This design comes from an exercise in tuning for small area and a short achievable clock period on the open sky130 flow, not from production work.
RTL that was checked went through simulation tests only; none was proved equivalent to the original.
The series may have gaps, and a smaller design here may also do less where the tests do not look.
No functional check of the RTL was part of runs 2, 3 and 11.
Power and IR drop assume default switching activity.

==> run_1/io_fan.png <==
Drawn at 2 px/um.
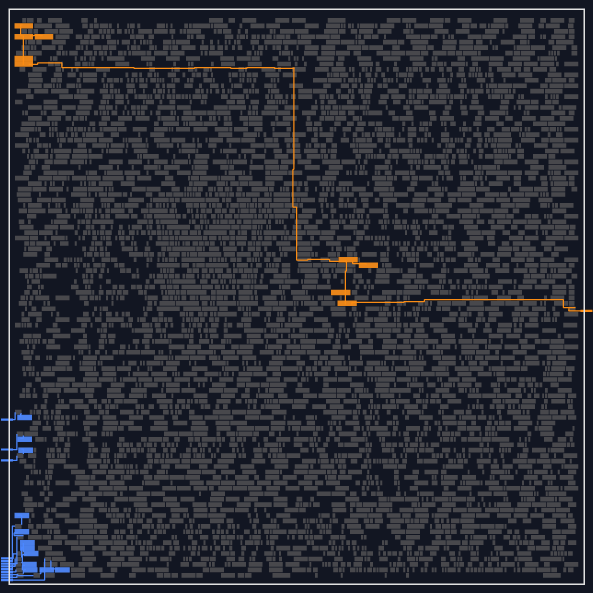
==> run_1/layer_met1.png <==
Drawn at 2 px/um. Supply wires on this layer in gray.
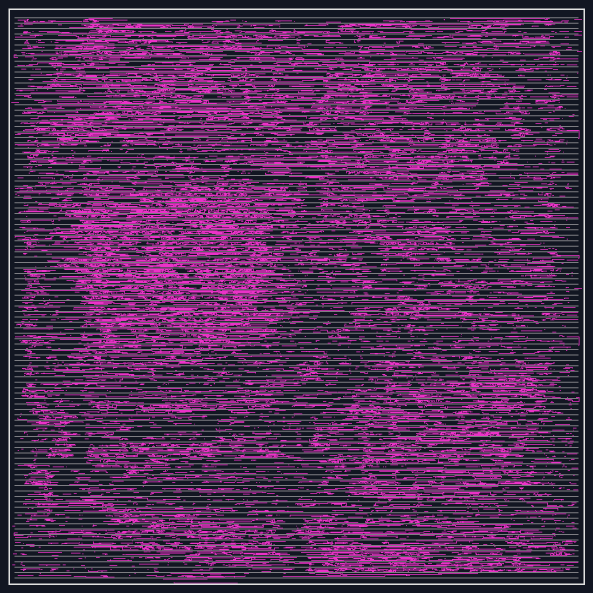
==> run_1/layer_met3.png <==
Drawn at 1 px/um.
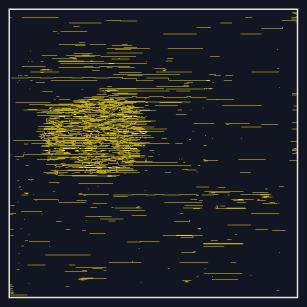
==> run_1/clock_tree.png <==
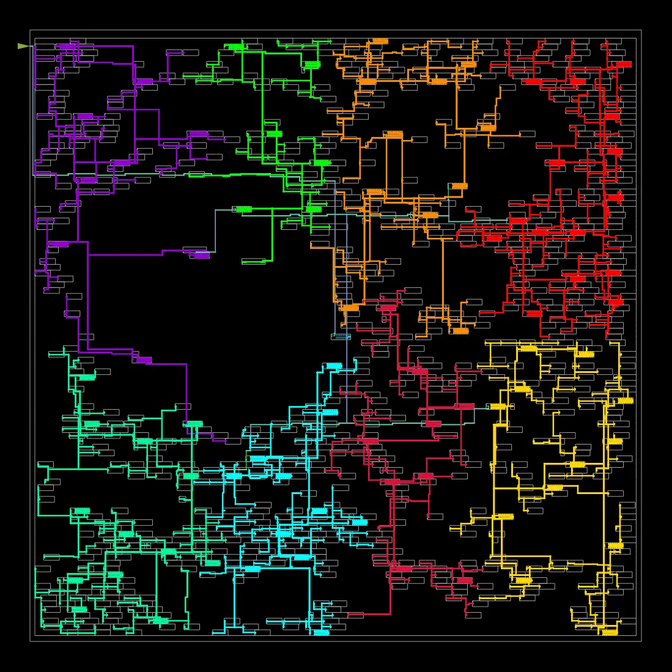
--- flow/design.v: outline only ---
// module SDC_fft: 168 lines
// module rot16a: 626 lines
// module rot8a: 416 lines
module SDC_fft #(
    parameter width = 12
) (
    input clk, rst_n,
    input signed [width-1:0] R, I,
    output signed [width-1:0] R_out, I_out,
    output done
);
  // ...
==> flow/flow/run.sh <==
#!/bin/bash
set -o pipefail
export SETUP_SLACK_MARGIN=6.6
bash standard.sh > standard.log 2>&1
==> flow/standard.sh <==
#!/bin/bash
# synth_recipe.tcl (not shown) runs the flow's synth.tcl, then flattens the netlist and writes it again
# the make line also repeats each setting of config.mk as NAME=value (left out here)
make -C /OpenROAD-flow-scripts/flow DESIGN_CONFIG=/design/flow/config.mk WORK_HOME=/design/flow/orfs CLKGATE_MAP_FILE= SYNTH_SCRIPT=/design/flow/synth_recipe.tcl "${@:-finish}"
==> flow/config.mk <==
export PLATFORM = sky130hd
export DESIGN_NAME = SDC_fft
export DESIGN_NICKNAME = SDC_fft
export VERILOG_FILES = /design/flow/design.v
export SDC_FILE = /design/flow/constraint.sdc
export NUM_CORES = 4
export LEC_CHECK = 0
export ABC_CLOCK_PERIOD_IN_PS = 3400
export CAP_MARGIN = 20
export CORE_MARGIN = 2
export CORE_UTILIZATION = 55
export SLEW_MARGIN = 20
==> flow/constraint.sdc <==
create_clock -name core_clock -period 10.0 [get_ports {clk}]
set_input_delay 2.0000 -clock core_clock [delete_from_list [all_inputs] [get_ports {clk}]]
set_output_delay 2.0000 -clock core_clock [all_outputs]
set_load 0.01 [all_outputs]
==> flow_metrics.py, run 1 <==
metrics = {
    "cells_and_area": {
        "drive_gt1_share_pct": 11.8,
        "postLayoutCellArea_mm2": 0.0507,
        "area_growth_pct": 15.2,
        "stdcell_count": 5768,
    },
    "route": {
        "wl_per_cell_um": 21.9,
        "ant_nets": 0,
        "met1_length_mm": 52.3,
        "initialDrtViolationCount": 3403,
        "met2WireLength_mm": 55.5,
        "firstDrtPassIters": 15,
        "drcViolationCount": 0,
    },
    "outcome": {
        "status": "timing/DRC/antenna clean",
    },
    "sta": {
        "setup_viol_count_final": 0,
        "rsz0062_at_grt": "true",
        "tightest_slew_ns": 1.08,
        "timing.final.crit_share_pct": 35.6,
        "tns_ns": 0,
        "slew_viol_final": 0,
        "finalWorstSetupSlack_ns": 6.44,
        "fin_crit_ns": 3.56,
        "relSlewSlack_pct": 27.5,
        "skew_ns": 0.0705,
        "fmax_mhz": 281,
    },
    "global_routing": {
        "grt_max_degree": 88,
        "grt_pass1_wl_mm": 192,
        "grt_pass1_vias": 32254,
        "antenna_found_initial": 7,
    },
    "synthesis": {
        "ys.flop_type": "dfxtp_1",
        "ys_ff_latch": 849,
        "synth_top_area_share_pct": 38.2,
        "ys_seq_area_share_pct": 38.8,
        "synth_edf_count": 0,
        "synth_area_leaders": "dfxtp_1, fa_1, ha_1",
        "syn_nets": 5213,
        "synthTopCellsByCount": "dfxtp_1, inv_1, ha_1",
        "synth_area_per_cell_um2": 9.63,
    },
    "worst_setup_path": {
        "r2r_slack_ns": 6.44,
        "start_kind": "flip-flop",
        "cp_max_fo": 10,
        "critPathArrivalTime_ns": 4.12,
        "cp.required_ns": 10.55,
        "worstSetupEndpointType": "flip-flop",
        "r2r_cells": 10,
        "crit_type": "flip-flop to flip-flop",
    },
    "clocking": {
        "htreeDepth": 3,
        "cts_tree": "built",
        "clk_pin_slew_worst_paths_ns": 0.06,
    },
    "min_path": {
        "worstHoldPathType": "flip-flop to flip-flop",
        "holdPathStages": 0,
    },
    "power_and_ir_drop": {
        "p_total_mw": 18.6,
        "power_density_mw_per_mm2": 368,
        "leakage_nw": 22.8,
    },
    "placement": {
        "dpl.cell_count": 5506,
        "placed_cell_area_mm2": 0.0454,
        "gp_congestion": 0.976,
        "hpwl_mm": 91.3,
    },
    "die": {
        "core_area_mm2": 0.0790,
    },
}
About io_fan.png:
Key: R = blue [bits 12, direction input, end cells 12, buffers 12, wire 176 um]; rst_n = orange [bits 1, direction input, end cells 9, buffers 1, wire 449 um]
I/O pin count: 51
IO buf count: 50

About layer_met1.png:
The wires run mostly horizontal. The longest straight run is 81.0 um. The layer carries 52.3 mm of wire.
Vias: 33047
final WL: 126 mm
GR Layer Usage met1: 40.0%

About layer_met3.png:
The layer carries 10400 um of wire. The longest straight run is 86.5 um. The wires run mostly horizontal.
Global Route met3 Usage: 7.23%

About clock_tree.png:
Inserted Clock Buffers: 87
clock root buffer: clkbuf_16

-- run 1: report_power, final --
part | internal [mW] | total, mW | leakage, nW | switching (mW)
Sequential | 4.96 | 6.16 | 7.17 | 1.20
Clock | 1.82 | 3.24 | 1.41 | 1.41
Combinational | 3.97 | 9.24 | 14.2 | 5.26
-- run 1: timing repair --
action,4_1_cts,5_1_grt
setup endpoints to repair,138,71
gates cloned,17,4
pin swaps,35,55
hold buffers,0,0
buffers inserted,47,33
resized for setup,221,149
-- run 1: worst max-delay path, stage by stage (launching register included) --
cell	delay, ns
dfxtp_4	0.36
buf_12	0.13
bufbuf_16	0.28
a22oi_1	0.33
nand3_2	0.32
fa_1	0.54
fa_1	0.51
inv_1	0.05
fa_1	0.47
inv_1	0.06
fa_1	0.44
-- run 1: final cells by class --
class,instances,area [um2],share of cell area [%]
flip-flops and latches,849,17100,33.8
clock inverters,43,473,0.934
multi-input cells,2909,24800,48.9
clock buffers,117,2410,4.76
repair buffers,174,2100,4.14
diodes,1,2.50,0.00494
inverters,622,2450,4.83
repair inverters,3,27.5,0.0543
well taps,1050,1310,2.59
-- run 1: layout by cell type (no fill, tap or decap), types with 25 or more instances in the layout --
cell and count:
dfxtp_1 800, inv_1 593, fa_2 30, a21oi_1 322
o21bai_1 42, nand2_1 212, nand3_1 38, clkbuf_16 90
o21ai_1 66, o21ai_0 136, a22oi_1 31, mux2i_1 100
nor2b_1 43, nor3_1 56, a211oi_1 25, xor2_1 52
buf_4 74, o21a_1 28, clkdlybuf4s50_1 25, a21o_1 31
fa_1 237, nand2b_1 45, xnor2_1 158, o211ai_1 40
nor2_1 335, mux2_2 49, dfxtp_2 30, ha_1 356
o22ai_1 47
-- run 1: through the flow --
| stage | utilization [%] | hold slack, ns |
|---|---|---|
| floorplan | - | 0.310 |
| global placement | 57.4 | 0.310 |
| detailed placement | 57.4 | 0.312 |
| CTS | 63.0 | 0.262 |
| global route | 64.1 | 0.272 |
| finish | 64.1 | 0.268 |
-- run 1: routing by layer --
layer,global-route usage [%],up-vias
met5,0,-
met4,16.0,6
met3,7.23,576
met2,47.9,1495
met1,40.0,15479
li1,-,15491
-- run 1: logic make-up after synthesis --
| group | Yosys count | share of synthesized area [%] |
|---|---|---|
| muxes | 152 | 3.60 |
| adders and majority gates | 623 | 22.3 |
| and+or+nand+nor | 881 | 9.11 |
| AOI/OAI and AO/OA | 1042 | 15.1 |
| buffers and inverters | 806 | 6.88 |
| DFF | 849 | 38.8 |
| xor gates and xnor gates | 211 | 4.20 |
==> run_1/sizes.png <==
Drawn at 2 px/um.
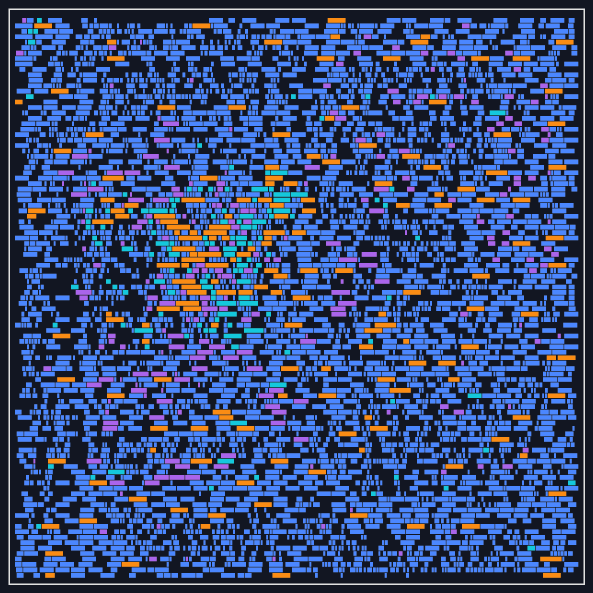

## Run 2: what changed since run 1
--- a/flow/design.v
+++ b/flow/design.v
@@ -9,7 +9,13 @@
     reg [4:0] count;
+    reg done_r;                   
     always @(posedge clk or negedge rst_n) begin
-        if (!rst_n) count <= 0;
-        else if (count != 27) count <= count + 1'b1;
+        if (!rst_n) begin
+            count <= 0;
+            done_r <= 1'b0;
+        end else begin
+            if (count != 27) count <= count + 1'b1;
+            done_r <= count[4] & count[3] & ~count[2] & count[1];    
+        end
     end
-    assign done = count[4] & count[3] & ~count[2] & count[1] & count[0];
+    assign done = done_r;
     reg [3:0] ph;
--- a/flow/config.mk
+++ b/flow/config.mk
@@ -12 +12,2 @@
 export SLEW_MARGIN = 20
+export TNS_END_PERCENT = 10
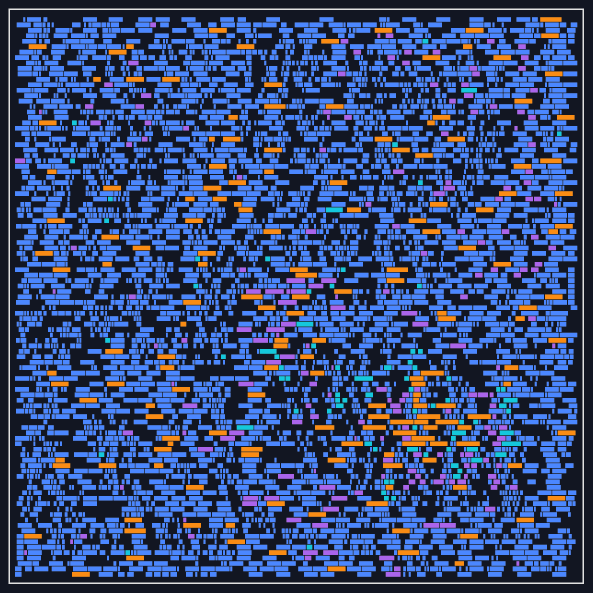
(run_2/sizes.png)
Drawn at 2 px/um.
Key: _0 and _1 cells = blue [cells 4219, share 91%, most used dfxtp_1]; _3 and _4 cells = cyan [cells 78, share 1.7%, most used buf_4]; _6 and larger = orange [cells 165, share 3.5%, most used clkbuf_16]; _2 cells = purple [cells 192, share 4.1%, most used mux2_2]
setup ws final: 6.39 ns
Buffers, non-clock: 131
Finished Cell Area: 0.0498 mm2
Syn-to-layout area delta: 13.7%

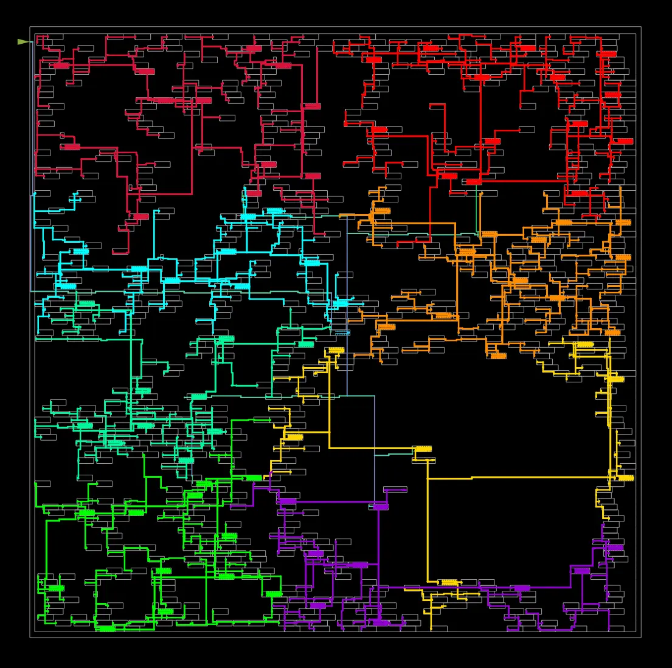
(run_2/clock_tree.png)
Inserted Clock Buffers: 88
CTS HTree Levels: 3
sequential cell count: 850

==> run 2 against run 1 <==
Effect of this change: final cell count shrank 1.1%; register-to-register slack worse by 0.05 ns; flip-flop and latch count up 1; largest cell class unchanged; highest routed layer is now met4; clock-buffer cell count is 4 higher; combinational power fell by 1%; sequential power decreased by 1%.
==> flow_metrics.py, run 2 <==
metrics = {
    "global_routing": {
        "grt_max_degree": 85,
        "grt_pass1_wl_mm": 183,
        "grt_pass1_vias": 31921,
        "grt_usage_pct": 28.8,
        "antenna_found_initial": 5,
    },
    "cells_and_area": {
        "fill_cells": 6690,
        "drive_gt1_share_pct": 9.35,
        "final_cell_mix": "dfxtp_1, inv_1, nor2_1",
        "final_common_cell": "dfxtp_1",
        "stdcell_count": 5704,
        "final_util_pct": 63.2,
        "diodes": 0,
    },
    "route": {
        "met1_length_mm": 52.7,
        "wirelength_mm": 117,
        "firstDrtPassIters": 12,
        "vias": 31982,
        "initialDrtViolationCount": 3303,
        "drcViolationCount": 0,
        "met2WireLength_mm": 50.8,
        "top_layer_used": "met4",
        "wl_per_cell_um": 20.5,
        "ant_nets": 0,
    },
    "sta": {
        "setup_viol_count_final": 0,
        "relSlewSlack_pct": 29.0,
        "tightest_slew_ns": 1.06,
        "tns_ns": 0,
        "hold_ws_ns": 0.318,
        "skew_ns": 0.0343,
        "finalHoldViolations": 0,
        "rsz0062_at_grt": "true",
        "fmax_mhz": 277,
        "fin_crit_ns": 3.61,
        "slew_viol_final": 0,
        "timing.final.crit_share_pct": 36.1,
    },
    "synthesis": {
        "synthTopCellsByCount": "dfxtp_1, inv_1, nor2_1",
        "ys_seq_area_share_pct": 39.0,
        "synth_edf_count": 0,
        "ys.flop_type": "dfxtp_1",
        "ys_ff_latch": 850,
        "ys_types": 77,
        "synth_area_per_cell_um2": 9.63,
        "synth_area_leaders": "dfxtp_1, fa_1, ha_1",
        "syn_nets": 5200,
        "synth_top_area_share_pct": 38.4,
    },
    "min_path": {
        "holdPathStages": 0,
        "worstHoldPathType": "flip-flop to flip-flop",
    },
    "power_and_ir_drop": {
        "power_density_mw_per_mm2": 374,
        "leakage_nw": 22.4,
        "p_total_mw": 18.6,
        "peakVddDrop_mv": 0.228,
    },
    "worst_setup_path": {
        "cp.required_ns": 10.52,
        "r2r_cells": 13,
        "crit_type": "flip-flop to flip-flop",
        "worstSetupEndpointType": "flip-flop",
        "r2r_slack_ns": 6.39,
        "cp_max_fo": 6,
        "critPathArrivalTime_ns": 4.13,
        "start_kind": "flip-flop",
    },
    "die": {
        "boundaryPins": 51,
        "core_area_mm2": 0.0789,
        "fp.dieArea_mm2": 0.0819,
    },
    "clocking": {
        "root_buffer": "clkbuf_16",
        "clock_latency_ns": 0.66,
        "cts_tree": "built",
        "ctsHoldBuffers": 0,
        "clk_pin_slew_worst_paths_ns": 0.06,
    },
    "placement": {
        "hpwl_mm": 85.9,
        "placed_cell_area_mm2": 0.0452,
        "gp_congestion": 0.978,
        "post-place-ws_ns": 5.33,
        "io_buffer_count": 50,
        "dpl.cell_count": 5493,
    },
    "outcome": {
        "status": "timing/DRC/antenna clean",
    },
    "job": {
        "maxCapViolCount": 0,
    },
}
[run 2: critical path, cell delays in order (launching register included)]
cell,delay (ns)
dfxtp_4,0.36
buf_12,0.14
buf_16,0.12
clkinvlp_4,0.20
buf_12,0.22
o22ai_2,0.16
a21oi_1,0.07
o211ai_1,0.19
fa_1,0.51
inv_2,0.09
fa_2,0.44
fa_1,0.49
inv_1,0.05
fa_1,0.43
[run 2: area by class of cell]
class / instances / area (um2) / share of cell area, %
clock inverters: 38 / 536 / 1.07
clock buffers: 121 / 2510 / 5.03
repair buffers: 131 / 1690 / 3.38
flip-flops and latches: 850 / 17100 / 34.3
inverters: 594 / 2310 / 4.64
well taps: 1050 / 1310 / 2.64
repair inverters: 1 / 8.76 / 0.0176
multi-input cells: 2919 / 24400 / 48.9
[run 2: power by group]
part           leakage (nW)  switching [mW]  total [mW]  internal, mW
combinational          13.8            5.23        9.14          3.92
sequential             7.18            1.11        6.08          4.97
clock                  1.49            1.40        3.40          2.00
total                  22.4            7.74        18.6          10.9
[run 2: cell families after synthesis]
kind of cell               share of synthesized area (%)
adders and majority gates                           22.4
AOI/OAI and AO/OA                                   14.6
buffers and inverters                               6.71
muxes                                               3.21
DFF                                                 39.0
xor gates and xnor gates                            4.26
and+or+nand+nor                                     9.86
[run 2: what timing repair did]
action,in CTS,in global routing
setup endpoints to repair,142,123
resized for setup,177,65
hold endpoints to repair,0,0
buffers inserted,27,9
gates cloned,13,3
pin swaps,20,10
[run 2: metal layers]
layer	up-vias	global-route usage, %
li1	15332	-
met1	15022	39.9
met2	1259	44.9
met3	369	5.90
met4	0	9.61
met5	-	0
==> run_2/layer_met3.png <==
Drawn at 1 px/um.
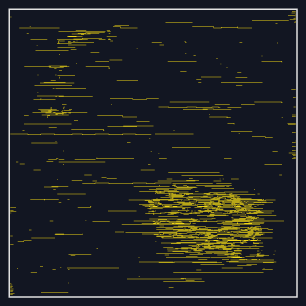

## Run 3: what changed since run 2
--- a/flow/config.mk
+++ b/flow/config.mk
@@ -11,2 +11,4 @@
 export CORE_UTILIZATION = 55
+export CTS_CLUSTER_DIAMETER = 80
+export CTS_CLUSTER_SIZE = 30
 export SLEW_MARGIN = 20
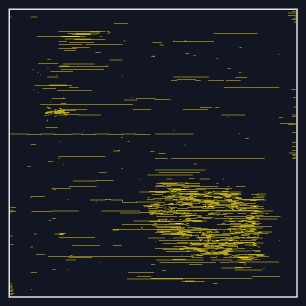
(run_3/layer_met3.png)
Drawn at 1 px/um.
351 nets have wire on it. The layer holds 7.1% of the routed length.
Vias: 31315
Global Route met3 Usage: 4.58%
final WL: 114 mm

==> run 3 against run 2 <==
Effect of this change: final cell count decreased by 1.8%; non-clock buffer count is 9 lower; power down 7.8%; critical path type unchanged.
==> flow_metrics.py, run 3 <==
metrics = {
    "clocking": {
        "clock_latency_ns": 0.63,
        "numCtsBuffers": 41,
        "root_buffer": "clkbuf_16",
        "clk_pin_slew_worst_paths_ns": 0.10,
    },
    "power_and_ir_drop": {
        "power_density_mw_per_mm2": 359,
        "p_int_mw": 9.69,
        "peakVddDrop_mv": 0.250,
        "p_total_mw": 17.2,
        "swShare_pct": 43.5,
        "clkPwrFrac_pct": 11.8,
        "p_seq_share_pct": 35.2,
        "leakage_nw": 21.5,
    },
    "sta": {
        "tns_ns": 0,
        "slew_viol_final": 0,
        "tightest_slew_ns": 0.989,
        "relSlewSlack_pct": 33.7,
        "fin_crit_ns": 3.68,
        "finalHoldViolations": 0,
        "fmax_mhz": 271,
        "rsz0062_at_grt": "true",
    },
    "cells_and_area": {
        "postLayoutCellArea_mm2": 0.0478,
        "fill_cells": 6902,
        "drive_gt1_share_pct": 6.83,
        "stdcell_count": 5604,
    },
    "worst_setup_path": {
        "critPathArrivalTime_ns": 4.20,
        "path_cells": "o21ai_0, a211o_1, fa_1, inv_1, fa_2, fa_1, inv_1, fa_1",
        "crit_type": "flip-flop to flip-flop",
        "r2r_cells": 8,
        "cp_slowest_cell": "dfxtp_1",
        "worstSetupEndpointType": "flip-flop",
        "cp_common_cell": "fa_1",
    },
    "die": {
        "core_area_mm2": 0.0789,
        "fp.dieArea_mm2": 0.0819,
        "boundaryPins": 51,
    },
    "global_routing": {
        "grt_usage_pct": 28.1,
        "antenna_found_initial": 5,
    },
    "synthesis": {
        "synth_area_per_cell_um2": 9.63,
        "syn_nets": 5200,
        "ys.flop_type": "dfxtp_1",
        "synthTopCellsByCount": "dfxtp_1, inv_1, nor2_1",
    },
    "placement": {
        "post-place-ws_ns": 5.33,
        "dpl.cell_count": 5493,
    },
    "outcome": {
        "status": "timing/DRC/antenna clean",
    },
    "min_path": {
        "worstHoldPathType": "flip-flop to flip-flop",
    },
    "route": {
        "firstDrtPassIters": 11,
    },
}
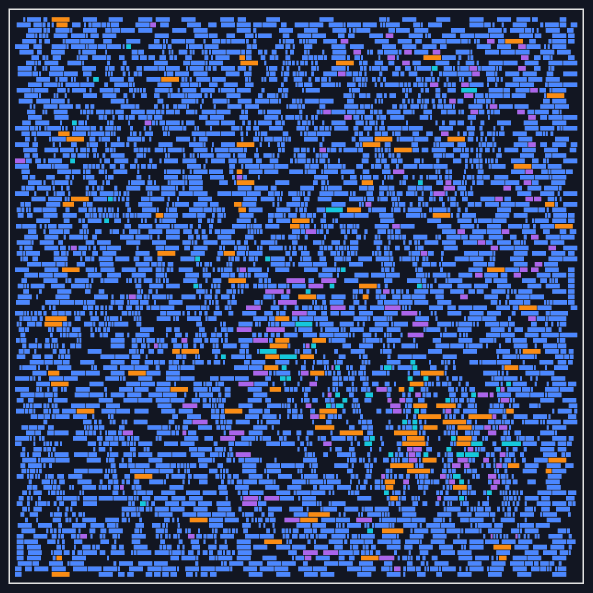
(run_3/sizes.png)
Drawn at 2 px/um.
Key: _6 and larger = orange [cells 102, share 2.2%, most used clkbuf_16]; _3 and _4 cells = cyan [cells 62, share 1.4%, most used buf_4]; _2 cells = purple [cells 147, share 3.2%, most used mux2_2]; _0 and _1 cells = blue [cells 4242, share 93%, most used dfxtp_1]
Buffers, non-clock: 122
setup ws final: 6.32 ns
Syn-to-layout area delta: 9.15%

[run 3: cell counts after synthesis]
Identical to the previous run, type by type.
[run 3: cell type report]
cell class,instances,share of cell area [%]
Clock inverter,21,0.599
Clock buffer,46,2.27
Timing Repair inverter,1,0.0183
Inverter,594,4.82
Antenna cell,1,0.00523
Multi-Input combinational cell,2919,50.5
Timing Repair Buffer,122,3.26
Tap cell,1050,2.75
Sequential cell,850,35.8
[run 3: kinds of logic after synthesis]
kind of cell | after synthesis | synth area share (%)
compound gates | 995 | 14.6
simple gates | 953 | 9.86
flops | 850 | 39.0
buf+inv | 782 | 6.71
fa+ha+maj | 623 | 22.4
xor+xnor | 213 | 4.26
mux | 135 | 3.21
[run 3: per-layer routing]
layer	GRT usage [%]	part of all wire, %
met1	39.8	46
met2	44.3	44
met3	4.58	7.1
met4	8.38	3.4
met5	0	0
[run 3: power by group through the flow]
stage               logic [mW]  registers [mW]  clock network [mW]
floorplan                 6.77            5.59                   0
global placement          8.90            6.09                   0
detailed placement        9.00            6.10                   0
CTS                       9.11            6.03                2.10
global route              10.4            6.19                2.21
finish                    9.10            6.04                2.02
[run 3: worst max-delay path, delay by kind of cell (launching register included)]
kind	cells	cell delay, ns
compound gates	2	0.79
fa+ha+maj	4	1.78
buf+inv	2	0.10
flops	1	0.88
[run 3: stage by stage]
stage / hold WS, ns / util (%)
after global routing: 0.314 / 60.6
after detailed placement: 0.312 / 57.3
final: 0.313 / 60.6
after CTS: 0.309 / 60.3
after global placement: 0.310 / 57.3
after floorplan: 0.310 / -
[run 3: repair_timing]
| item | in CTS | in global routing |
|---|---|---|
| buffers inserted | 24 | 5 |
| pin swaps | 13 | 9 |
| hold buffers | 0 | 0 |
| gates cloned | 11 | 3 |
| endpoints found under the setup margin | 144 | 117 |
| gates resized for setup | 149 | 34 |
==> run_3/io_fan.png <==
Drawn at 2 px/um.
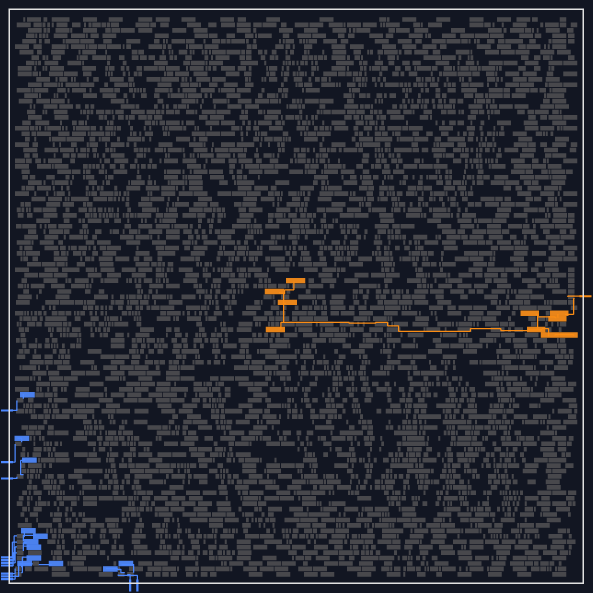

==> run 4: too many edits to list; what changed since run 3 <==
flow/design.v: 1216 -> 1221 lines; modules unchanged: 1
  SDC_fft: edited, 174 -> 178 lines
  rot16a: edited, 626 -> 627 lines
==> module SDC_fft as of run 4 <==
module SDC_fft #(
    parameter width = 12
) (
    input clk, rst_n,
    input signed [width-1:0] R, I,
    output signed [width-1:0] R_out, I_out,
    output done
);
    reg [4:0] count;
    reg done_r;                   
    always @(posedge clk or negedge rst_n) begin
        if (!rst_n) begin
            count <= 0;
            done_r <= 1'b0;
        end else begin
            if (count != 27) count <= count + 1'b1;
            done_r <= count[4] & count[3] & ~count[2] & count[1];    
        end
    end
    assign done = done_r;
    reg [3:0] ph;
    always @(posedge clk or negedge rst_n) begin
        if (!rst_n) ph <= 4'hf;
        else ph <= ph + 1'b1;
    end
    wire [3:0] pn = ph + 1'b1;
    wire [3:0] t1n = pn - 4'd14;        
    wire [3:0] t2n = pn - 4'd11;        
    wire [3:0] e2n = pn - 4'd9, e3n = pn - 4'd14, e4n = pn - 4'd1;
    wire [3:0] e5n = pn - 4'd3, e6n = pn - 4'd5;
    reg [7:0] sel1a, sel1n;       
    reg [3:0] sel2a, sel2b, sel2c, sel2d;
    reg s1bf, s2bf, s3bf, s4bf, s4j, x1, x2;
    always @(posedge clk) begin
        sel1a <= t1n[3] ? 8'd1 : (8'd1 << t1n[2:0]);
        sel1n <= ~(t1n[3] ? 8'd1 : (8'd1 << t1n[2:0]));
        sel2a <= t2n[2] ? (4'd1 << t2n[1:0]) : 4'd1;
        sel2b <= t2n[2] ? (4'd1 << t2n[1:0]) : 4'd1;
        sel2c <= t2n[2] ? (4'd1 << t2n[1:0]) : 4'd1;
        sel2d <= t2n[2] ? (4'd1 << t2n[1:0]) : 4'd1;
        s1bf <= pn[3];
        s2bf <= e2n[2];
        s3bf <= e3n[1];
        s4bf <= e4n[0];
        s4j <= e4n[1];
        x1 <= e5n[2] & ~e5n[1];
        x2 <= e6n[3] & ~e6n[2];
    end
    reg signed [11:0] xr, xi;
    always @(posedge clk) begin
        xr <= R;
        xi <= I;
    end
    reg signed [11:0] d1r [0:5];
    reg signed [11:0] d1i [0:5];
    reg signed [12:0] d1a, d1b;           
    reg [11:0] d1rn, d1in;                
    reg [12:0] d1an, d1bn;                
    reg [21:0] d1rs, d1rc, d1is, d1ic;    
    reg signed [11:0] d1r7, d1i7;
    wire signed [12:0] s1sr = d1r7 + xr, s1dr = d1r7 - xr;
    wire signed [12:0] s1si = d1i7 + xi, s1di = d1i7 - xi;
    wire signed [11:0] s1or = s1bf ? s1sr[12:1] : d1r7;
    wire signed [11:0] s1oi = s1bf ? s1si[12:1] : d1i7;
    wire signed [11:0] d1inr = s1bf ? s1dr[12:1] : xr;
    wire signed [11:0] d1ini = s1bf ? s1di[12:1] : xi;
    wire [21:0] r1rs, r1rc, r1is, r1ic;
    rot16a u_r1 (.vr(d1r[5]), .vi(d1i[5]), .a(d1a), .b(d1b),
                 .vr2(~d1rn), .vi2(~d1in), .a2(~d1an), .b2(~d1bn),
                 .d0(sel1a), .d1(sel1a), .d2(~sel1n), .d3(~sel1n),
                 .res(r1rs), .rec(r1rc), .ims(r1is), .imc(r1ic));
    wire [21:0] r1rt = d1rs + d1rc, r1it = d1is + d1ic;
    integer k;
    always @(posedge clk) begin
        d1r[0] <= d1inr; d1i[0] <= d1ini;
        for (k = 1; k < 6; k = k + 1) begin
            d1r[k] <= d1r[k-1]; d1i[k] <= d1i[k-1];
        end
        d1a <= d1r[4] + d1i[4];
        d1b <= d1i[4] - d1r[4];
        d1rn <= ~d1r[4]; d1in <= ~d1i[4];
        d1an <= ~(d1r[4] + d1i[4]);
        d1bn <= ~(d1i[4] - d1r[4]);
        d1rs <= r1rs; d1rc <= r1rc;
        d1is <= r1is; d1ic <= r1ic;
        d1r7 <= r1rt[21:10];
        d1i7 <= r1it[21:10];
    end
    reg signed [11:0] p1r, p1i;
    always @(posedge clk) begin
        p1r <= s1or; p1i <= s1oi;
    end
    reg signed [11:0] d2r0, d2i0, d2r1, d2i1;
    reg signed [12:0] d2a, d2b;
    reg [21:0] d2rs, d2rc, d2is, d2ic;
    reg signed [11:0] d2r3, d2i3;
    wire signed [11:0] s2sr = d2r3 + p1r, s2dr = d2r3 - p1r;
    wire signed [11:0] s2si = d2i3 + p1i, s2di = d2i3 - p1i;
    wire signed [11:0] s2or = s2bf ? s2sr : d2r3;
    wire signed [11:0] s2oi = s2bf ? s2si : d2i3;
    wire signed [11:0] d2inr = s2bf ? s2dr : p1r;
    wire signed [11:0] d2ini = s2bf ? s2di : p1i;
    wire [21:0] r2rs, r2rc, r2is, r2ic;
    rot8a u_r2 (.vr(d2r1), .vi(d2i1), .a(d2a), .b(d2b),
                .d0(sel2a), .d1(sel2b), .d2(sel2c), .d3(sel2d),
                .res(r2rs), .rec(r2rc), .ims(r2is), .imc(r2ic));
    wire [21:0] r2rt = d2rs + d2rc, r2it = d2is + d2ic;
    always @(posedge clk) begin
        d2r0 <= d2inr; d2i0 <= d2ini;
        d2r1 <= d2r0; d2i1 <= d2i0;
        d2a <= d2r0 + d2i0;
        d2b <= d2i0 - d2r0;
        d2rs <= r2rs; d2rc <= r2rc;
        d2is <= r2is; d2ic <= r2ic;
        d2r3 <= r2rt[21:10];
        d2i3 <= r2it[21:10];
    end
    reg signed [11:0] p2r, p2i;
    always @(posedge clk) begin
        p2r <= s2or; p2i <= s2oi;
    end
    reg signed [11:0] d3r [0:1];
    reg signed [11:0] d3i [0:1];
    wire signed [12:0] s3sr = d3r[1] + p2r, s3dr = d3r[1] - p2r;
    wire signed [12:0] s3si = d3i[1] + p2i, s3di = d3i[1] - p2i;
    wire signed [11:0] s3or = s3bf ? s3sr[12:1] : d3r[1];
    wire signed [11:0] s3oi = s3bf ? s3si[12:1] : d3i[1];
    wire signed [11:0] d3inr = s3bf ? s3dr[12:1] : p2r;
    wire signed [11:0] d3ini = s3bf ? s3di[12:1] : p2i;
    always @(posedge clk) begin
        d3r[0] <= d3inr; d3i[0] <= d3ini;
        d3r[1] <= d3r[0]; d3i[1] <= d3i[0];
    end
    reg signed [11:0] p3r, p3i;
    always @(posedge clk) begin
        p3r <= s3or; p3i <= s3oi;
    end
    reg signed [11:0] d4r, d4i;
    wire signed [11:0] br = s4j ? p3i : p3r;
    wire signed [11:0] bi = s4j ? p3r : p3i;
    wire signed [11:0] s4sr = d4r + br;
    wire signed [11:0] s4dr = d4r - br;
    wire signed [11:0] s4si = s4j ? d4i - bi : d4i + bi;
    wire signed [11:0] s4di = s4j ? d4i + bi : d4i - bi;
    wire signed [11:0] s4or = s4bf ? s4sr : d4r;
    wire signed [11:0] s4oi = s4bf ? s4si : d4i;
    always @(posedge clk) begin
        d4r <= s4bf ? s4dr : p3r;
        d4i <= s4bf ? s4di : p3i;
    end
    reg signed [11:0] p4r, p4i;
    always @(posedge clk) begin
        p4r <= s4or; p4i <= s4oi;
    end
    reg signed [11:0] b1r [0:1];
    reg signed [11:0] b1i [0:1];
    wire signed [11:0] w1r = x1 ? p4r : b1r[1];
    wire signed [11:0] w1i = x1 ? p4i : b1i[1];
    always @(posedge clk) begin
        b1r[0] <= x1 ? b1r[1] : p4r;
        b1i[0] <= x1 ? b1i[1] : p4i;
        b1r[1] <= b1r[0]; b1i[1] <= b1i[0];
    end
    reg signed [11:0] b2r [0:3];
    reg signed [11:0] b2i [0:3];
    reg signed [11:0] outr, outi;
    always @(posedge clk) begin
        b2r[0] <= x2 ? b2r[3] : w1r;
        b2i[0] <= x2 ? b2i[3] : w1i;
        for (k = 1; k < 4; k = k + 1) begin
            b2r[k] <= b2r[k-1]; b2i[k] <= b2i[k-1];
        end
        outr <= x2 ? w1r : b2r[3];
        outi <= x2 ? w1i : b2i[3];
    end
    assign R_out = outr;
    assign I_out = outi;
endmodule
--- a/flow/config.mk
+++ b/flow/config.mk
@@ -9,7 +9,4 @@
 export CAP_MARGIN = 20
 export CORE_MARGIN = 2
-export CORE_UTILIZATION = 55
-export CTS_CLUSTER_DIAMETER = 80
-export CTS_CLUSTER_SIZE = 30
+export CORE_UTILIZATION = 40
 export SLEW_MARGIN = 20
-export TNS_END_PERCENT = 10
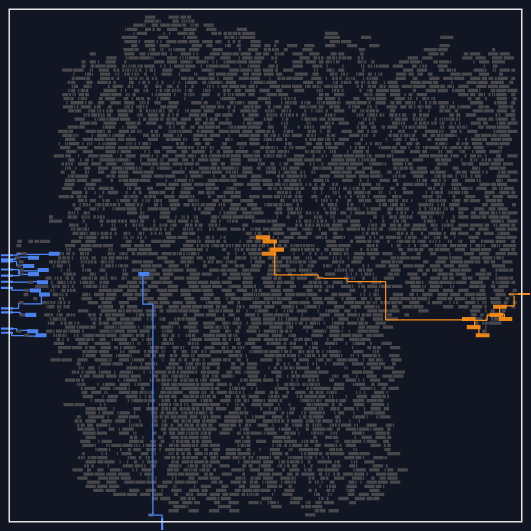
(run_4/io_fan.png)
Drawn at 1.5 px/um.
Key: rst_n = orange [bits 1, direction input, end cells 10, buffers 1, wire 255 um]; R = blue [bits 12, direction input, end cells 12, buffers 12, wire 351 um]

==> run 4 against run 3 <==
Effect of this change: largest cell class unchanged; synthesized cell count is 2.7% higher; design area increased by 11%; clock skew up 0.0036 ns; setup slack better by 0.14 ns; maximum frequency up 4.1%; non-clock buffer count rose by 71; critical endpoint is now d1rc[10]$_DFF_P_; power is 9.7% higher; global-route usage is 8.5 points lower; area after synthesis grew 3.4%; critical path depth is 1 higher.
==> flow_metrics.py, run 4 <==
metrics = {
    "clocking": {
        "cts_tree": "built",
        "root_buffer": "clkbuf_16",
        "clock_latency_ns": 0.69,
        "clk_pin_slew_worst_paths_ns": 0.06,
        "htreeDepth": 3,
        "clockBufferDepth": 3,
    },
    "route": {
        "vias": 32598,
        "initialDrtViolationCount": 2805,
        "drcViolationCount": 0,
        "firstDrtPassIters": 8,
        "wl_per_cell_um": 18.2,
        "vias_per_cell": 5.12,
        "ant_nets": 0,
        "wirelength_mm": 116,
    },
    "placement": {
        "hpwl_mm": 84.5,
        "gp_congestion": 0.922,
        "placed_cell_area_mm2": 0.0472,
        "dpl.cell_count": 6054,
        "io_buffer_count": 50,
        "post-place-ws_ns": 5.58,
    },
    "sta": {
        "finalHoldViolations": 0,
        "rsz0062_at_grt": "true",
        "fmax_mhz": 283,
        "relSlewSlack_pct": 31.5,
        "tns_ns": 0,
        "finalWorstSetupSlack_ns": 6.46,
        "skew_ns": 0.0392,
        "hold_ws_ns": 0.313,
        "timing.final.crit_share_pct": 35.4,
        "setup_viol_count_final": 0,
        "fin_crit_ns": 3.54,
        "tightest_slew_ns": 1.00,
        "slew_viol_final": 0,
    },
    "cells_and_area": {
        "final_common_cell": "dfxtp_1",
        "final_cell_mix": "dfxtp_1, inv_1, ha_1",
        "postLayoutCellArea_mm2": 0.0532,
        "area_growth_pct": 17.3,
        "stdcell_count": 6364,
        "final_nets": 5432,
        "drive_gt1_share_pct": 12.1,
    },
    "global_routing": {
        "grt_usage_pct": 19.6,
        "grt_max_degree": 91,
        "grt_overflow": 0,
        "grt_pass1_wl_mm": 181,
        "grt_pass1_vias": 31987,
        "antenna_found_initial": 7,
    },
    "synthesis": {
        "netlist_area_mm2": 0.0453,
        "yosys.area.top_type": "dfxtp_1",
        "ys_types": 72,
        "syn_inst": 4675,
        "ys.flop_type": "dfxtp_1",
        "synthTopCellsByCount": "dfxtp_1, inv_1, nor2_1",
        "yosysWarnings": 17,
        "synth_area_per_cell_um2": 9.70,
        "synth_area_leaders": "dfxtp_1, fa_1, ha_1",
        "synth.most_common_cell": "dfxtp_1",
        "synth_edf_count": 0,
        "syn_nets": 5328,
        "async_flop_share_pct": 1.10,
        "ys_ff_latch": 907,
        "synth_top_area_share_pct": 39.6,
        "ys_seq_area_share_pct": 40.2,
    },
    "die": {
        "fp.dieArea_mm2": 0.116,
        "die_w_um": 341,
        "core_area_mm2": 0.112,
        "boundaryPins": 51,
        "die_h_um": 341,
        "initial_utilization_pct": 40.3,
        "fp-row-count": 123,
    },
    "worst_setup_path": {
        "start_kind": "flip-flop",
        "worstSetupEndpointType": "flip-flop",
        "crit_type": "flip-flop to flip-flop",
        "r2r_slack_ns": 6.46,
        "r2r_cells": 9,
        "cp_max_fo": 6,
        "cp.required_ns": 10.53,
        "critPathArrivalTime_ns": 4.07,
    },
    "min_path": {
        "worstHoldPathType": "flip-flop to flip-flop",
        "holdPathStages": 0,
    },
    "job": {
        "maxCapViolCount": 0,
    },
    "power_and_ir_drop": {
        "leakage_nw": 23.9,
        "peakVddDrop_mv": 0.175,
        "power_density_mw_per_mm2": 354,
    },
    "outcome": {
        "status": "timing/DRC/antenna clean",
    },
}
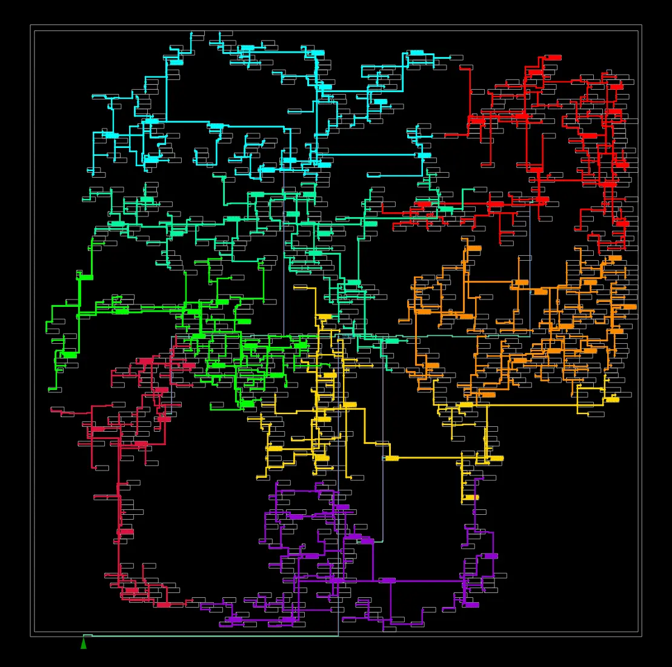
(run_4/clock_tree.png)
clock sink count: 907
Inserted Clock Buffers: 100
sequential cell count: 907

==> run 4: cell types whose count changed after synthesis, moves of 15 or more <==
cell	delta
nand2_1	-17
clkbuf_1	+16
nand2b_1	+16
inv_1	+73
o221ai_1	+18
a211oi_1	+15
nor3_1	-21
o22ai_1	+15
dfxtp_1	+57
a21oi_1	-22
==> run 4: metal layers <==
metal | wire length (um) | track usage, % | share of wire [%]
met1 | 53800 | 27.4 | 46
met2 | 50200 | 30.3 | 43
met3 | 7820 | 3.45 | 6.7
met4 | 4300 | 6.82 | 3.7
met5 | 13 | 0 | 0.011
==> run 4: through the flow <==
stage / util (%) / power, mW
2_1_floorplan: - / 12.5
5_1_grt: 47.3 / 20.5
3_5_place_dp: 41.9 / 14.9
3_3_place_gp: 41.9 / 14.8
6_report: 47.3 / 18.8
4_1_cts: 46.2 / 18.9
==> run 4: cell type report <==
cell class | count | area (um2)
Clock inverter | 62 | 757
Timing Repair Buffer | 193 | 2210
Inverter | 664 | 2560
Fill cell | 10383 | 59300
Tap cell | 1500 | 1880
Antenna cell | 2 | 5.00
Multi-Input combinational cell | 2910 | 24800
Clock buffer | 123 | 2720
Sequential cell | 907 | 18300
Timing Repair inverter | 3 | 21.3
==> run 4: cells by family (layout without fill, tap and decap cells) <==
group                    count (synthesis)  after routing  synth area share (%)
flip-flops                             907            907                  40.2
adder cells (fa/ha/maj)                627            627                  21.7
multiplexers                           147            147                  3.36
buffers and inverters                  859           1045                  7.12
XOR/XNOR                               205            205                  3.96
AND/OR/NAND/NOR                        916            917                  9.21
AO/OA/AOI/OAI                         1014           1014                  14.4
other                                    0              2                     0
==> run 4: what timing repair did <==
item,in CTS,in global routing
pin swaps,27,79
gates cloned,11,9
gates resized for setup,185,172
setup endpoints to repair,132,68
setup buffers,50,53
hold buffers,0,0
==> run 4: critical path: stages, from the launching register on <==
cell and delay [ns]:
dfxtp_4 0.35, buf_12 0.13, buf_8 0.12, or3_4 0.46, a211oi_4 0.32, fa_2 0.51, fa_2 0.56, fa_1 0.42
inv_2 0.07, fa_2 0.43
==> run 4: report_power, final <==
part           leakage [nW]  switching [mW]  internal [mW]
Sequential             7.66            1.14           5.25
Combinational          14.6            4.78           3.84
Clock                  1.67            1.57           2.25
==> run_4/sizes.png <==
Drawn at 1.5 px/um.
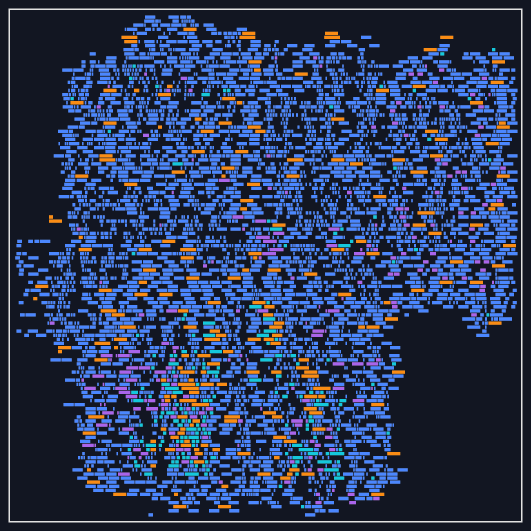

## Run 5: what changed since run 4
--- a/flow/config.mk
+++ b/flow/config.mk
@@ -10,3 +10,4 @@
 export CORE_MARGIN = 2
-export CORE_UTILIZATION = 40
+export CORE_UTILIZATION = 55
 export SLEW_MARGIN = 20
+export TNS_END_PERCENT = 10
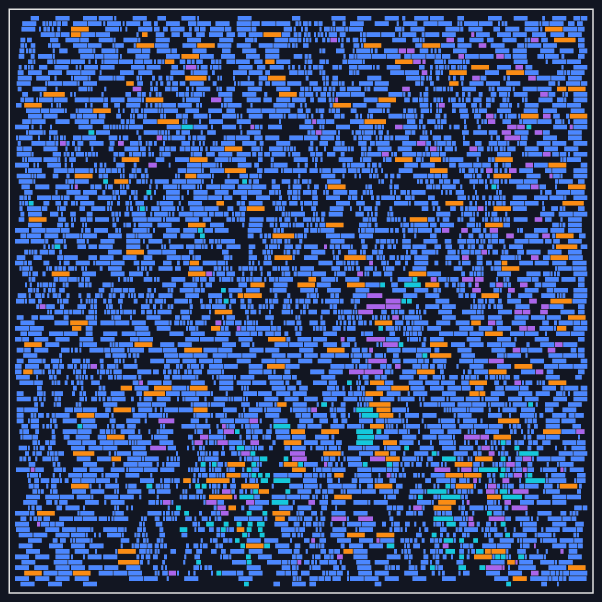
(run_5/sizes.png)
Drawn at 2 px/um.
Key: _6 and larger = orange [cells 175, share 3.6%, most used clkbuf_16]; _3 and _4 cells = cyan [cells 118, share 2.5%, most used buf_4]; _2 cells = purple [cells 169, share 3.5%, most used mux2_2]; _0 and _1 cells = blue [cells 4336, share 90%, most used dfxtp_1]
Syn-to-layout area delta: 14.0%
Finished Cell Area: 0.0517 mm2
Buffers, non-clock: 143
setup ws final: 6.49 ns

==> run 5 against run 4 <==
Effect of this change: clock power hardly changed; critical endpoint is now d1rc[15]$_DFF_P_; clock-buffer cell count is 4 lower; power is 0.19% lower; sequential power hardly changed; synthesized cell count stayed put; worst hold slack worse by 0.00070 ns; sequential share of layout area is 0.99 points higher; maximum frequency is 0.88% higher; final cell count is 7.7% lower; register-to-register slack better by 0.03 ns; non-clock buffer count is 50 lower.
==> flow_metrics.py, run 5 <==
metrics = {
    "clocking": {
        "ctsHoldBuffers": 0,
        "htreeDepth": 3,
        "root_buffer": "clkbuf_16",
        "cts_tree": "built",
        "cts_sinks": 907,
        "clk_pin_slew_worst_paths_ns": 0.07,
        "clockBufferDepth": 3,
        "numCtsBuffers": 93,
        "clock_latency_ns": 0.66,
    },
    "global_routing": {
        "grt_max_degree": 86,
        "grt_overflow": 0,
        "grt_pass1_wl_mm": 179,
        "antenna_found_initial": 7,
        "grt_usage_pct": 27.0,
    },
    "worst_setup_path": {
        "cp.required_ns": 10.53,
        "cp_max_fo": 15,
        "worstSetupEndpointType": "flip-flop",
        "r2r_slack_ns": 6.49,
        "r2r_cells": 10,
        "start_kind": "flip-flop",
        "crit_type": "flip-flop to flip-flop",
    },
    "sta": {
        "rsz0062_at_grt": "true",
        "setup_viol_count_final": 0,
        "tightest_slew_ns": 1.11,
        "skew_ns": 0.0255,
        "relSlewSlack_pct": 25.5,
        "slew_viol_final": 0,
        "timing.final.crit_share_pct": 35.1,
        "fmax_mhz": 285,
        "finalHoldViolations": 0,
        "hold_ws_ns": 0.313,
        "fin_crit_ns": 3.51,
        "tns_ns": 0,
    },
    "synthesis": {
        "synth_area_per_cell_um2": 9.70,
        "ys_types": 72,
        "synth_top_area_share_pct": 39.6,
        "syn_nets": 5328,
        "synth_edf_count": 0,
        "yosysWarnings": 17,
        "ys_seq_area_share_pct": 40.2,
        "async_flop_share_pct": 1.10,
        "synthTopCellsByCount": "dfxtp_1, inv_1, nor2_1",
        "syn_inst": 4675,
        "ys.flop_type": "dfxtp_1",
        "yosys.area.top_type": "dfxtp_1",
        "synth_area_leaders": "dfxtp_1, fa_1, ha_1",
    },
    "placement": {
        "hpwl_mm": 86.3,
        "io_buffer_count": 50,
        "post-place-ws_ns": 5.56,
    },
    "die": {
        "boundaryPins": 51,
        "initial_utilization_pct": 55.4,
        "die_h_um": 291,
        "core_area_mm2": 0.0818,
        "fp.dieArea_mm2": 0.0847,
        "fp-row-count": 105,
    },
    "power_and_ir_drop": {
        "power_density_mw_per_mm2": 364,
        "leakage_nw": 23.5,
        "peakVddDrop_mv": 0.229,
    },
    "route": {
        "wl_per_cell_um": 19.8,
        "drcViolationCount": 0,
        "initialDrtViolationCount": 3046,
        "firstDrtPassIters": 9,
        "ant_nets": 0,
    },
    "cells_and_area": {
        "final_cell_mix": "dfxtp_1, inv_1, ha_1",
        "final_nets": 5374,
        "fill_cells": 6863,
        "drive_gt1_share_pct": 9.63,
        "final_common_cell": "dfxtp_1",
    },
    "job": {
        "maxCapViolCount": 0,
    },
    "min_path": {
        "holdPathStages": 0,
        "worstHoldPathType": "flip-flop to flip-flop",
    },
    "outcome": {
        "status": "timing/DRC/antenna clean",
    },
}
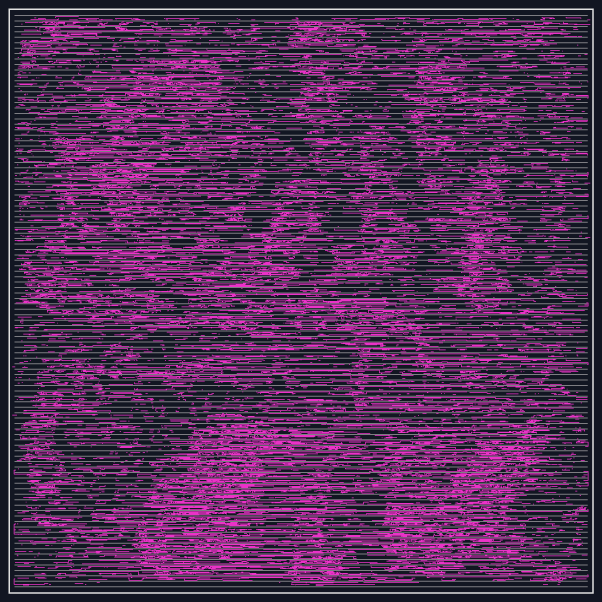
(run_5/layer_met1.png)
Drawn at 2 px/um. Supply wires on this layer in gray.
The wires run mostly horizontal. 5052 nets have wire on it. The layer carries 53.7 mm of wire. The layer holds 46% of the routed length. The longest straight run is 99.8 um.
Vias: 32396
GR Layer Usage met1: 38.7%
final WL: 116 mm

## run 5: cell counts after synthesis
No cell type changed its count.
## run 5: final cells by class
type | count | area [um2] | area share (%)
Multi-Input combinational cell | 2910 | 24500 | 47.3
Sequential cell | 907 | 18300 | 35.3
Clock buffer | 119 | 2610 | 5.04
Inverter | 664 | 2540 | 4.92
Timing Repair Buffer | 143 | 1640 | 3.17
Tap cell | 1070 | 1340 | 2.59
Clock inverter | 53 | 812 | 1.57
Timing Repair inverter | 2 | 10.0 | 0.0194
Antenna cell | 3 | 7.51 | 0.0145
## run 5: power breakdown
| group | total, mW | leakage (nW) | internal (mW) | switching (mW) |
|---|---|---|---|---|
| clock | 3.80 | 1.65 | 2.30 | 1.50 |
| combinational | 8.61 | 14.2 | 3.84 | 4.77 |
| sequential | 6.39 | 7.66 | 5.25 | 1.13 |
## run 5: repair_timing
| item | in CTS | in global routing |
|---|---|---|
| hold endpoints to repair | 0 | 0 |
| pin swaps | 12 | 28 |
| cloned | 4 | 12 |
| setup buffers | 33 | 21 |
| gates resized for setup | 89 | 133 |
| endpoints found under the setup margin | 126 | 117 |
## run 5: layer usage
metal  global-route usage, %  up-vias  part of all wire [%]
li1                        -    15653                     -
met1                    38.7    15257                    46
met3                    5.21      281                   7.6
met4                    6.98        2                   2.9
met5                       0        -                 0.010
met2                    41.9     1203                    43
## run 5: logic make-up (layout without fill, tap and decap cells)
group | after synthesis | in the layout | synth area share, %
and+or+nand+nor | 916 | 917 | 9.21
AOI/OAI and AO/OA | 1014 | 1014 | 14.4
xor gates and xnor gates | 205 | 205 | 3.96
muxes | 147 | 147 | 3.36
buffers and inverters | 859 | 981 | 7.12
adders and majority gates | 627 | 627 | 21.7
other | 0 | 3 | 0
DFF | 907 | 907 | 40.2
## run 5: stage by stage
step / utilization [%] / area, um2 / instances
2_1_floorplan: - / 45400 / 4675
3_3_place_gp: 57.0 / 46700 / 5626
3_5_place_dp: 57.0 / 46700 / 5626
4_1_cts: 62.0 / 50700 / 5835
5_1_grt: 63.1 / 51700 / 5868
6_report: 63.1 / 51700 / 5871
## run 5: critical path, stage by stage (launching register included)
cell and delay (ns):
dfxtp_4 0.39, buf_12 0.17, clkinvlp_4 0.17, buf_6 0.19, o22ai_1 0.38, nor2_1 0.13, fa_1 0.48, fa_1 0.45
fa_1 0.52, inv_1 0.06, fa_1 0.43
==> run_5/clock_tree.png <==
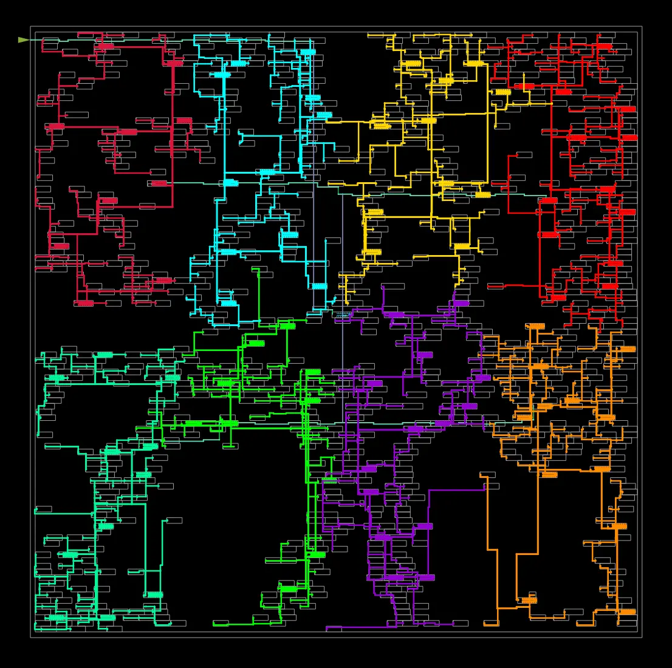

## Run 6: what changed since run 5
--- a/flow/config.mk
+++ b/flow/config.mk
@@ -11,2 +11,4 @@
 export CORE_UTILIZATION = 55
+export CTS_CLUSTER_DIAMETER = 90
+export CTS_CLUSTER_SIZE = 36
 export SLEW_MARGIN = 20
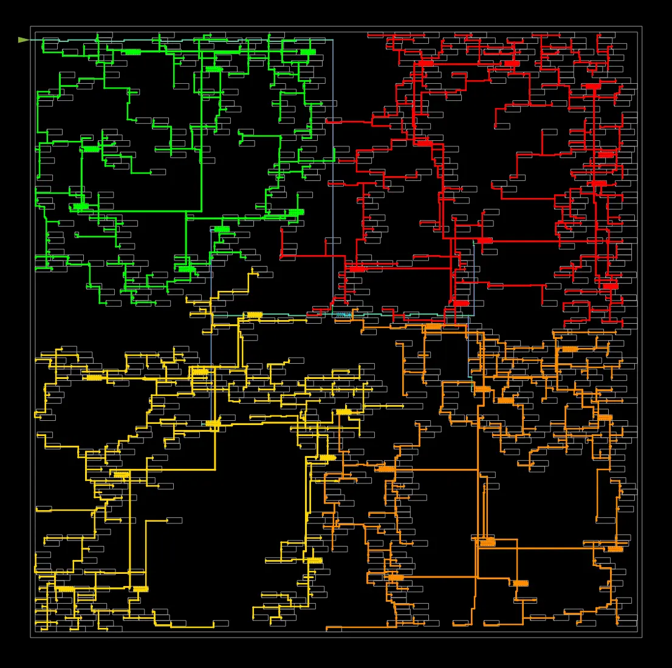
(run_6/clock_tree.png)
CTS HTree Levels: 2
Inserted Clock Buffers: 39

==> run 6 against run 5 <==
Effect of this change: clock skew grew 0.015 ns; register-to-register slack gained 0.04 ns; clock-buffer cell count shrank 78; global-route usage shrank 0.60 points; clock power shrank 45%; routed wire length shrank 2.0%; synthesized cell count is the same; maximum frequency grew 0.58%; die area is the same; highest routed layer unchanged.
==> flow_metrics.py, run 6 <==
metrics = {
    "power_and_ir_drop": {
        "leakage_nw": 22.5,
        "switching_power_mw": 7.12,
        "p_total_mw": 17.0,
        "swShare_pct": 41.8,
        "power_density_mw_per_mm2": 343,
        "p_comb_share_pct": 50.4,
        "peakVddDrop_mv": 0.229,
        "p_int_mw": 9.91,
        "clkPwrFrac_pct": 12.2,
        "p_seq_share_pct": 37.4,
    },
    "sta": {
        "tns_ns": 0,
        "fmax_mhz": 287,
        "slew_viol_final": 0,
        "timing.final.crit_share_pct": 34.9,
        "tightest_slew_ns": 1.08,
        "setup_viol_count_final": 0,
        "relSlewSlack_pct": 27.6,
        "finalHoldViolations": 0,
        "rsz0062_at_grt": "true",
        "skew_ns": 0.0404,
        "fin_crit_ns": 3.49,
    },
    "route": {
        "vias_per_cell": 5.52,
        "vias": 31854,
        "wirelength_mm": 114,
        "wl_per_cell_um": 19.8,
        "initialDrtViolationCount": 2801,
        "drcViolationCount": 0,
        "firstDrtPassIters": 9,
        "ant_nets": 0,
    },
    "die": {
        "die_w_um": 291,
        "fp-row-count": 105,
        "die_h_um": 291,
        "fp.dieArea_mm2": 0.0847,
        "initial_utilization_pct": 55.4,
        "boundaryPins": 51,
    },
    "synthesis": {
        "syn_inst": 4675,
        "syn_nets": 5328,
        "synth_top_area_share_pct": 39.6,
        "netlist_area_mm2": 0.0453,
        "ys_seq_area_share_pct": 40.2,
        "synth_area_leaders": "dfxtp_1, fa_1, ha_1",
        "async_flop_share_pct": 1.10,
        "synthTopCellsByCount": "dfxtp_1, inv_1, nor2_1",
        "yosys.area.top_type": "dfxtp_1",
        "synth_edf_count": 0,
        "synth_area_per_cell_um2": 9.70,
        "ys.flop_type": "dfxtp_1",
        "ys_types": 72,
        "synth.most_common_cell": "dfxtp_1",
        "ys_ff_latch": 907,
    },
    "worst_setup_path": {
        "cp.required_ns": 8.00,
        "cp_max_fo": 1,
        "cp_slowest_cell": "clkdlybuf4s50_1",
        "start_kind": "flip-flop",
        "cp.buffers_inverters": 1,
        "cp_num_cells": 1,
        "crit_type": "flip-flop to output pin",
        "critPathArrivalTime_ns": 1.49,
        "r2r_slack_ns": 6.53,
        "path_cells": "clkdlybuf4s50_1",
        "worstSetupEndpointType": "output pin",
        "critPathTopFamily": "buffers and inverters",
    },
    "placement": {
        "dpl.cell_count": 5626,
        "gp_congestion": 0.956,
        "placed_cell_area_mm2": 0.0467,
        "hpwl_mm": 86.3,
        "io_buffer_count": 50,
    },
    "cells_and_area": {
        "drive_gt1_share_pct": 7.60,
        "fill_cells": 7092,
        "stdcell_count": 5769,
        "seq_area_mm2": 0.0183,
        "multiInputGateArea_mm2": 0.0244,
        "final_cell_mix": "dfxtp_1, inv_1, ha_1",
        "final_nets": 5323,
        "final_common_cell": "dfxtp_1",
    },
    "global_routing": {
        "grt_max_degree": 86,
        "antenna_found_initial": 4,
        "grt_overflow": 0,
        "grt_pass1_wl_mm": 175,
        "grt_pass1_vias": 30607,
        "grt_usage_pct": 26.4,
    },
    "min_path": {
        "worstHoldPathType": "flip-flop to flip-flop",
    },
    "job": {
        "maxCapViolCount": 0,
    },
    "clocking": {
        "clk_pin_slew_worst_paths_ns": 0.12,
        "clock_latency_ns": 0.63,
        "clockBufferDepth": 3,
        "cts_sinks": 907,
        "cts_tree": "built",
    },
    "outcome": {
        "status": "timing/DRC/antenna clean",
    },
}
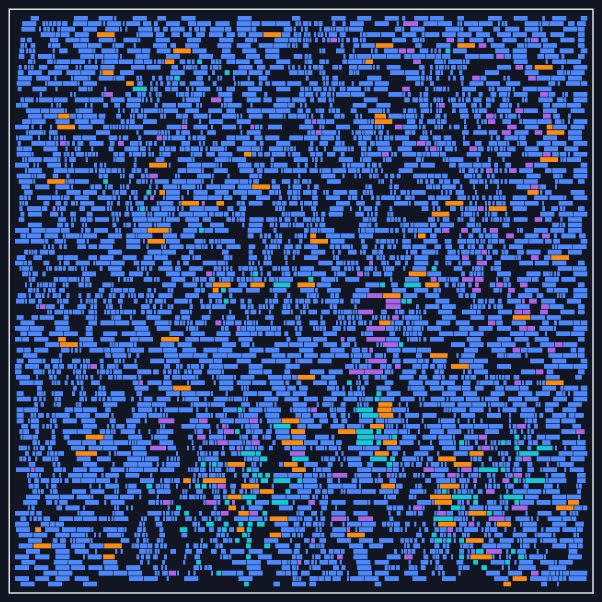
(run_6/sizes.png)
Drawn at 2 px/um.
Key: _0 and _1 cells = blue [cells 4340, share 92%, most used dfxtp_1]; _6 and larger = orange [cells 97, share 2.1%, most used clkbuf_16]; _3 and _4 cells = cyan [cells 108, share 2.3%, most used buf_4]; _2 cells = purple [cells 152, share 3.2%, most used mux2_2]
Buffers, non-clock: 147
Syn-to-layout area delta: 9.37%
Finished Cell Area: 0.0496 mm2
setup ws final: 6.51 ns

-- run 6: routing by layer --
metal | part of all wire [%] | track usage (%) | wire, um | vias to the layer above
li1 | - | - | - | 15496
met1 | 47 | 38.3 | 53400 | 15027
met2 | 43 | 41.0 | 49300 | 1090
met3 | 7.2 | 4.44 | 8250 | 237
met4 | 2.8 | 6.45 | 3190 | 4
met5 | 0.023 | 0 | 26 | -
-- run 6: metrics by stage --
step | util [%] | setup slack [ns] | hold WS [ns]
detailed placement | 57.0 | 5.56 | 0.312
floorplan | - | 6.51 | 0.310
global placement | 57.0 | 5.57 | 0.310
CTS | 59.5 | 6.37 | 0.332
global route | 60.6 | 6.42 | 0.330
finish | 60.6 | 6.51 | 0.325
-- run 6: cell families (layout without fill, tap and decap cells) --
logic type      after synthesis  after routing  share of synthesized area [%]
compound gates             1014           1014                           14.4
simple gates                916            916                           9.21
flops                       907            907                           40.2
buf+inv                     859            881                           7.12
fa+ha+maj                   627            627                           21.7
xor+xnor                    205            205                           3.96
mux                         147            147                           3.36
other cells                   0              2                              0
-- run 6: power groups by stage --
stage | clock, mW | sequential [mW] | combinational, mW
after floorplan | 0 | 5.90 | 6.59
after global placement | 0 | 6.41 | 8.40
after detailed placement | 0 | 6.41 | 8.50
after CTS | 2.16 | 6.34 | 8.59
after global routing | 2.28 | 6.52 | 9.83
final | 2.09 | 6.36 | 8.58
-- run 6: final cells by class --
type | count | area share, %
multi-input combinational | 2909 | 49.2
sequential | 907 | 36.9
inverter | 664 | 5.12
timing repair buffer | 147 | 3.30
tap | 1070 | 2.70
clock buffer | 41 | 1.98
clock inverter | 27 | 0.808
timing repair inverter | 2 | 0.0202
antenna | 2 | 0.0101
-- run 6: timing repair --
| item | CTS | global route |
|---|---|---|
| setup buffers | 28 | 32 |
| hold endpoints to repair | 0 | 0 |
| gates cloned | 4 | 9 |
| hold buffers | 0 | 0 |
| gates resized for setup | 103 | 100 |
| endpoints found under the setup margin | 131 | 118 |
| pin swaps | 12 | 17 |
-- run 6: worst register-to-register path, delay by kind of cell (launching register included) --
| kind | cells | cell delay [ns] |
|---|---|---|
| adders and majority gates | 4 | 1.82 |
| and+or+nand+nor | 1 | 0.49 |
| buffers and inverters | 3 | 0.41 |
| DFF | 1 | 0.38 |
| AOI/OAI and AO/OA | 1 | 0.26 |
==> run_6/layer_met3.png <==
Drawn at 1 px/um.
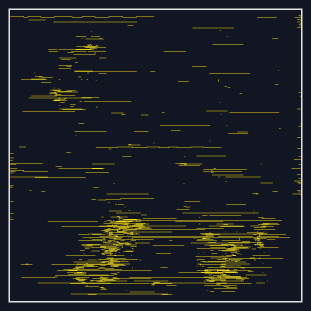

## Run 7: what changed since run 6
--- a/flow/config.mk
+++ b/flow/config.mk
@@ -11,4 +11,4 @@
 export CORE_UTILIZATION = 55
-export CTS_CLUSTER_DIAMETER = 90
-export CTS_CLUSTER_SIZE = 36
+export CTS_CLUSTER_DIAMETER = 80
+export CTS_CLUSTER_SIZE = 30
 export SLEW_MARGIN = 20
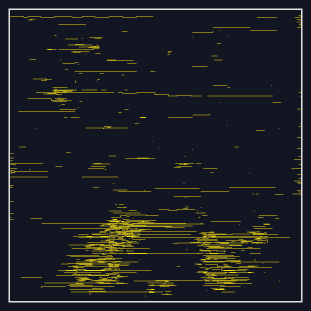
(run_7/layer_met3.png)
Drawn at 1 px/um.
The layer carries 7720 um of wire. 384 nets have wire on it. The wires run mostly horizontal.
final WL: 114 mm
Global Route met3 Usage: 4.12%
Vias: 31748

==> run 7 against run 6 <==
Effect of this change: setup slack worse by 0.0063 ns; power grew 0.78%; maximum frequency down 0.18%; final cell count shrank 0.10%; combinational power hardly changed; routed wire length decreased by 0.16%; design area barely moved; first-iteration DRC count rose by 1.9%; flip-flop and latch count unchanged; clock power up 6%; area after synthesis unchanged; clock-buffer cell count increased by 8; highest routed layer unchanged.
==> flow_metrics.py, run 7 <==
metrics = {
    "cells_and_area": {
        "stdcell_count": 5763,
        "final_nets": 5316,
        "final_util_pct": 60.6,
        "final_common_cell": "dfxtp_1",
    },
    "clocking": {
        "cts_tree": "built",
        "cts_sinks": 907,
        "clk_pin_slew_worst_paths_ns": 0.11,
        "root_buffer": "clkbuf_16",
        "htreeDepth": 2,
        "clock_latency_ns": 0.64,
    },
    "placement": {
        "placed_cell_area_mm2": 0.0467,
        "hpwl_mm": 86.3,
        "io_buffer_count": 50,
        "post-place-ws_ns": 5.56,
        "gp_congestion": 0.956,
    },
    "synthesis": {
        "yosysWarnings": 17,
        "synth_top_area_share_pct": 39.6,
        "yosys.area.top_type": "dfxtp_1",
        "ys_seq_area_share_pct": 40.2,
        "synthTopCellsByCount": "dfxtp_1, inv_1, nor2_1",
        "ys_types": 72,
        "ys_ff_latch": 907,
    },
    "die": {
        "initial_utilization_pct": 55.4,
        "die_h_um": 291,
        "fp.dieArea_mm2": 0.0847,
        "fp-row-count": 105,
    },
    "route": {
        "ant_nets": 0,
        "vias_per_cell": 5.51,
    },
    "global_routing": {
        "grt_use_met2_pct": 40.9,
        "grtUsageMet1_pct": 38.5,
        "antenna_found_initial": 4,
        "grt_pass1_wl_mm": 175,
    },
    "sta": {
        "fmax_mhz": 286,
        "finalHoldViolations": 0,
        "relSlewSlack_pct": 27.9,
        "tns_ns": 0,
        "tightest_slew_ns": 1.07,
        "timing.final.crit_share_pct": 35.0,
    },
    "worst_setup_path": {
        "cp_max_fo": 15,
        "crit_type": "flip-flop to flip-flop",
        "worstSetupEndpointType": "flip-flop",
        "path_cells": "buf_12, clkinvlp_4, buf_6, o22ai_2, nor2_1, fa_1, inv_1, fa_1, inv_1, fa_1, inv_1, fa_1",
        "max_stage_delay_ns": 0.51,
        "r2r_slack_ns": 6.51,
        "cp.required_ns": 10.52,
        "critPathArrivalTime_ns": 4.02,
    },
    "outcome": {
        "status": "timing/DRC/antenna clean",
    },
    "min_path": {
        "holdPathStages": 0,
    },
}
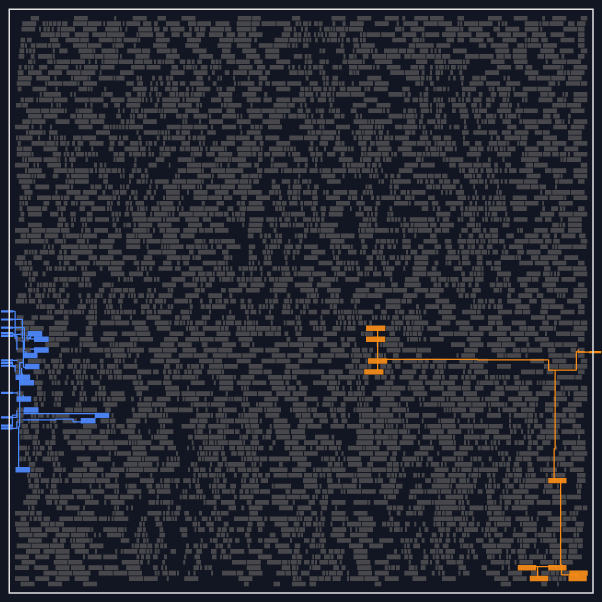
(run_7/io_fan.png)
Drawn at 2 px/um.
Key: R = blue [bits 12, direction input, end cells 12, buffers 12, wire 275 um]; rst_n = orange [bits 1, direction input, end cells 10, buffers 1, wire 278 um]

run 7: layout make-up:
class	instances	area, um2
clock inverters	26	348
well taps	1070	1340
fillers	7118	32300
flip-flops and latches	907	18300
diodes	2	5.00
inverters	664	2540
multi-input cells	2910	24400
repair inverters	3	15.0
clock buffers	49	1180
repair buffers	132	1490
run 7: through the flow:
step	hold WS (ns)	power, mW
2_1_floorplan	0.310	12.5
6_report	0.331	17.2
3_3_place_gp	0.310	14.8
4_1_cts	0.329	17.2
3_5_place_dp	0.312	14.9
5_1_grt	0.328	18.7
run 7: kinds of logic (layout without fill, tap and decap cells):
kind of cell               count (synthesis)  after routing  share of synthesized area, %
adders and majority gates                627            627                          21.7
AOI/OAI and AO/OA                       1014           1014                          14.4
DFF                                      907            907                          40.2
xor gates and xnor gates                 205            205                          3.96
muxes                                    147            147                          3.36
other                                      0              2                             0
buffers and inverters                    859            874                          7.12
and+or+nand+nor                          916            917                          9.21
run 7: where the power goes:
part	internal (mW)	leakage, nW	switching [mW]
sequential	5.24	7.66	1.13
clock	0.944	0.743	1.26
combinational	3.83	14.2	4.76
run 7: timing repair:
item | 4_1_cts | 5_1_grt
pin swaps | 8 | 18
gates resized for setup | 95 | 113
buffers inserted | 24 | 22
endpoints found under the hold margin | 0 | 0
gates cloned | 3 | 11
endpoints found under the setup margin | 126 | 117
run 7: per-layer routing:
| layer | wire length (um) | vias to the layer above |
|---|---|---|
| li1 | - | 15480 |
| met1 | 53600 | 14993 |
| met2 | 49400 | 1039 |
| met3 | 7720 | 230 |
| met4 | 3130 | 6 |
| met5 | 43 | - |
run 7: critical path: cells and delay by family, from the launching register on:
kind / cells / cell delay [ns]
DFF: 1 / 0.41
AOI/OAI and AO/OA: 1 / 0.24
adders and majority gates: 4 / 1.92
buffers and inverters: 6 / 0.67
and+or+nand+nor: 1 / 0.12
==> run_7/clock_tree.png <==
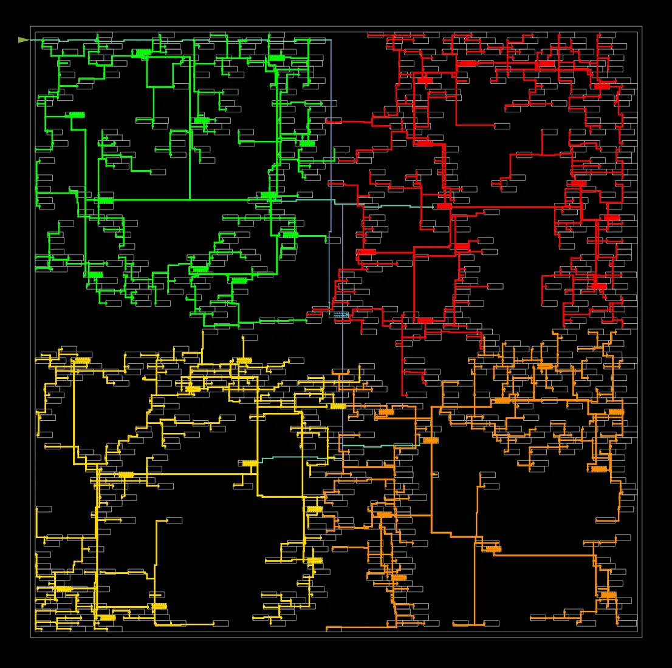

## Run 8: what changed since run 7
==> flow/flow/run.sh (replaced) <==
#!/bin/bash
set -o pipefail
export SETUP_SLACK_MARGIN=6.9
bash standard.sh > standard.log 2>&1
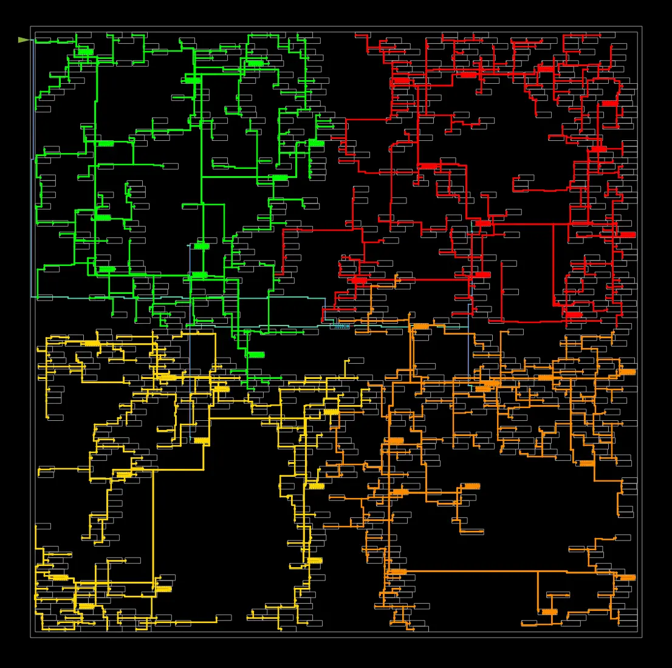
(run_8/clock_tree.png)
Inserted Clock Buffers: 46

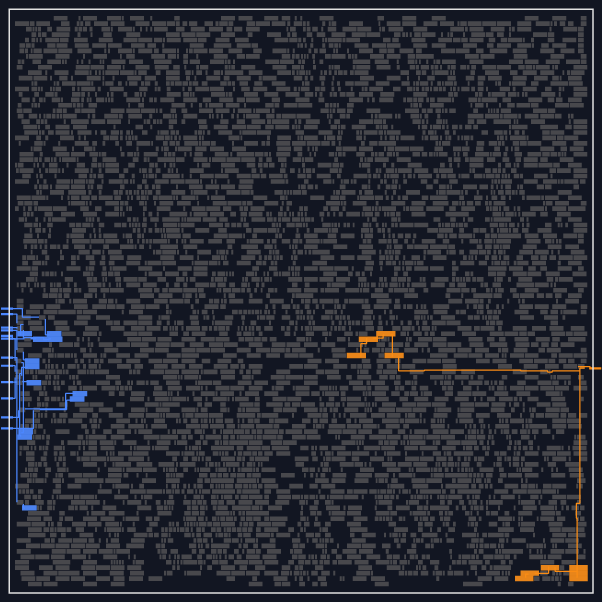
(run_8/io_fan.png)
Drawn at 2 px/um.
Key: rst_n = orange [bits 1, direction input, end cells 10, buffers 1, wire 274 um]; R = blue [bits 12, direction input, end cells 12, buffers 12, wire 368 um]

==> run 8 against run 7 <==
Effect of this change: sequential power about the same; routed wire length increased by 1.9%; clock-buffer cell count increased by 2; combinational power increased by 2%; highest routed layer unchanged; critical endpoint is now d1ic[11]$_DFF_P_; critical path type unchanged; flip-flop and latch count unchanged.
==> flow_metrics.py, run 8 <==
metrics = {
    "outcome": {
        "status": "timing/DRC/antenna clean",
    },
    "route": {
        "met2WireLength_mm": 49.6,
        "firstDrtPassIters": 10,
        "top_layer_used": "met5",
        "met1_length_mm": 53.9,
        "vias": 32374,
        "ant_nets": 0,
        "wirelength_mm": 116,
        "drcViolationCount": 0,
        "dr_wl_met3_mm": 8.53,
        "vias_per_cell": 5.54,
    },
    "synthesis": {
        "syn_inst": 4675,
        "ys_seq_area_share_pct": 40.2,
        "synth_area_per_cell_um2": 9.70,
        "ys_ff_latch": 907,
        "yosysWarnings": 17,
        "synth_edf_count": 0,
        "netlist_area_mm2": 0.0453,
        "ys_types": 72,
        "ys.flop_type": "dfxtp_1",
    },
    "worst_setup_path": {
        "critPathTopFamily": "adder cells",
        "start_kind": "flip-flop",
        "cp_num_cells": 10,
    },
    "sta": {
        "tns_ns": 0,
        "setup_viol_count_final": 0,
        "relSlewSlack_pct": 30.4,
        "fin_crit_ns": 3.41,
        "slew_viol_final": 0,
        "fmax_mhz": 294,
        "rsz0062_at_grt": "true",
        "skew_ns": 0.0366,
    },
    "placement": {
        "io_buffer_count": 50,
        "hpwl_mm": 85.5,
    },
    "clocking": {
        "ctsHoldBuffers": 0,
        "htreeDepth": 2,
        "cts_tree": "built",
        "clk_pin_slew_worst_paths_ns": 0.11,
    },
    "cells_and_area": {
        "final_util_pct": 62.4,
        "area_growth_pct": 12.6,
    },
    "power_and_ir_drop": {
        "p_comb_share_pct": 50.2,
        "p_int_mw": 10.2,
        "power_density_mw_per_mm2": 341,
        "leakage_nw": 23.2,
        "p_total_mw": 17.4,
        "switching_power_mw": 7.27,
        "clkPwrFrac_pct": 13.2,
    },
    "die": {
        "die_w_um": 291,
        "core_area_mm2": 0.0818,
        "initial_utilization_pct": 55.4,
    },
    "global_routing": {
        "grt_overflow": 0,
        "antenna_found_initial": 7,
    },
    "min_path": {
        "worstHoldPathType": "flip-flop to flip-flop",
        "holdPathStages": 0,
    },
}
## run 8: cell types whose count changed in the layout (fill, tap and decap cells not counted), moves of 10 or more
cell and delta:
a21oi_1 -11, o21ai_0 -11, dlygate4sd2_1 +23, a21oi_2 +10
buf_12 +11, inv_1 -12, fa_1 -23, fa_2 +23
buf_4 +59, clkdlybuf4s50_1 -23
## run 8: per-layer routing
| metal | vias to the layer above | GRT usage, % |
|---|---|---|
| li1 | 15649 | - |
| met1 | 15253 | 39.2 |
| met2 | 1180 | 41.8 |
| met3 | 290 | 5.18 |
| met4 | 2 | 8.43 |
| met5 | - | 0 |
## run 8: cell families (layout without fill, tap and decap cells)
kind of cell	Yosys count	count (layout)	synth area share (%)
buffers and inverters	859	952	7.12
flip-flops	907	907	40.2
AND/OR/NAND/NOR	916	920	9.21
multiplexers	147	147	3.36
AO/OA/AOI/OAI	1014	1014	14.4
XOR/XNOR	205	205	3.96
adder cells (fa/ha/maj)	627	627	21.7
## run 8: what timing repair did
action,in CTS,in global routing
pin swaps,60,45
resized for setup,247,98
buffers inserted,87,33
cloned,18,2
setup endpoints to repair,174,159
## run 8: layout make-up
| cell class | instances | area, um2 | share of cell area [%] |
|---|---|---|---|
| multi-input cells | 2913 | 24900 | 48.8 |
| flip-flops and latches | 907 | 18300 | 35.8 |
| inverters | 664 | 2550 | 5.00 |
| repair buffers | 208 | 2320 | 4.54 |
| well taps | 1070 | 1340 | 2.62 |
| clock buffers | 51 | 1230 | 2.42 |
| clock inverters | 27 | 408 | 0.799 |
| repair inverters | 2 | 10.0 | 0.0196 |
## run 8: worst register-to-register path, cell delays in order, from the launching register on
cell	delay (ns)
dfxtp_4	0.40
buf_12	0.15
nand2b_1	0.15
o21ai_0	0.13
a2111o_1	0.37
fa_2	0.43
fa_1	0.52
inv_1	0.05
fa_1	0.56
inv_1	0.07
fa_1	0.44
## run 8: power groups by stage
stage	Sequential (mW)	Clock, mW	Combinational (mW)
5_1_grt	6.52	2.50	10.0
3_5_place_dp	6.39	0	8.49
3_3_place_gp	6.39	0	8.40
2_1_floorplan	5.90	0	6.61
6_report	6.37	2.30	8.75
4_1_cts	6.34	2.38	8.62
## run 8: metrics by stage
stage | instances | hold slack (ns) | area [um2] | worst slack (ns)
5_1_grt | 5842 | 0.322 | 51000 | 6.52
4_1_cts | 5807 | 0.322 | 50300 | 6.65
2_1_floorplan | 4675 | 0.310 | 45600 | 6.70
6_report | 5842 | 0.319 | 51000 | 6.59
3_3_place_gp | 5624 | 0.310 | 46700 | 5.75
3_5_place_dp | 5624 | 0.312 | 46700 | 5.69
==> run_8/layer_met3.png <==
Drawn at 1 px/um.
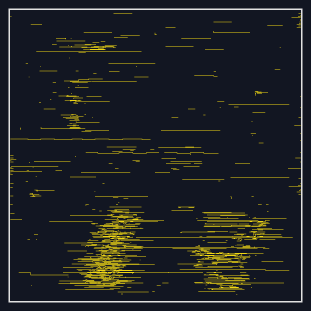

## Run 9: what changed since run 8
==> flow/flow/run.sh (replaced) <==
#!/bin/bash
set -o pipefail
export SETUP_SLACK_MARGIN=6.6
bash standard.sh > standard.log 2>&1
--- a/flow/config.mk
+++ b/flow/config.mk
@@ -10,3 +10,3 @@
 export CORE_MARGIN = 2
-export CORE_UTILIZATION = 55
+export CORE_UTILIZATION = 60
 export CTS_CLUSTER_DIAMETER = 80
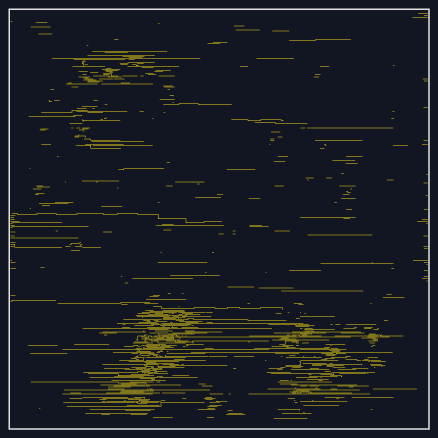
(run_9/layer_met3.png)
Drawn at 1.5 px/um.
The longest straight run is 137 um. 410 nets have wire on it. The wires run mostly horizontal. The layer holds 7.3% of the routed length.
final WL: 112 mm
Global Route met3 Usage: 5.13%
Vias: 31934

==> run 9 against run 8 <==
Effect of this change: still clean; design area decreased by 3.5%; synthesized cell count unchanged; flip-flop and latch count unchanged; combinational power decreased by 1%; clock-buffer cell count decreased by 5; via count decreased by 1.4%; register-to-register slack got worse by 0.09 ns; final cell count decreased by 3.4%; global-route usage increased by 1.5 points; sequential share of layout area increased by 1.3 points; critical path depth decreased by 9; first-iteration DRC count increased by 18%; critical endpoint is now R_out[8]; highest routed layer unchanged.
==> flow_metrics.py, run 9 <==
metrics = {
    "clocking": {
        "cts_sinks": 907,
        "numCtsBuffers": 43,
        "cts_tree": "built",
        "clock_latency_ns": 0.61,
        "clockBufferDepth": 3,
        "clk_pin_slew_worst_paths_ns": 0.11,
        "htreeDepth": 2,
        "root_buffer": "clkbuf_16",
    },
    "cells_and_area": {
        "final_cell_mix": "dfxtp_1, inv_1, ha_1",
        "postLayoutCellArea_mm2": 0.0492,
        "multiInputGateArea_mm2": 0.0244,
        "area_growth_pct": 8.63,
        "final_common_cell": "dfxtp_1",
        "seq_area_mm2": 0.0183,
        "final_nets": 5302,
        "drive_gt1_share_pct": 7.13,
        "fill_cells": 6022,
    },
    "worst_setup_path": {
        "cp.buffers_inverters": 1,
        "r2r_slack_ns": 6.51,
        "cp.required_ns": 8.00,
        "crit_type": "flip-flop to output pin",
        "cp_max_fo": 1,
        "r2r_cells": 11,
        "max_stage_delay_ns": 0.54,
        "critPathArrivalTime_ns": 1.49,
        "cp_num_cells": 1,
        "path_cells": "clkdlybuf4s50_1",
        "cp_slowest_cell": "clkdlybuf4s50_1",
        "critPathTopFamily": "buffers and inverters",
        "worstSetupEndpointType": "output pin",
        "start_kind": "flip-flop",
    },
    "route": {
        "drcViolationCount": 0,
        "vias_per_cell": 5.66,
        "initialDrtViolationCount": 3208,
        "ant_nets": 0,
        "firstDrtPassIters": 7,
        "wl_per_cell_um": 19.9,
    },
    "power_and_ir_drop": {
        "p_seq_share_pct": 37.1,
        "power_density_mw_per_mm2": 348,
        "peakVddDrop_mv": 0.278,
        "leakage_nw": 22.4,
        "clkPwrFrac_pct": 12.5,
        "swShare_pct": 41.7,
        "p_int_mw": 9.97,
        "switching_power_mw": 7.15,
        "p_comb_share_pct": 50.4,
    },
    "die": {
        "fp.dieArea_mm2": 0.0778,
        "die_h_um": 279,
        "core_area_mm2": 0.0746,
        "initial_utilization_pct": 60.8,
        "die_w_um": 279,
        "fp-row-count": 100,
        "boundaryPins": 51,
    },
    "min_path": {
        "holdPathStages": 0,
        "worstHoldPathType": "flip-flop to flip-flop",
    },
    "synthesis": {
        "netlist_area_mm2": 0.0453,
        "ys_types": 72,
        "synth_area_leaders": "dfxtp_1, fa_1, ha_1",
        "synth_area_per_cell_um2": 9.70,
        "ys_seq_area_share_pct": 40.2,
        "syn_nets": 5328,
        "yosysWarnings": 17,
        "synthTopCellsByCount": "dfxtp_1, inv_1, nor2_1",
        "yosys.area.top_type": "dfxtp_1",
        "ys.flop_type": "dfxtp_1",
        "synth.most_common_cell": "dfxtp_1",
        "ys_ff_latch": 907,
        "synth_top_area_share_pct": 39.6,
        "syn_inst": 4675,
        "async_flop_share_pct": 1.10,
        "synth_edf_count": 0,
    },
    "global_routing": {
        "grt_overflow": 0,
        "grt_pass1_vias": 31006,
        "antenna_found_initial": 4,
        "grt_usage_pct": 28.9,
        "grt_max_degree": 91,
        "grt_pass1_wl_mm": 176,
    },
    "placement": {
        "gp_congestion": 0.994,
        "io_buffer_count": 50,
        "placed_cell_area_mm2": 0.0465,
        "hpwl_mm": 84.8,
    },
    "sta": {
        "finalHoldViolations": 0,
        "fin_crit_ns": 3.49,
        "hold_ws_ns": 0.321,
        "rsz0062_at_grt": "true",
        "skew_ns": 0.0228,
        "setup_viol_count_final": 0,
        "tns_ns": 0,
        "slew_viol_final": 0,
        "fmax_mhz": 286,
        "relSlewSlack_pct": 38.8,
        "timing.final.crit_share_pct": 34.9,
        "tightest_slew_ns": 0.895,
    },
    "outcome": {
        "status": "timing/DRC/antenna clean",
    },
    "job": {
        "maxCapViolCount": 0,
    },
}
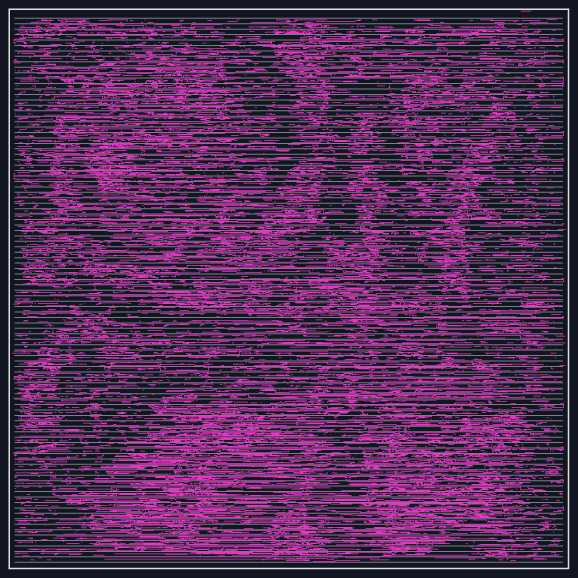
(run_9/layer_met1.png)
Drawn at 2 px/um. Supply wires on this layer in gray.
The layer carries 52.1 mm of wire. The layer holds 46% of the routed length. 4978 nets have wire on it.
GR Layer Usage met1: 42.0%

[run 9: cell families (layout without fill, tap and decap cells)]
| kind of cell | Yosys count | after routing | synth area share [%] |
|---|---|---|---|
| other | 0 | 2 | 0 |
| adder cells (fa/ha/maj) | 627 | 627 | 21.7 |
| XOR/XNOR | 205 | 205 | 3.96 |
| AO/OA/AOI/OAI | 1014 | 1014 | 14.4 |
| multiplexers | 147 | 147 | 3.36 |
| AND/OR/NAND/NOR | 916 | 917 | 9.21 |
| buffers and inverters | 859 | 856 | 7.12 |
| flip-flops | 907 | 907 | 40.2 |
[run 9: per-stage QoR]
stage	worst slack [ns]	std cells	utilization [%]	power, mW
floorplan	6.51	4675	-	12.5
global placement	5.67	5526	62.4	14.8
detailed placement	5.64	5526	62.4	14.9
CTS	6.37	5627	65.2	17.1
global route	6.42	5642	66.0	18.7
finish	6.51	5644	66.0	17.1
[run 9: timing repair]
action | 4_1_cts | 5_1_grt
setup endpoints to repair | 128 | 117
buffers inserted | 28 | 8
gates resized for setup | 92 | 100
cloned | 4 | 7
pin swaps | 4 | 11
hold buffers | 0 | 0
[run 9: routing by layer]
| metal | vias up | wire length, um | track usage (%) |
|---|---|---|---|
| li1 | 15448 | - | - |
| met1 | 15085 | 52100 | 42.0 |
| met2 | 1166 | 48700 | 44.5 |
| met3 | 229 | 8200 | 5.13 |
| met4 | 6 | 3110 | 7.39 |
| met5 | - | 46 | 0 |
[run 9: worst register-to-register path: stages, from the launching register on]
cell,delay (ns)
dfxtp_1,0.34
buf_6,0.26
and2_4,0.28
o22ai_1,0.10
nor2_1,0.16
nand2_1,0.10
fa_1,0.61
inv_1,0.08
fa_1,0.47
fa_1,0.50
inv_1,0.05
fa_1,0.44
[run 9: power by group through the flow]
stage / combinational [mW] / clock, mW / sequential, mW
finish: 8.63 / 2.14 / 6.35
floorplan: 6.59 / 0 / 5.90
CTS: 8.60 / 2.19 / 6.32
global placement: 8.38 / 0 / 6.37
global route: 9.86 / 2.32 / 6.50
detailed placement: 8.50 / 0 / 6.38
[run 9: layout make-up]
cell class                 instances  share of cell area [%]
antenna                            2                  0.0102
clock buffer                      46                    2.29
timing repair inverter             2                  0.0203
sequential                       907                    37.1
multi-input combinational       2910                    49.6
inverter                         664                    5.13
timing repair buffer             121                    2.78
tap                              969                    2.46
clock inverter                    23                   0.658
==> run_9/sizes.png <==
Drawn at 2 px/um.
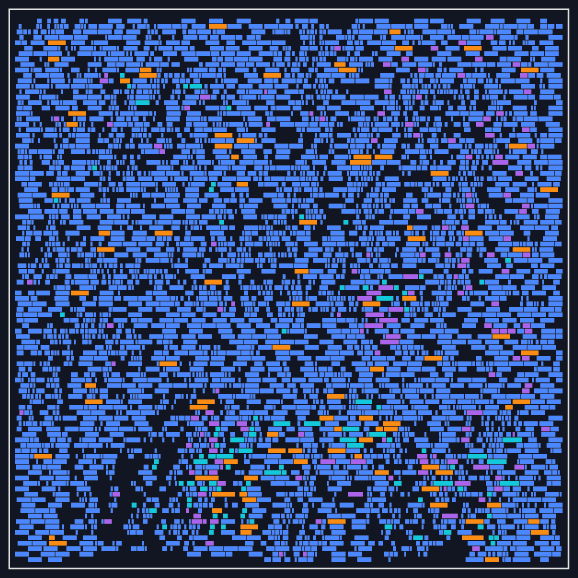

## Run 10: what changed since run 9
--- a/flow/config.mk
+++ b/flow/config.mk
@@ -10,3 +10,3 @@
 export CORE_MARGIN = 2
-export CORE_UTILIZATION = 60
+export CORE_UTILIZATION = 65
 export CTS_CLUSTER_DIAMETER = 80
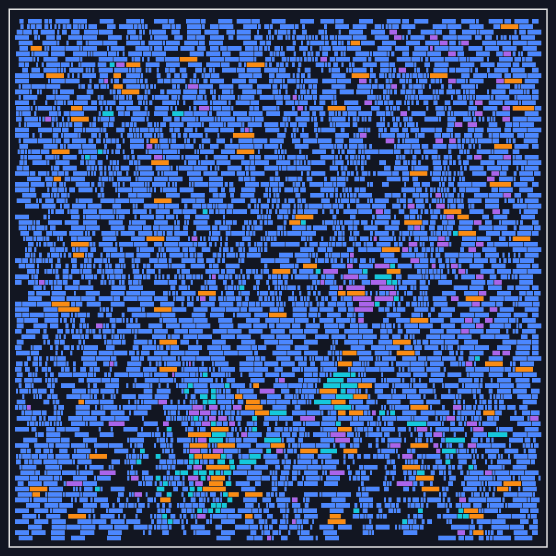
(run_10/sizes.png)
Drawn at 2 px/um.
Key: _0 and _1 cells = blue [cells 4341, share 92%, most used dfxtp_1]; _6 and larger = orange [cells 105, share 2.2%, most used clkbuf_16]; _3 and _4 cells = cyan [cells 102, share 2.2%, most used buf_4]; _2 cells = purple [cells 150, share 3.2%, most used mux2_2]
setup ws final: 6.50 ns
Buffers, non-clock: 148
Syn-to-layout area delta: 9.34%

==> run 10 against run 9 <==
Effect of this change: still clean on timing, DRC and antenna; power rose by 0.70%; routed wire length down 0.23%; die area shrank 7.6%; worst hold slack worse by 0.0063 ns; clock skew increased by 0.0027 ns; critical path type is now flip-flop to flip-flop; highest routed layer unchanged.
==> flow_metrics.py, run 10 <==
metrics = {
    "clocking": {
        "numCtsBuffers": 42,
        "root_buffer": "clkbuf_16",
        "cts_tree": "built",
        "clk_pin_slew_worst_paths_ns": 0.11,
        "clockBufferDepth": 3,
        "htreeDepth": 2,
        "clock_latency_ns": 0.61,
        "cts_sinks": 907,
    },
    "power_and_ir_drop": {
        "clkPwrFrac_pct": 12.6,
        "switching_power_mw": 7.17,
        "p_comb_share_pct": 50.6,
        "p_seq_share_pct": 36.7,
        "swShare_pct": 41.6,
        "p_int_mw": 10.1,
        "leakage_nw": 22.7,
        "power_density_mw_per_mm2": 348,
        "p_total_mw": 17.2,
        "peakVddDrop_mv": 0.277,
    },
    "die": {
        "die_h_um": 268,
        "fp-row-count": 96,
        "initial_utilization_pct": 65.9,
        "die_w_um": 268,
        "fp.dieArea_mm2": 0.0719,
        "boundaryPins": 51,
        "core_area_mm2": 0.0688,
    },
    "cells_and_area": {
        "final_cell_mix": "dfxtp_1, inv_1, ha_1",
        "final_common_cell": "dfxtp_1",
        "diodes": 0,
        "final_nets": 5327,
        "stdcell_count": 5629,
        "drive_gt1_share_pct": 7.60,
    },
    "worst_setup_path": {
        "critPathArrivalTime_ns": 4.00,
        "start_kind": "flip-flop",
        "worstSetupEndpointType": "flip-flop",
        "cp.required_ns": 10.49,
        "r2r_cells": 11,
        "crit_type": "flip-flop to flip-flop",
        "cp_max_fo": 15,
        "r2r_slack_ns": 6.50,
    },
    "sta": {
        "tightest_slew_ns": 0.872,
        "tns_ns": 0,
        "finalHoldViolations": 0,
        "skew_ns": 0.0255,
        "slew_viol_final": 0,
        "hold_ws_ns": 0.315,
        "rsz0062_at_grt": "true",
        "fin_crit_ns": 3.50,
        "relSlewSlack_pct": 41.8,
        "setup_viol_count_final": 0,
        "fmax_mhz": 285,
        "timing.final.crit_share_pct": 35.0,
    },
    "synthesis": {
        "netlist_area_mm2": 0.0453,
        "synth_area_leaders": "dfxtp_1, fa_1, ha_1",
        "ys_ff_latch": 907,
        "synth_top_area_share_pct": 39.6,
        "synth_area_per_cell_um2": 9.70,
        "ys_seq_area_share_pct": 40.2,
        "synthTopCellsByCount": "dfxtp_1, inv_1, nor2_1",
        "synth.most_common_cell": "dfxtp_1",
        "synth_edf_count": 0,
        "syn_nets": 5328,
        "yosys.area.top_type": "dfxtp_1",
        "syn_inst": 4675,
        "async_flop_share_pct": 1.10,
        "yosysWarnings": 17,
        "ys_types": 72,
        "ys.flop_type": "dfxtp_1",
    },
    "route": {
        "firstDrtPassIters": 12,
        "initialDrtViolationCount": 3614,
        "ant_nets": 0,
        "wl_per_cell_um": 19.9,
        "drcViolationCount": 0,
        "vias_per_cell": 5.79,
    },
    "min_path": {
        "holdPathStages": 0,
        "worstHoldPathType": "flip-flop to flip-flop",
    },
    "global_routing": {
        "grt_usage_pct": 30.5,
        "grt_max_degree": 91,
        "grt_overflow": 0,
        "antenna_found_initial": 6,
        "grt_pass1_vias": 30918,
        "grt_pass1_wl_mm": 171,
    },
    "job": {
        "maxCapViolCount": 0,
    },
    "placement": {
        "io_buffer_count": 50,
        "hpwl_mm": 83.0,
        "post-place-ws_ns": 5.60,
        "gp_congestion": 0.995,
        "dpl.cell_count": 5492,
    },
    "outcome": {
        "status": "timing/DRC/antenna clean",
    },
}
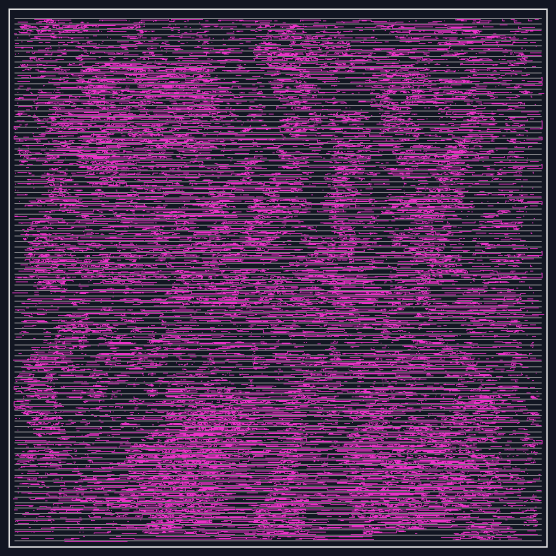
(run_10/layer_met1.png)
Drawn at 2 px/um. Supply wires on this layer in gray.
The layer holds 44% of the routed length. The longest straight run is 75.4 um. 4996 nets have wire on it. The wires run mostly horizontal.
GR Layer Usage met1: 42.9%
Vias: 32603
final WL: 112 mm

==> run 10: stage by stage <==
step	cell area [um2]	utilization (%)
6_report	49600	72.0
5_1_grt	49600	72.0
4_1_cts	48600	70.7
3_5_place_dp	46500	67.6
3_3_place_gp	46500	67.6
2_1_floorplan	45400	-
==> run 10: what timing repair did <==
action | in CTS | in global routing
gates cloned | 4 | 12
hold buffers | 0 | 0
setup buffers | 21 | 32
pin swaps | 15 | 29
setup endpoints to repair | 133 | 110
resized for setup | 104 | 103
==> run 10: layer usage <==
metal,up-vias,GRT usage [%],routed length [um]
li1,15484,-,-
met1,15339,42.9,48900
met2,1402,47.1,48300
met3,368,6.36,9850
met4,10,10.0,4720
met5,-,0,69
==> run 10: power groups by stage <==
stage	logic, mW	clock network (mW)	registers (mW)
after floorplan	6.59	0	5.90
after global placement	8.31	0	6.35
after detailed placement	8.54	0	6.36
after CTS	8.67	2.23	6.29
after global routing	9.91	2.35	6.47
final	8.73	2.18	6.33
==> run 10: cell families (layout without fill, tap and decap cells) <==
group / count (synthesis) / in the layout / synth area share [%]
mux: 147 / 147 / 3.36
fa+ha+maj: 627 / 627 / 21.7
compound gates: 1014 / 1014 / 14.4
buf+inv: 859 / 881 / 7.12
xor+xnor: 205 / 205 / 3.96
flops: 907 / 907 / 40.2
simple gates: 916 / 917 / 9.21
==> run 10: critical path: stages, from the launching register on <==
cell	delay, ns
dfxtp_4	0.42
buf_12	0.18
clkinvlp_4	0.18
buf_12	0.19
o22ai_1	0.28
a211o_1	0.17
fa_1	0.41
inv_1	0.09
fa_2	0.44
fa_1	0.49
inv_1	0.06
fa_1	0.45
==> run 10: final cells by class <==
class | instances | area (um2)
multi-input combinational | 2910 | 24400
fill | 5185 | 19300
sequential | 907 | 18300
inverter | 664 | 2530
timing repair buffer | 148 | 1720
tap | 931 | 1160
clock buffer | 47 | 1140
clock inverter | 21 | 343
timing repair inverter | 1 | 5.00
==> run_10/io_fan.png <==
Drawn at 2 px/um.
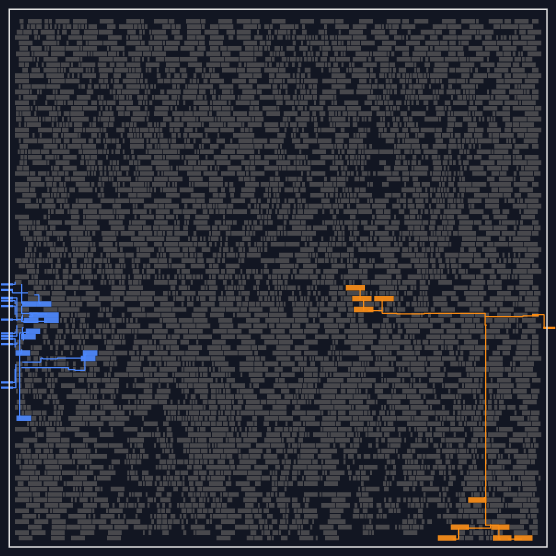

==> run 11: too many edits to list; what changed since run 10 <==
flow/design.v: 1221 -> 1220 lines; modules unchanged: 0
  SDC_fft: edited, 178 -> 170 lines
  rot16a: edited, 627 -> 630 lines
  rot8a: edited, 416 -> 420 lines
--- a/flow/config.mk
+++ b/flow/config.mk
@@ -9,7 +9,4 @@
 export CAP_MARGIN = 20
 export CORE_MARGIN = 2
-export CORE_UTILIZATION = 65
-export CTS_CLUSTER_DIAMETER = 80
-export CTS_CLUSTER_SIZE = 30
+export CORE_UTILIZATION = 40
 export SLEW_MARGIN = 20
-export TNS_END_PERCENT = 10
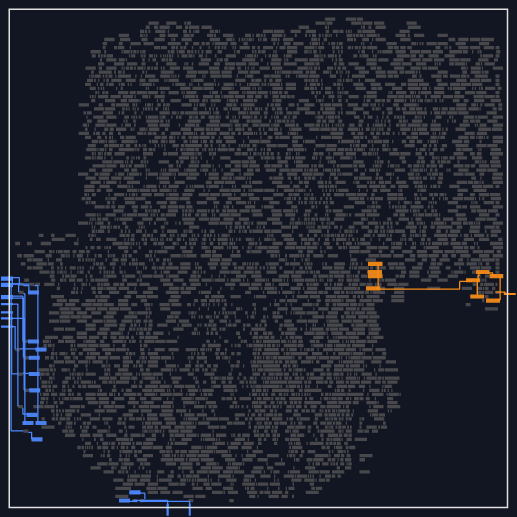
(run_11/io_fan.png)
Drawn at 1.5 px/um.
Key: rst_n = orange [bits 1, direction input, end cells 9, buffers 1, wire 139 um]; R = blue [bits 12, direction input, end cells 12, buffers 12, wire 739 um]

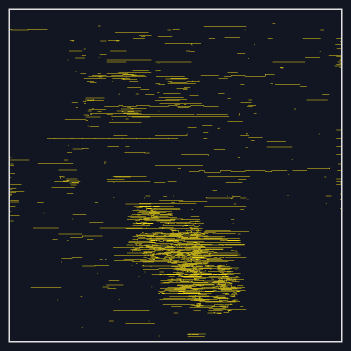
(run_11/layer_met3.png)
Drawn at 1 px/um.
The layer holds 8.2% of the routed length. The layer carries 9750 um of wire.
final WL: 119 mm
Global Route met3 Usage: 4.67%
Vias: 32442

==> run 11 against run 10 <==
Effect of this change: still clean on timing, DRC and antenna; worst hold slack worse by 0.0043 ns; maximum frequency is 9.6% lower; utilization is 24 points lower; largest cell class unchanged; sequential share of layout area is 5.8 points lower; routed wire length is 6.3% higher; via count is 0.49% lower; clock power is 48% higher.
==> flow_metrics.py, run 11 <==
metrics = {
    "outcome": {
        "status": "timing/DRC/antenna clean",
    },
    "die": {
        "fp.dieArea_mm2": 0.110,
        "boundaryPins": 51,
        "die_h_um": 331,
        "die_w_um": 331,
        "fp-row-count": 119,
    },
    "worst_setup_path": {
        "critPathArrivalTime_ns": 4.41,
        "worstSetupEndpointType": "flip-flop",
        "cp.required_ns": 10.54,
        "cp_slowest_cell": "dfxtp_1",
        "cp_num_cells": 11,
        "crit_type": "flip-flop to flip-flop",
        "path_cells": "inv_1, a211oi_2, fa_1, fa_2, inv_1, fa_1, ha_2, a2111oi_4, o21ai_1, o2111ai_1, nand2_1",
        "cp_max_fo": 11,
        "cp.buffers_inverters": 2,
    },
    "global_routing": {
        "grt_max_degree": 79,
        "grt_pass1_vias": 31524,
        "grt_pass1_wl_mm": 182,
    },
    "clocking": {
        "numCtsBuffers": 87,
        "cts_tree": "built",
        "clock_latency_ns": 0.68,
        "clockBufferDepth": 3,
        "ctsHoldBuffers": 0,
        "root_buffer": "clkbuf_16",
    },
    "placement": {
        "dpl.cell_count": 5785,
        "hpwl_mm": 83.8,
        "io_buffer_count": 50,
    },
    "synthesis": {
        "ys_ff_latch": 778,
        "yosysWarnings": 17,
        "ys.flop_type": "dfxtp_1",
        "yosys.area.top_type": "dfxtp_1",
        "ys_types": 92,
        "syn_nets": 5167,
    },
    "power_and_ir_drop": {
        "switching_power_mw": 7.61,
        "leakage_nw": 22.7,
        "power_density_mw_per_mm2": 360,
        "clkPwrFrac_pct": 17.7,
    },
    "route": {
        "ant_nets": 0,
        "drcViolationCount": 0,
        "initialDrtViolationCount": 3139,
        "wl_per_cell_um": 19.5,
        "firstDrtPassIters": 11,
    },
    "sta": {
        "setup_viol_count_final": 0,
        "relSlewSlack_pct": 45.3,
        "tns_ns": 0,
    },
    "cells_and_area": {
        "stdcell_count": 6098,
        "final_nets": 5285,
    },
    "min_path": {
        "holdPathStages": 0,
    },
}
[run 11: cell types whose count changed in the layout (fill, tap and decap cells not counted), moves of 27 or more]
cell	change
a21oi_1	+34
buf_4	+51
clkbuf_16	+38
dfxtp_1	-144
inv_1	-27
nand2b_1	-34
nor2_1	-29
o21ai_0	-51
[run 11: through the flow]
step	area, um2	hold WS [ns]	setup slack [ns]
after floorplan	43200	0.310	6.38
after global placement	44600	0.309	5.07
after detailed placement	44600	0.312	5.01
after global routing	50600	0.328	6.04
final	50600	0.311	6.12
after CTS	49600	0.311	6.20
[run 11: cell type report]
type                       count  area share, %
antenna                        2        0.00989
sequential                   778           31.0
inverter                     656           5.08
timing repair buffer         226           5.29
multi-input combinational   2884           49.3
tap                         1391           3.44
clock inverter                39          0.779
clock buffer                 122           5.08
[run 11: cells by family (layout without fill, tap and decap cells)]
group | Yosys count | after routing | share of synthesized area (%)
DFF | 778 | 778 | 36.5
adders and majority gates | 627 | 627 | 23.1
muxes | 152 | 152 | 3.70
other | 0 | 2 | 0
xor gates and xnor gates | 215 | 215 | 4.42
and+or+nand+nor | 851 | 851 | 8.86
AOI/OAI and AO/OA | 1039 | 1039 | 15.8
buffers and inverters | 853 | 1043 | 7.59
[run 11: layer usage]
| layer | wire length, um | share of wire [%] | global-route usage (%) |
|---|---|---|---|
| met1 | 53500 | 45 | 29.8 |
| met2 | 50000 | 42 | 32.1 |
| met3 | 9750 | 8.2 | 4.67 |
| met4 | 5580 | 4.7 | 8.70 |
| met5 | 0 | 0 | 0 |
[run 11: worst reg2reg max path, cell delays in order, from the launching register on]
cell and delay [ns]:
dfxtp_1 0.67, inv_1 0.29, a211oi_2 0.40, fa_1 0.49
fa_2 0.53, inv_1 0.06, fa_1 0.48, ha_2 0.21
a2111oi_4 0.32, o21ai_1 0.10, o2111ai_1 0.12, nand2_1 0.07
[run 11: power groups by stage]
stage	clock (mW)	sequential (mW)	combinational (mW)
final	3.22	5.62	9.39
after detailed placement	0	5.63	8.91
after global placement	0	5.62	8.77
after CTS	3.31	5.60	9.10
after floorplan	0	5.15	7.04
after global routing	3.45	5.74	10.7
[run 11: timing repair]
item | in CTS | in global routing
buffers inserted | 85 | 42
cloned | 18 | 5
pin swaps | 48 | 67
setup endpoints to repair | 112 | 59
gates resized for setup | 247 | 128

==> screenshots <==
Signal wires on met1.
Drawn at 2 px/um. Supply wires on this layer in gray.
(a)
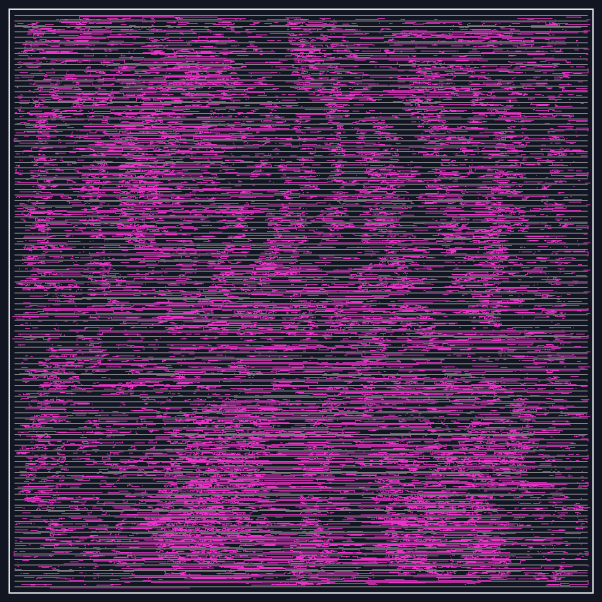
(b)
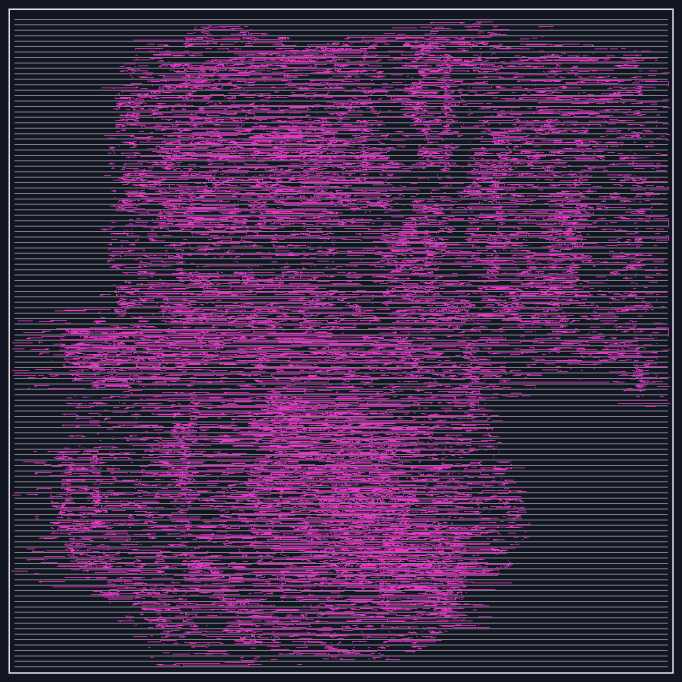
(c)
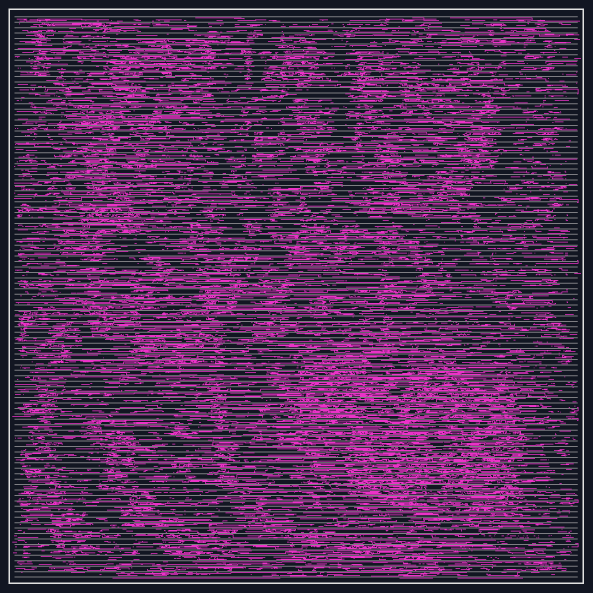
(d)
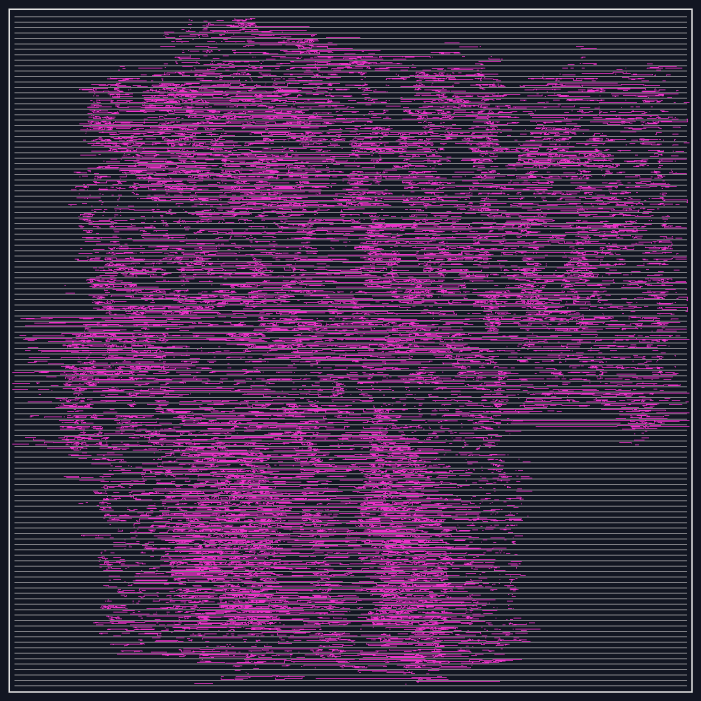
run 8: (a)
run 11: (b)
run 2: (c)
run 4: (d)

Key to (b):
The layer carries 53.5 mm of wire. The layer holds 45% of the routed length. The wires run mostly horizontal.


==> layout pictures side by side <==
Signal wires on met1.
Drawn at 2 px/um. Supply wires on this layer in gray.
shot_01.png
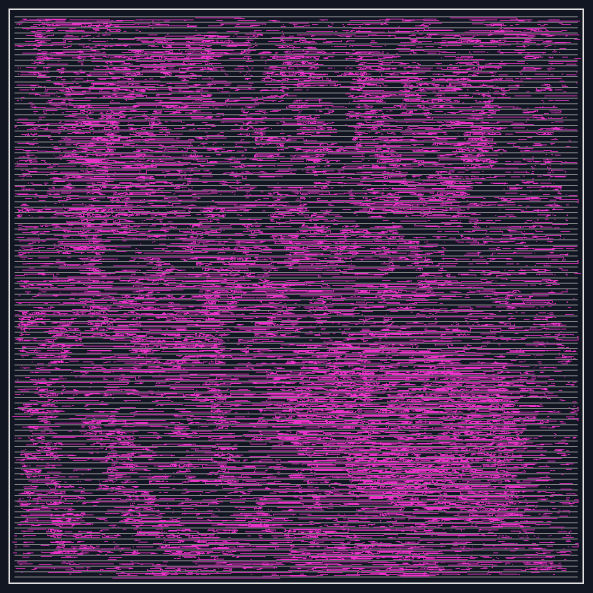
shot_02.png
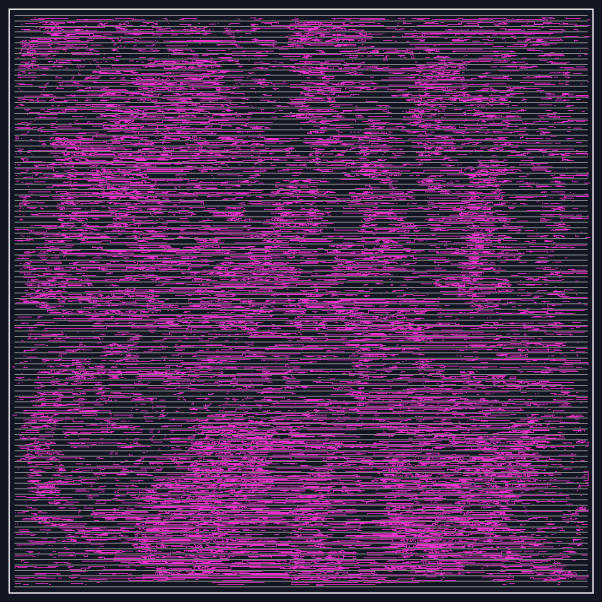
run 3 -> shot_01.png
run 7 -> shot_02.png

Key to shot_01.png:
The layer carries 52.2 mm of wire. 4871 nets have wire on it.

## re-timing with driven ports
How much do the figures lean on ideal ports? The routed layouts below were timed once more, with nothing changed but the port constraints. Step 1 assumes that a clkbuf_16 drives the clock port and a buf_2 every other input. Step 2, shift: input delay + t, output delay - t, t = (earliest + latest rising clock arrival at the registers) / 2. This alone moves slack from input paths to output paths. a / b / c = ideal / step 1 / step 2; a / b = the first two.
run	shift t [ns]	setup WS [ns]	worst hold slack (ns)	worst register clock-pin slew, ns	pins driven straight from the clock port
run 1	0.713	6.436 / 6.383 / 6.436	0.268 / 0.268 / 0.268	0.07 / 0.07	1
run 2	0.703	6.388 / 6.385 / 6.388	0.318 / 0.318 / 0.318	0.07 / 0.07	1
run 3	0.674	6.315 / 6.315 / 6.315	0.313 / 0.313 / 0.313	0.11 / 0.11	1
run 4	0.736	6.460 / 6.460 / 6.460	0.313 / 0.313 / 0.313	0.07 / 0.07	1
run 5	0.717	6.491 / 6.434 / 6.491	0.313 / 0.313 / 0.313	0.07 / 0.07	1
run 6	0.678	6.511 / 6.444 / 6.526	0.325 / 0.325 / 0.325	0.12 / 0.12	1
run 7	0.686	6.505 / 6.458 / 6.505	0.331 / 0.331 / 0.331	0.11 / 0.11	1
run 8	0.688	6.593 / 6.593 / 6.593	0.319 / 0.319 / 0.319	0.12 / 0.12	1
run 9	0.674	6.505 / 6.440 / 6.507	0.321 / 0.321 / 0.321	0.11 / 0.11	1
run 10	0.667	6.497 / 6.468 / 6.497	0.315 / 0.315 / 0.315	0.11 / 0.11	1
run 11	0.725	6.124 / 6.124 / 6.124	0.311 / 0.311 / 0.311	0.07 / 0.07	1
After both steps setup and hold are still met in every run listed.
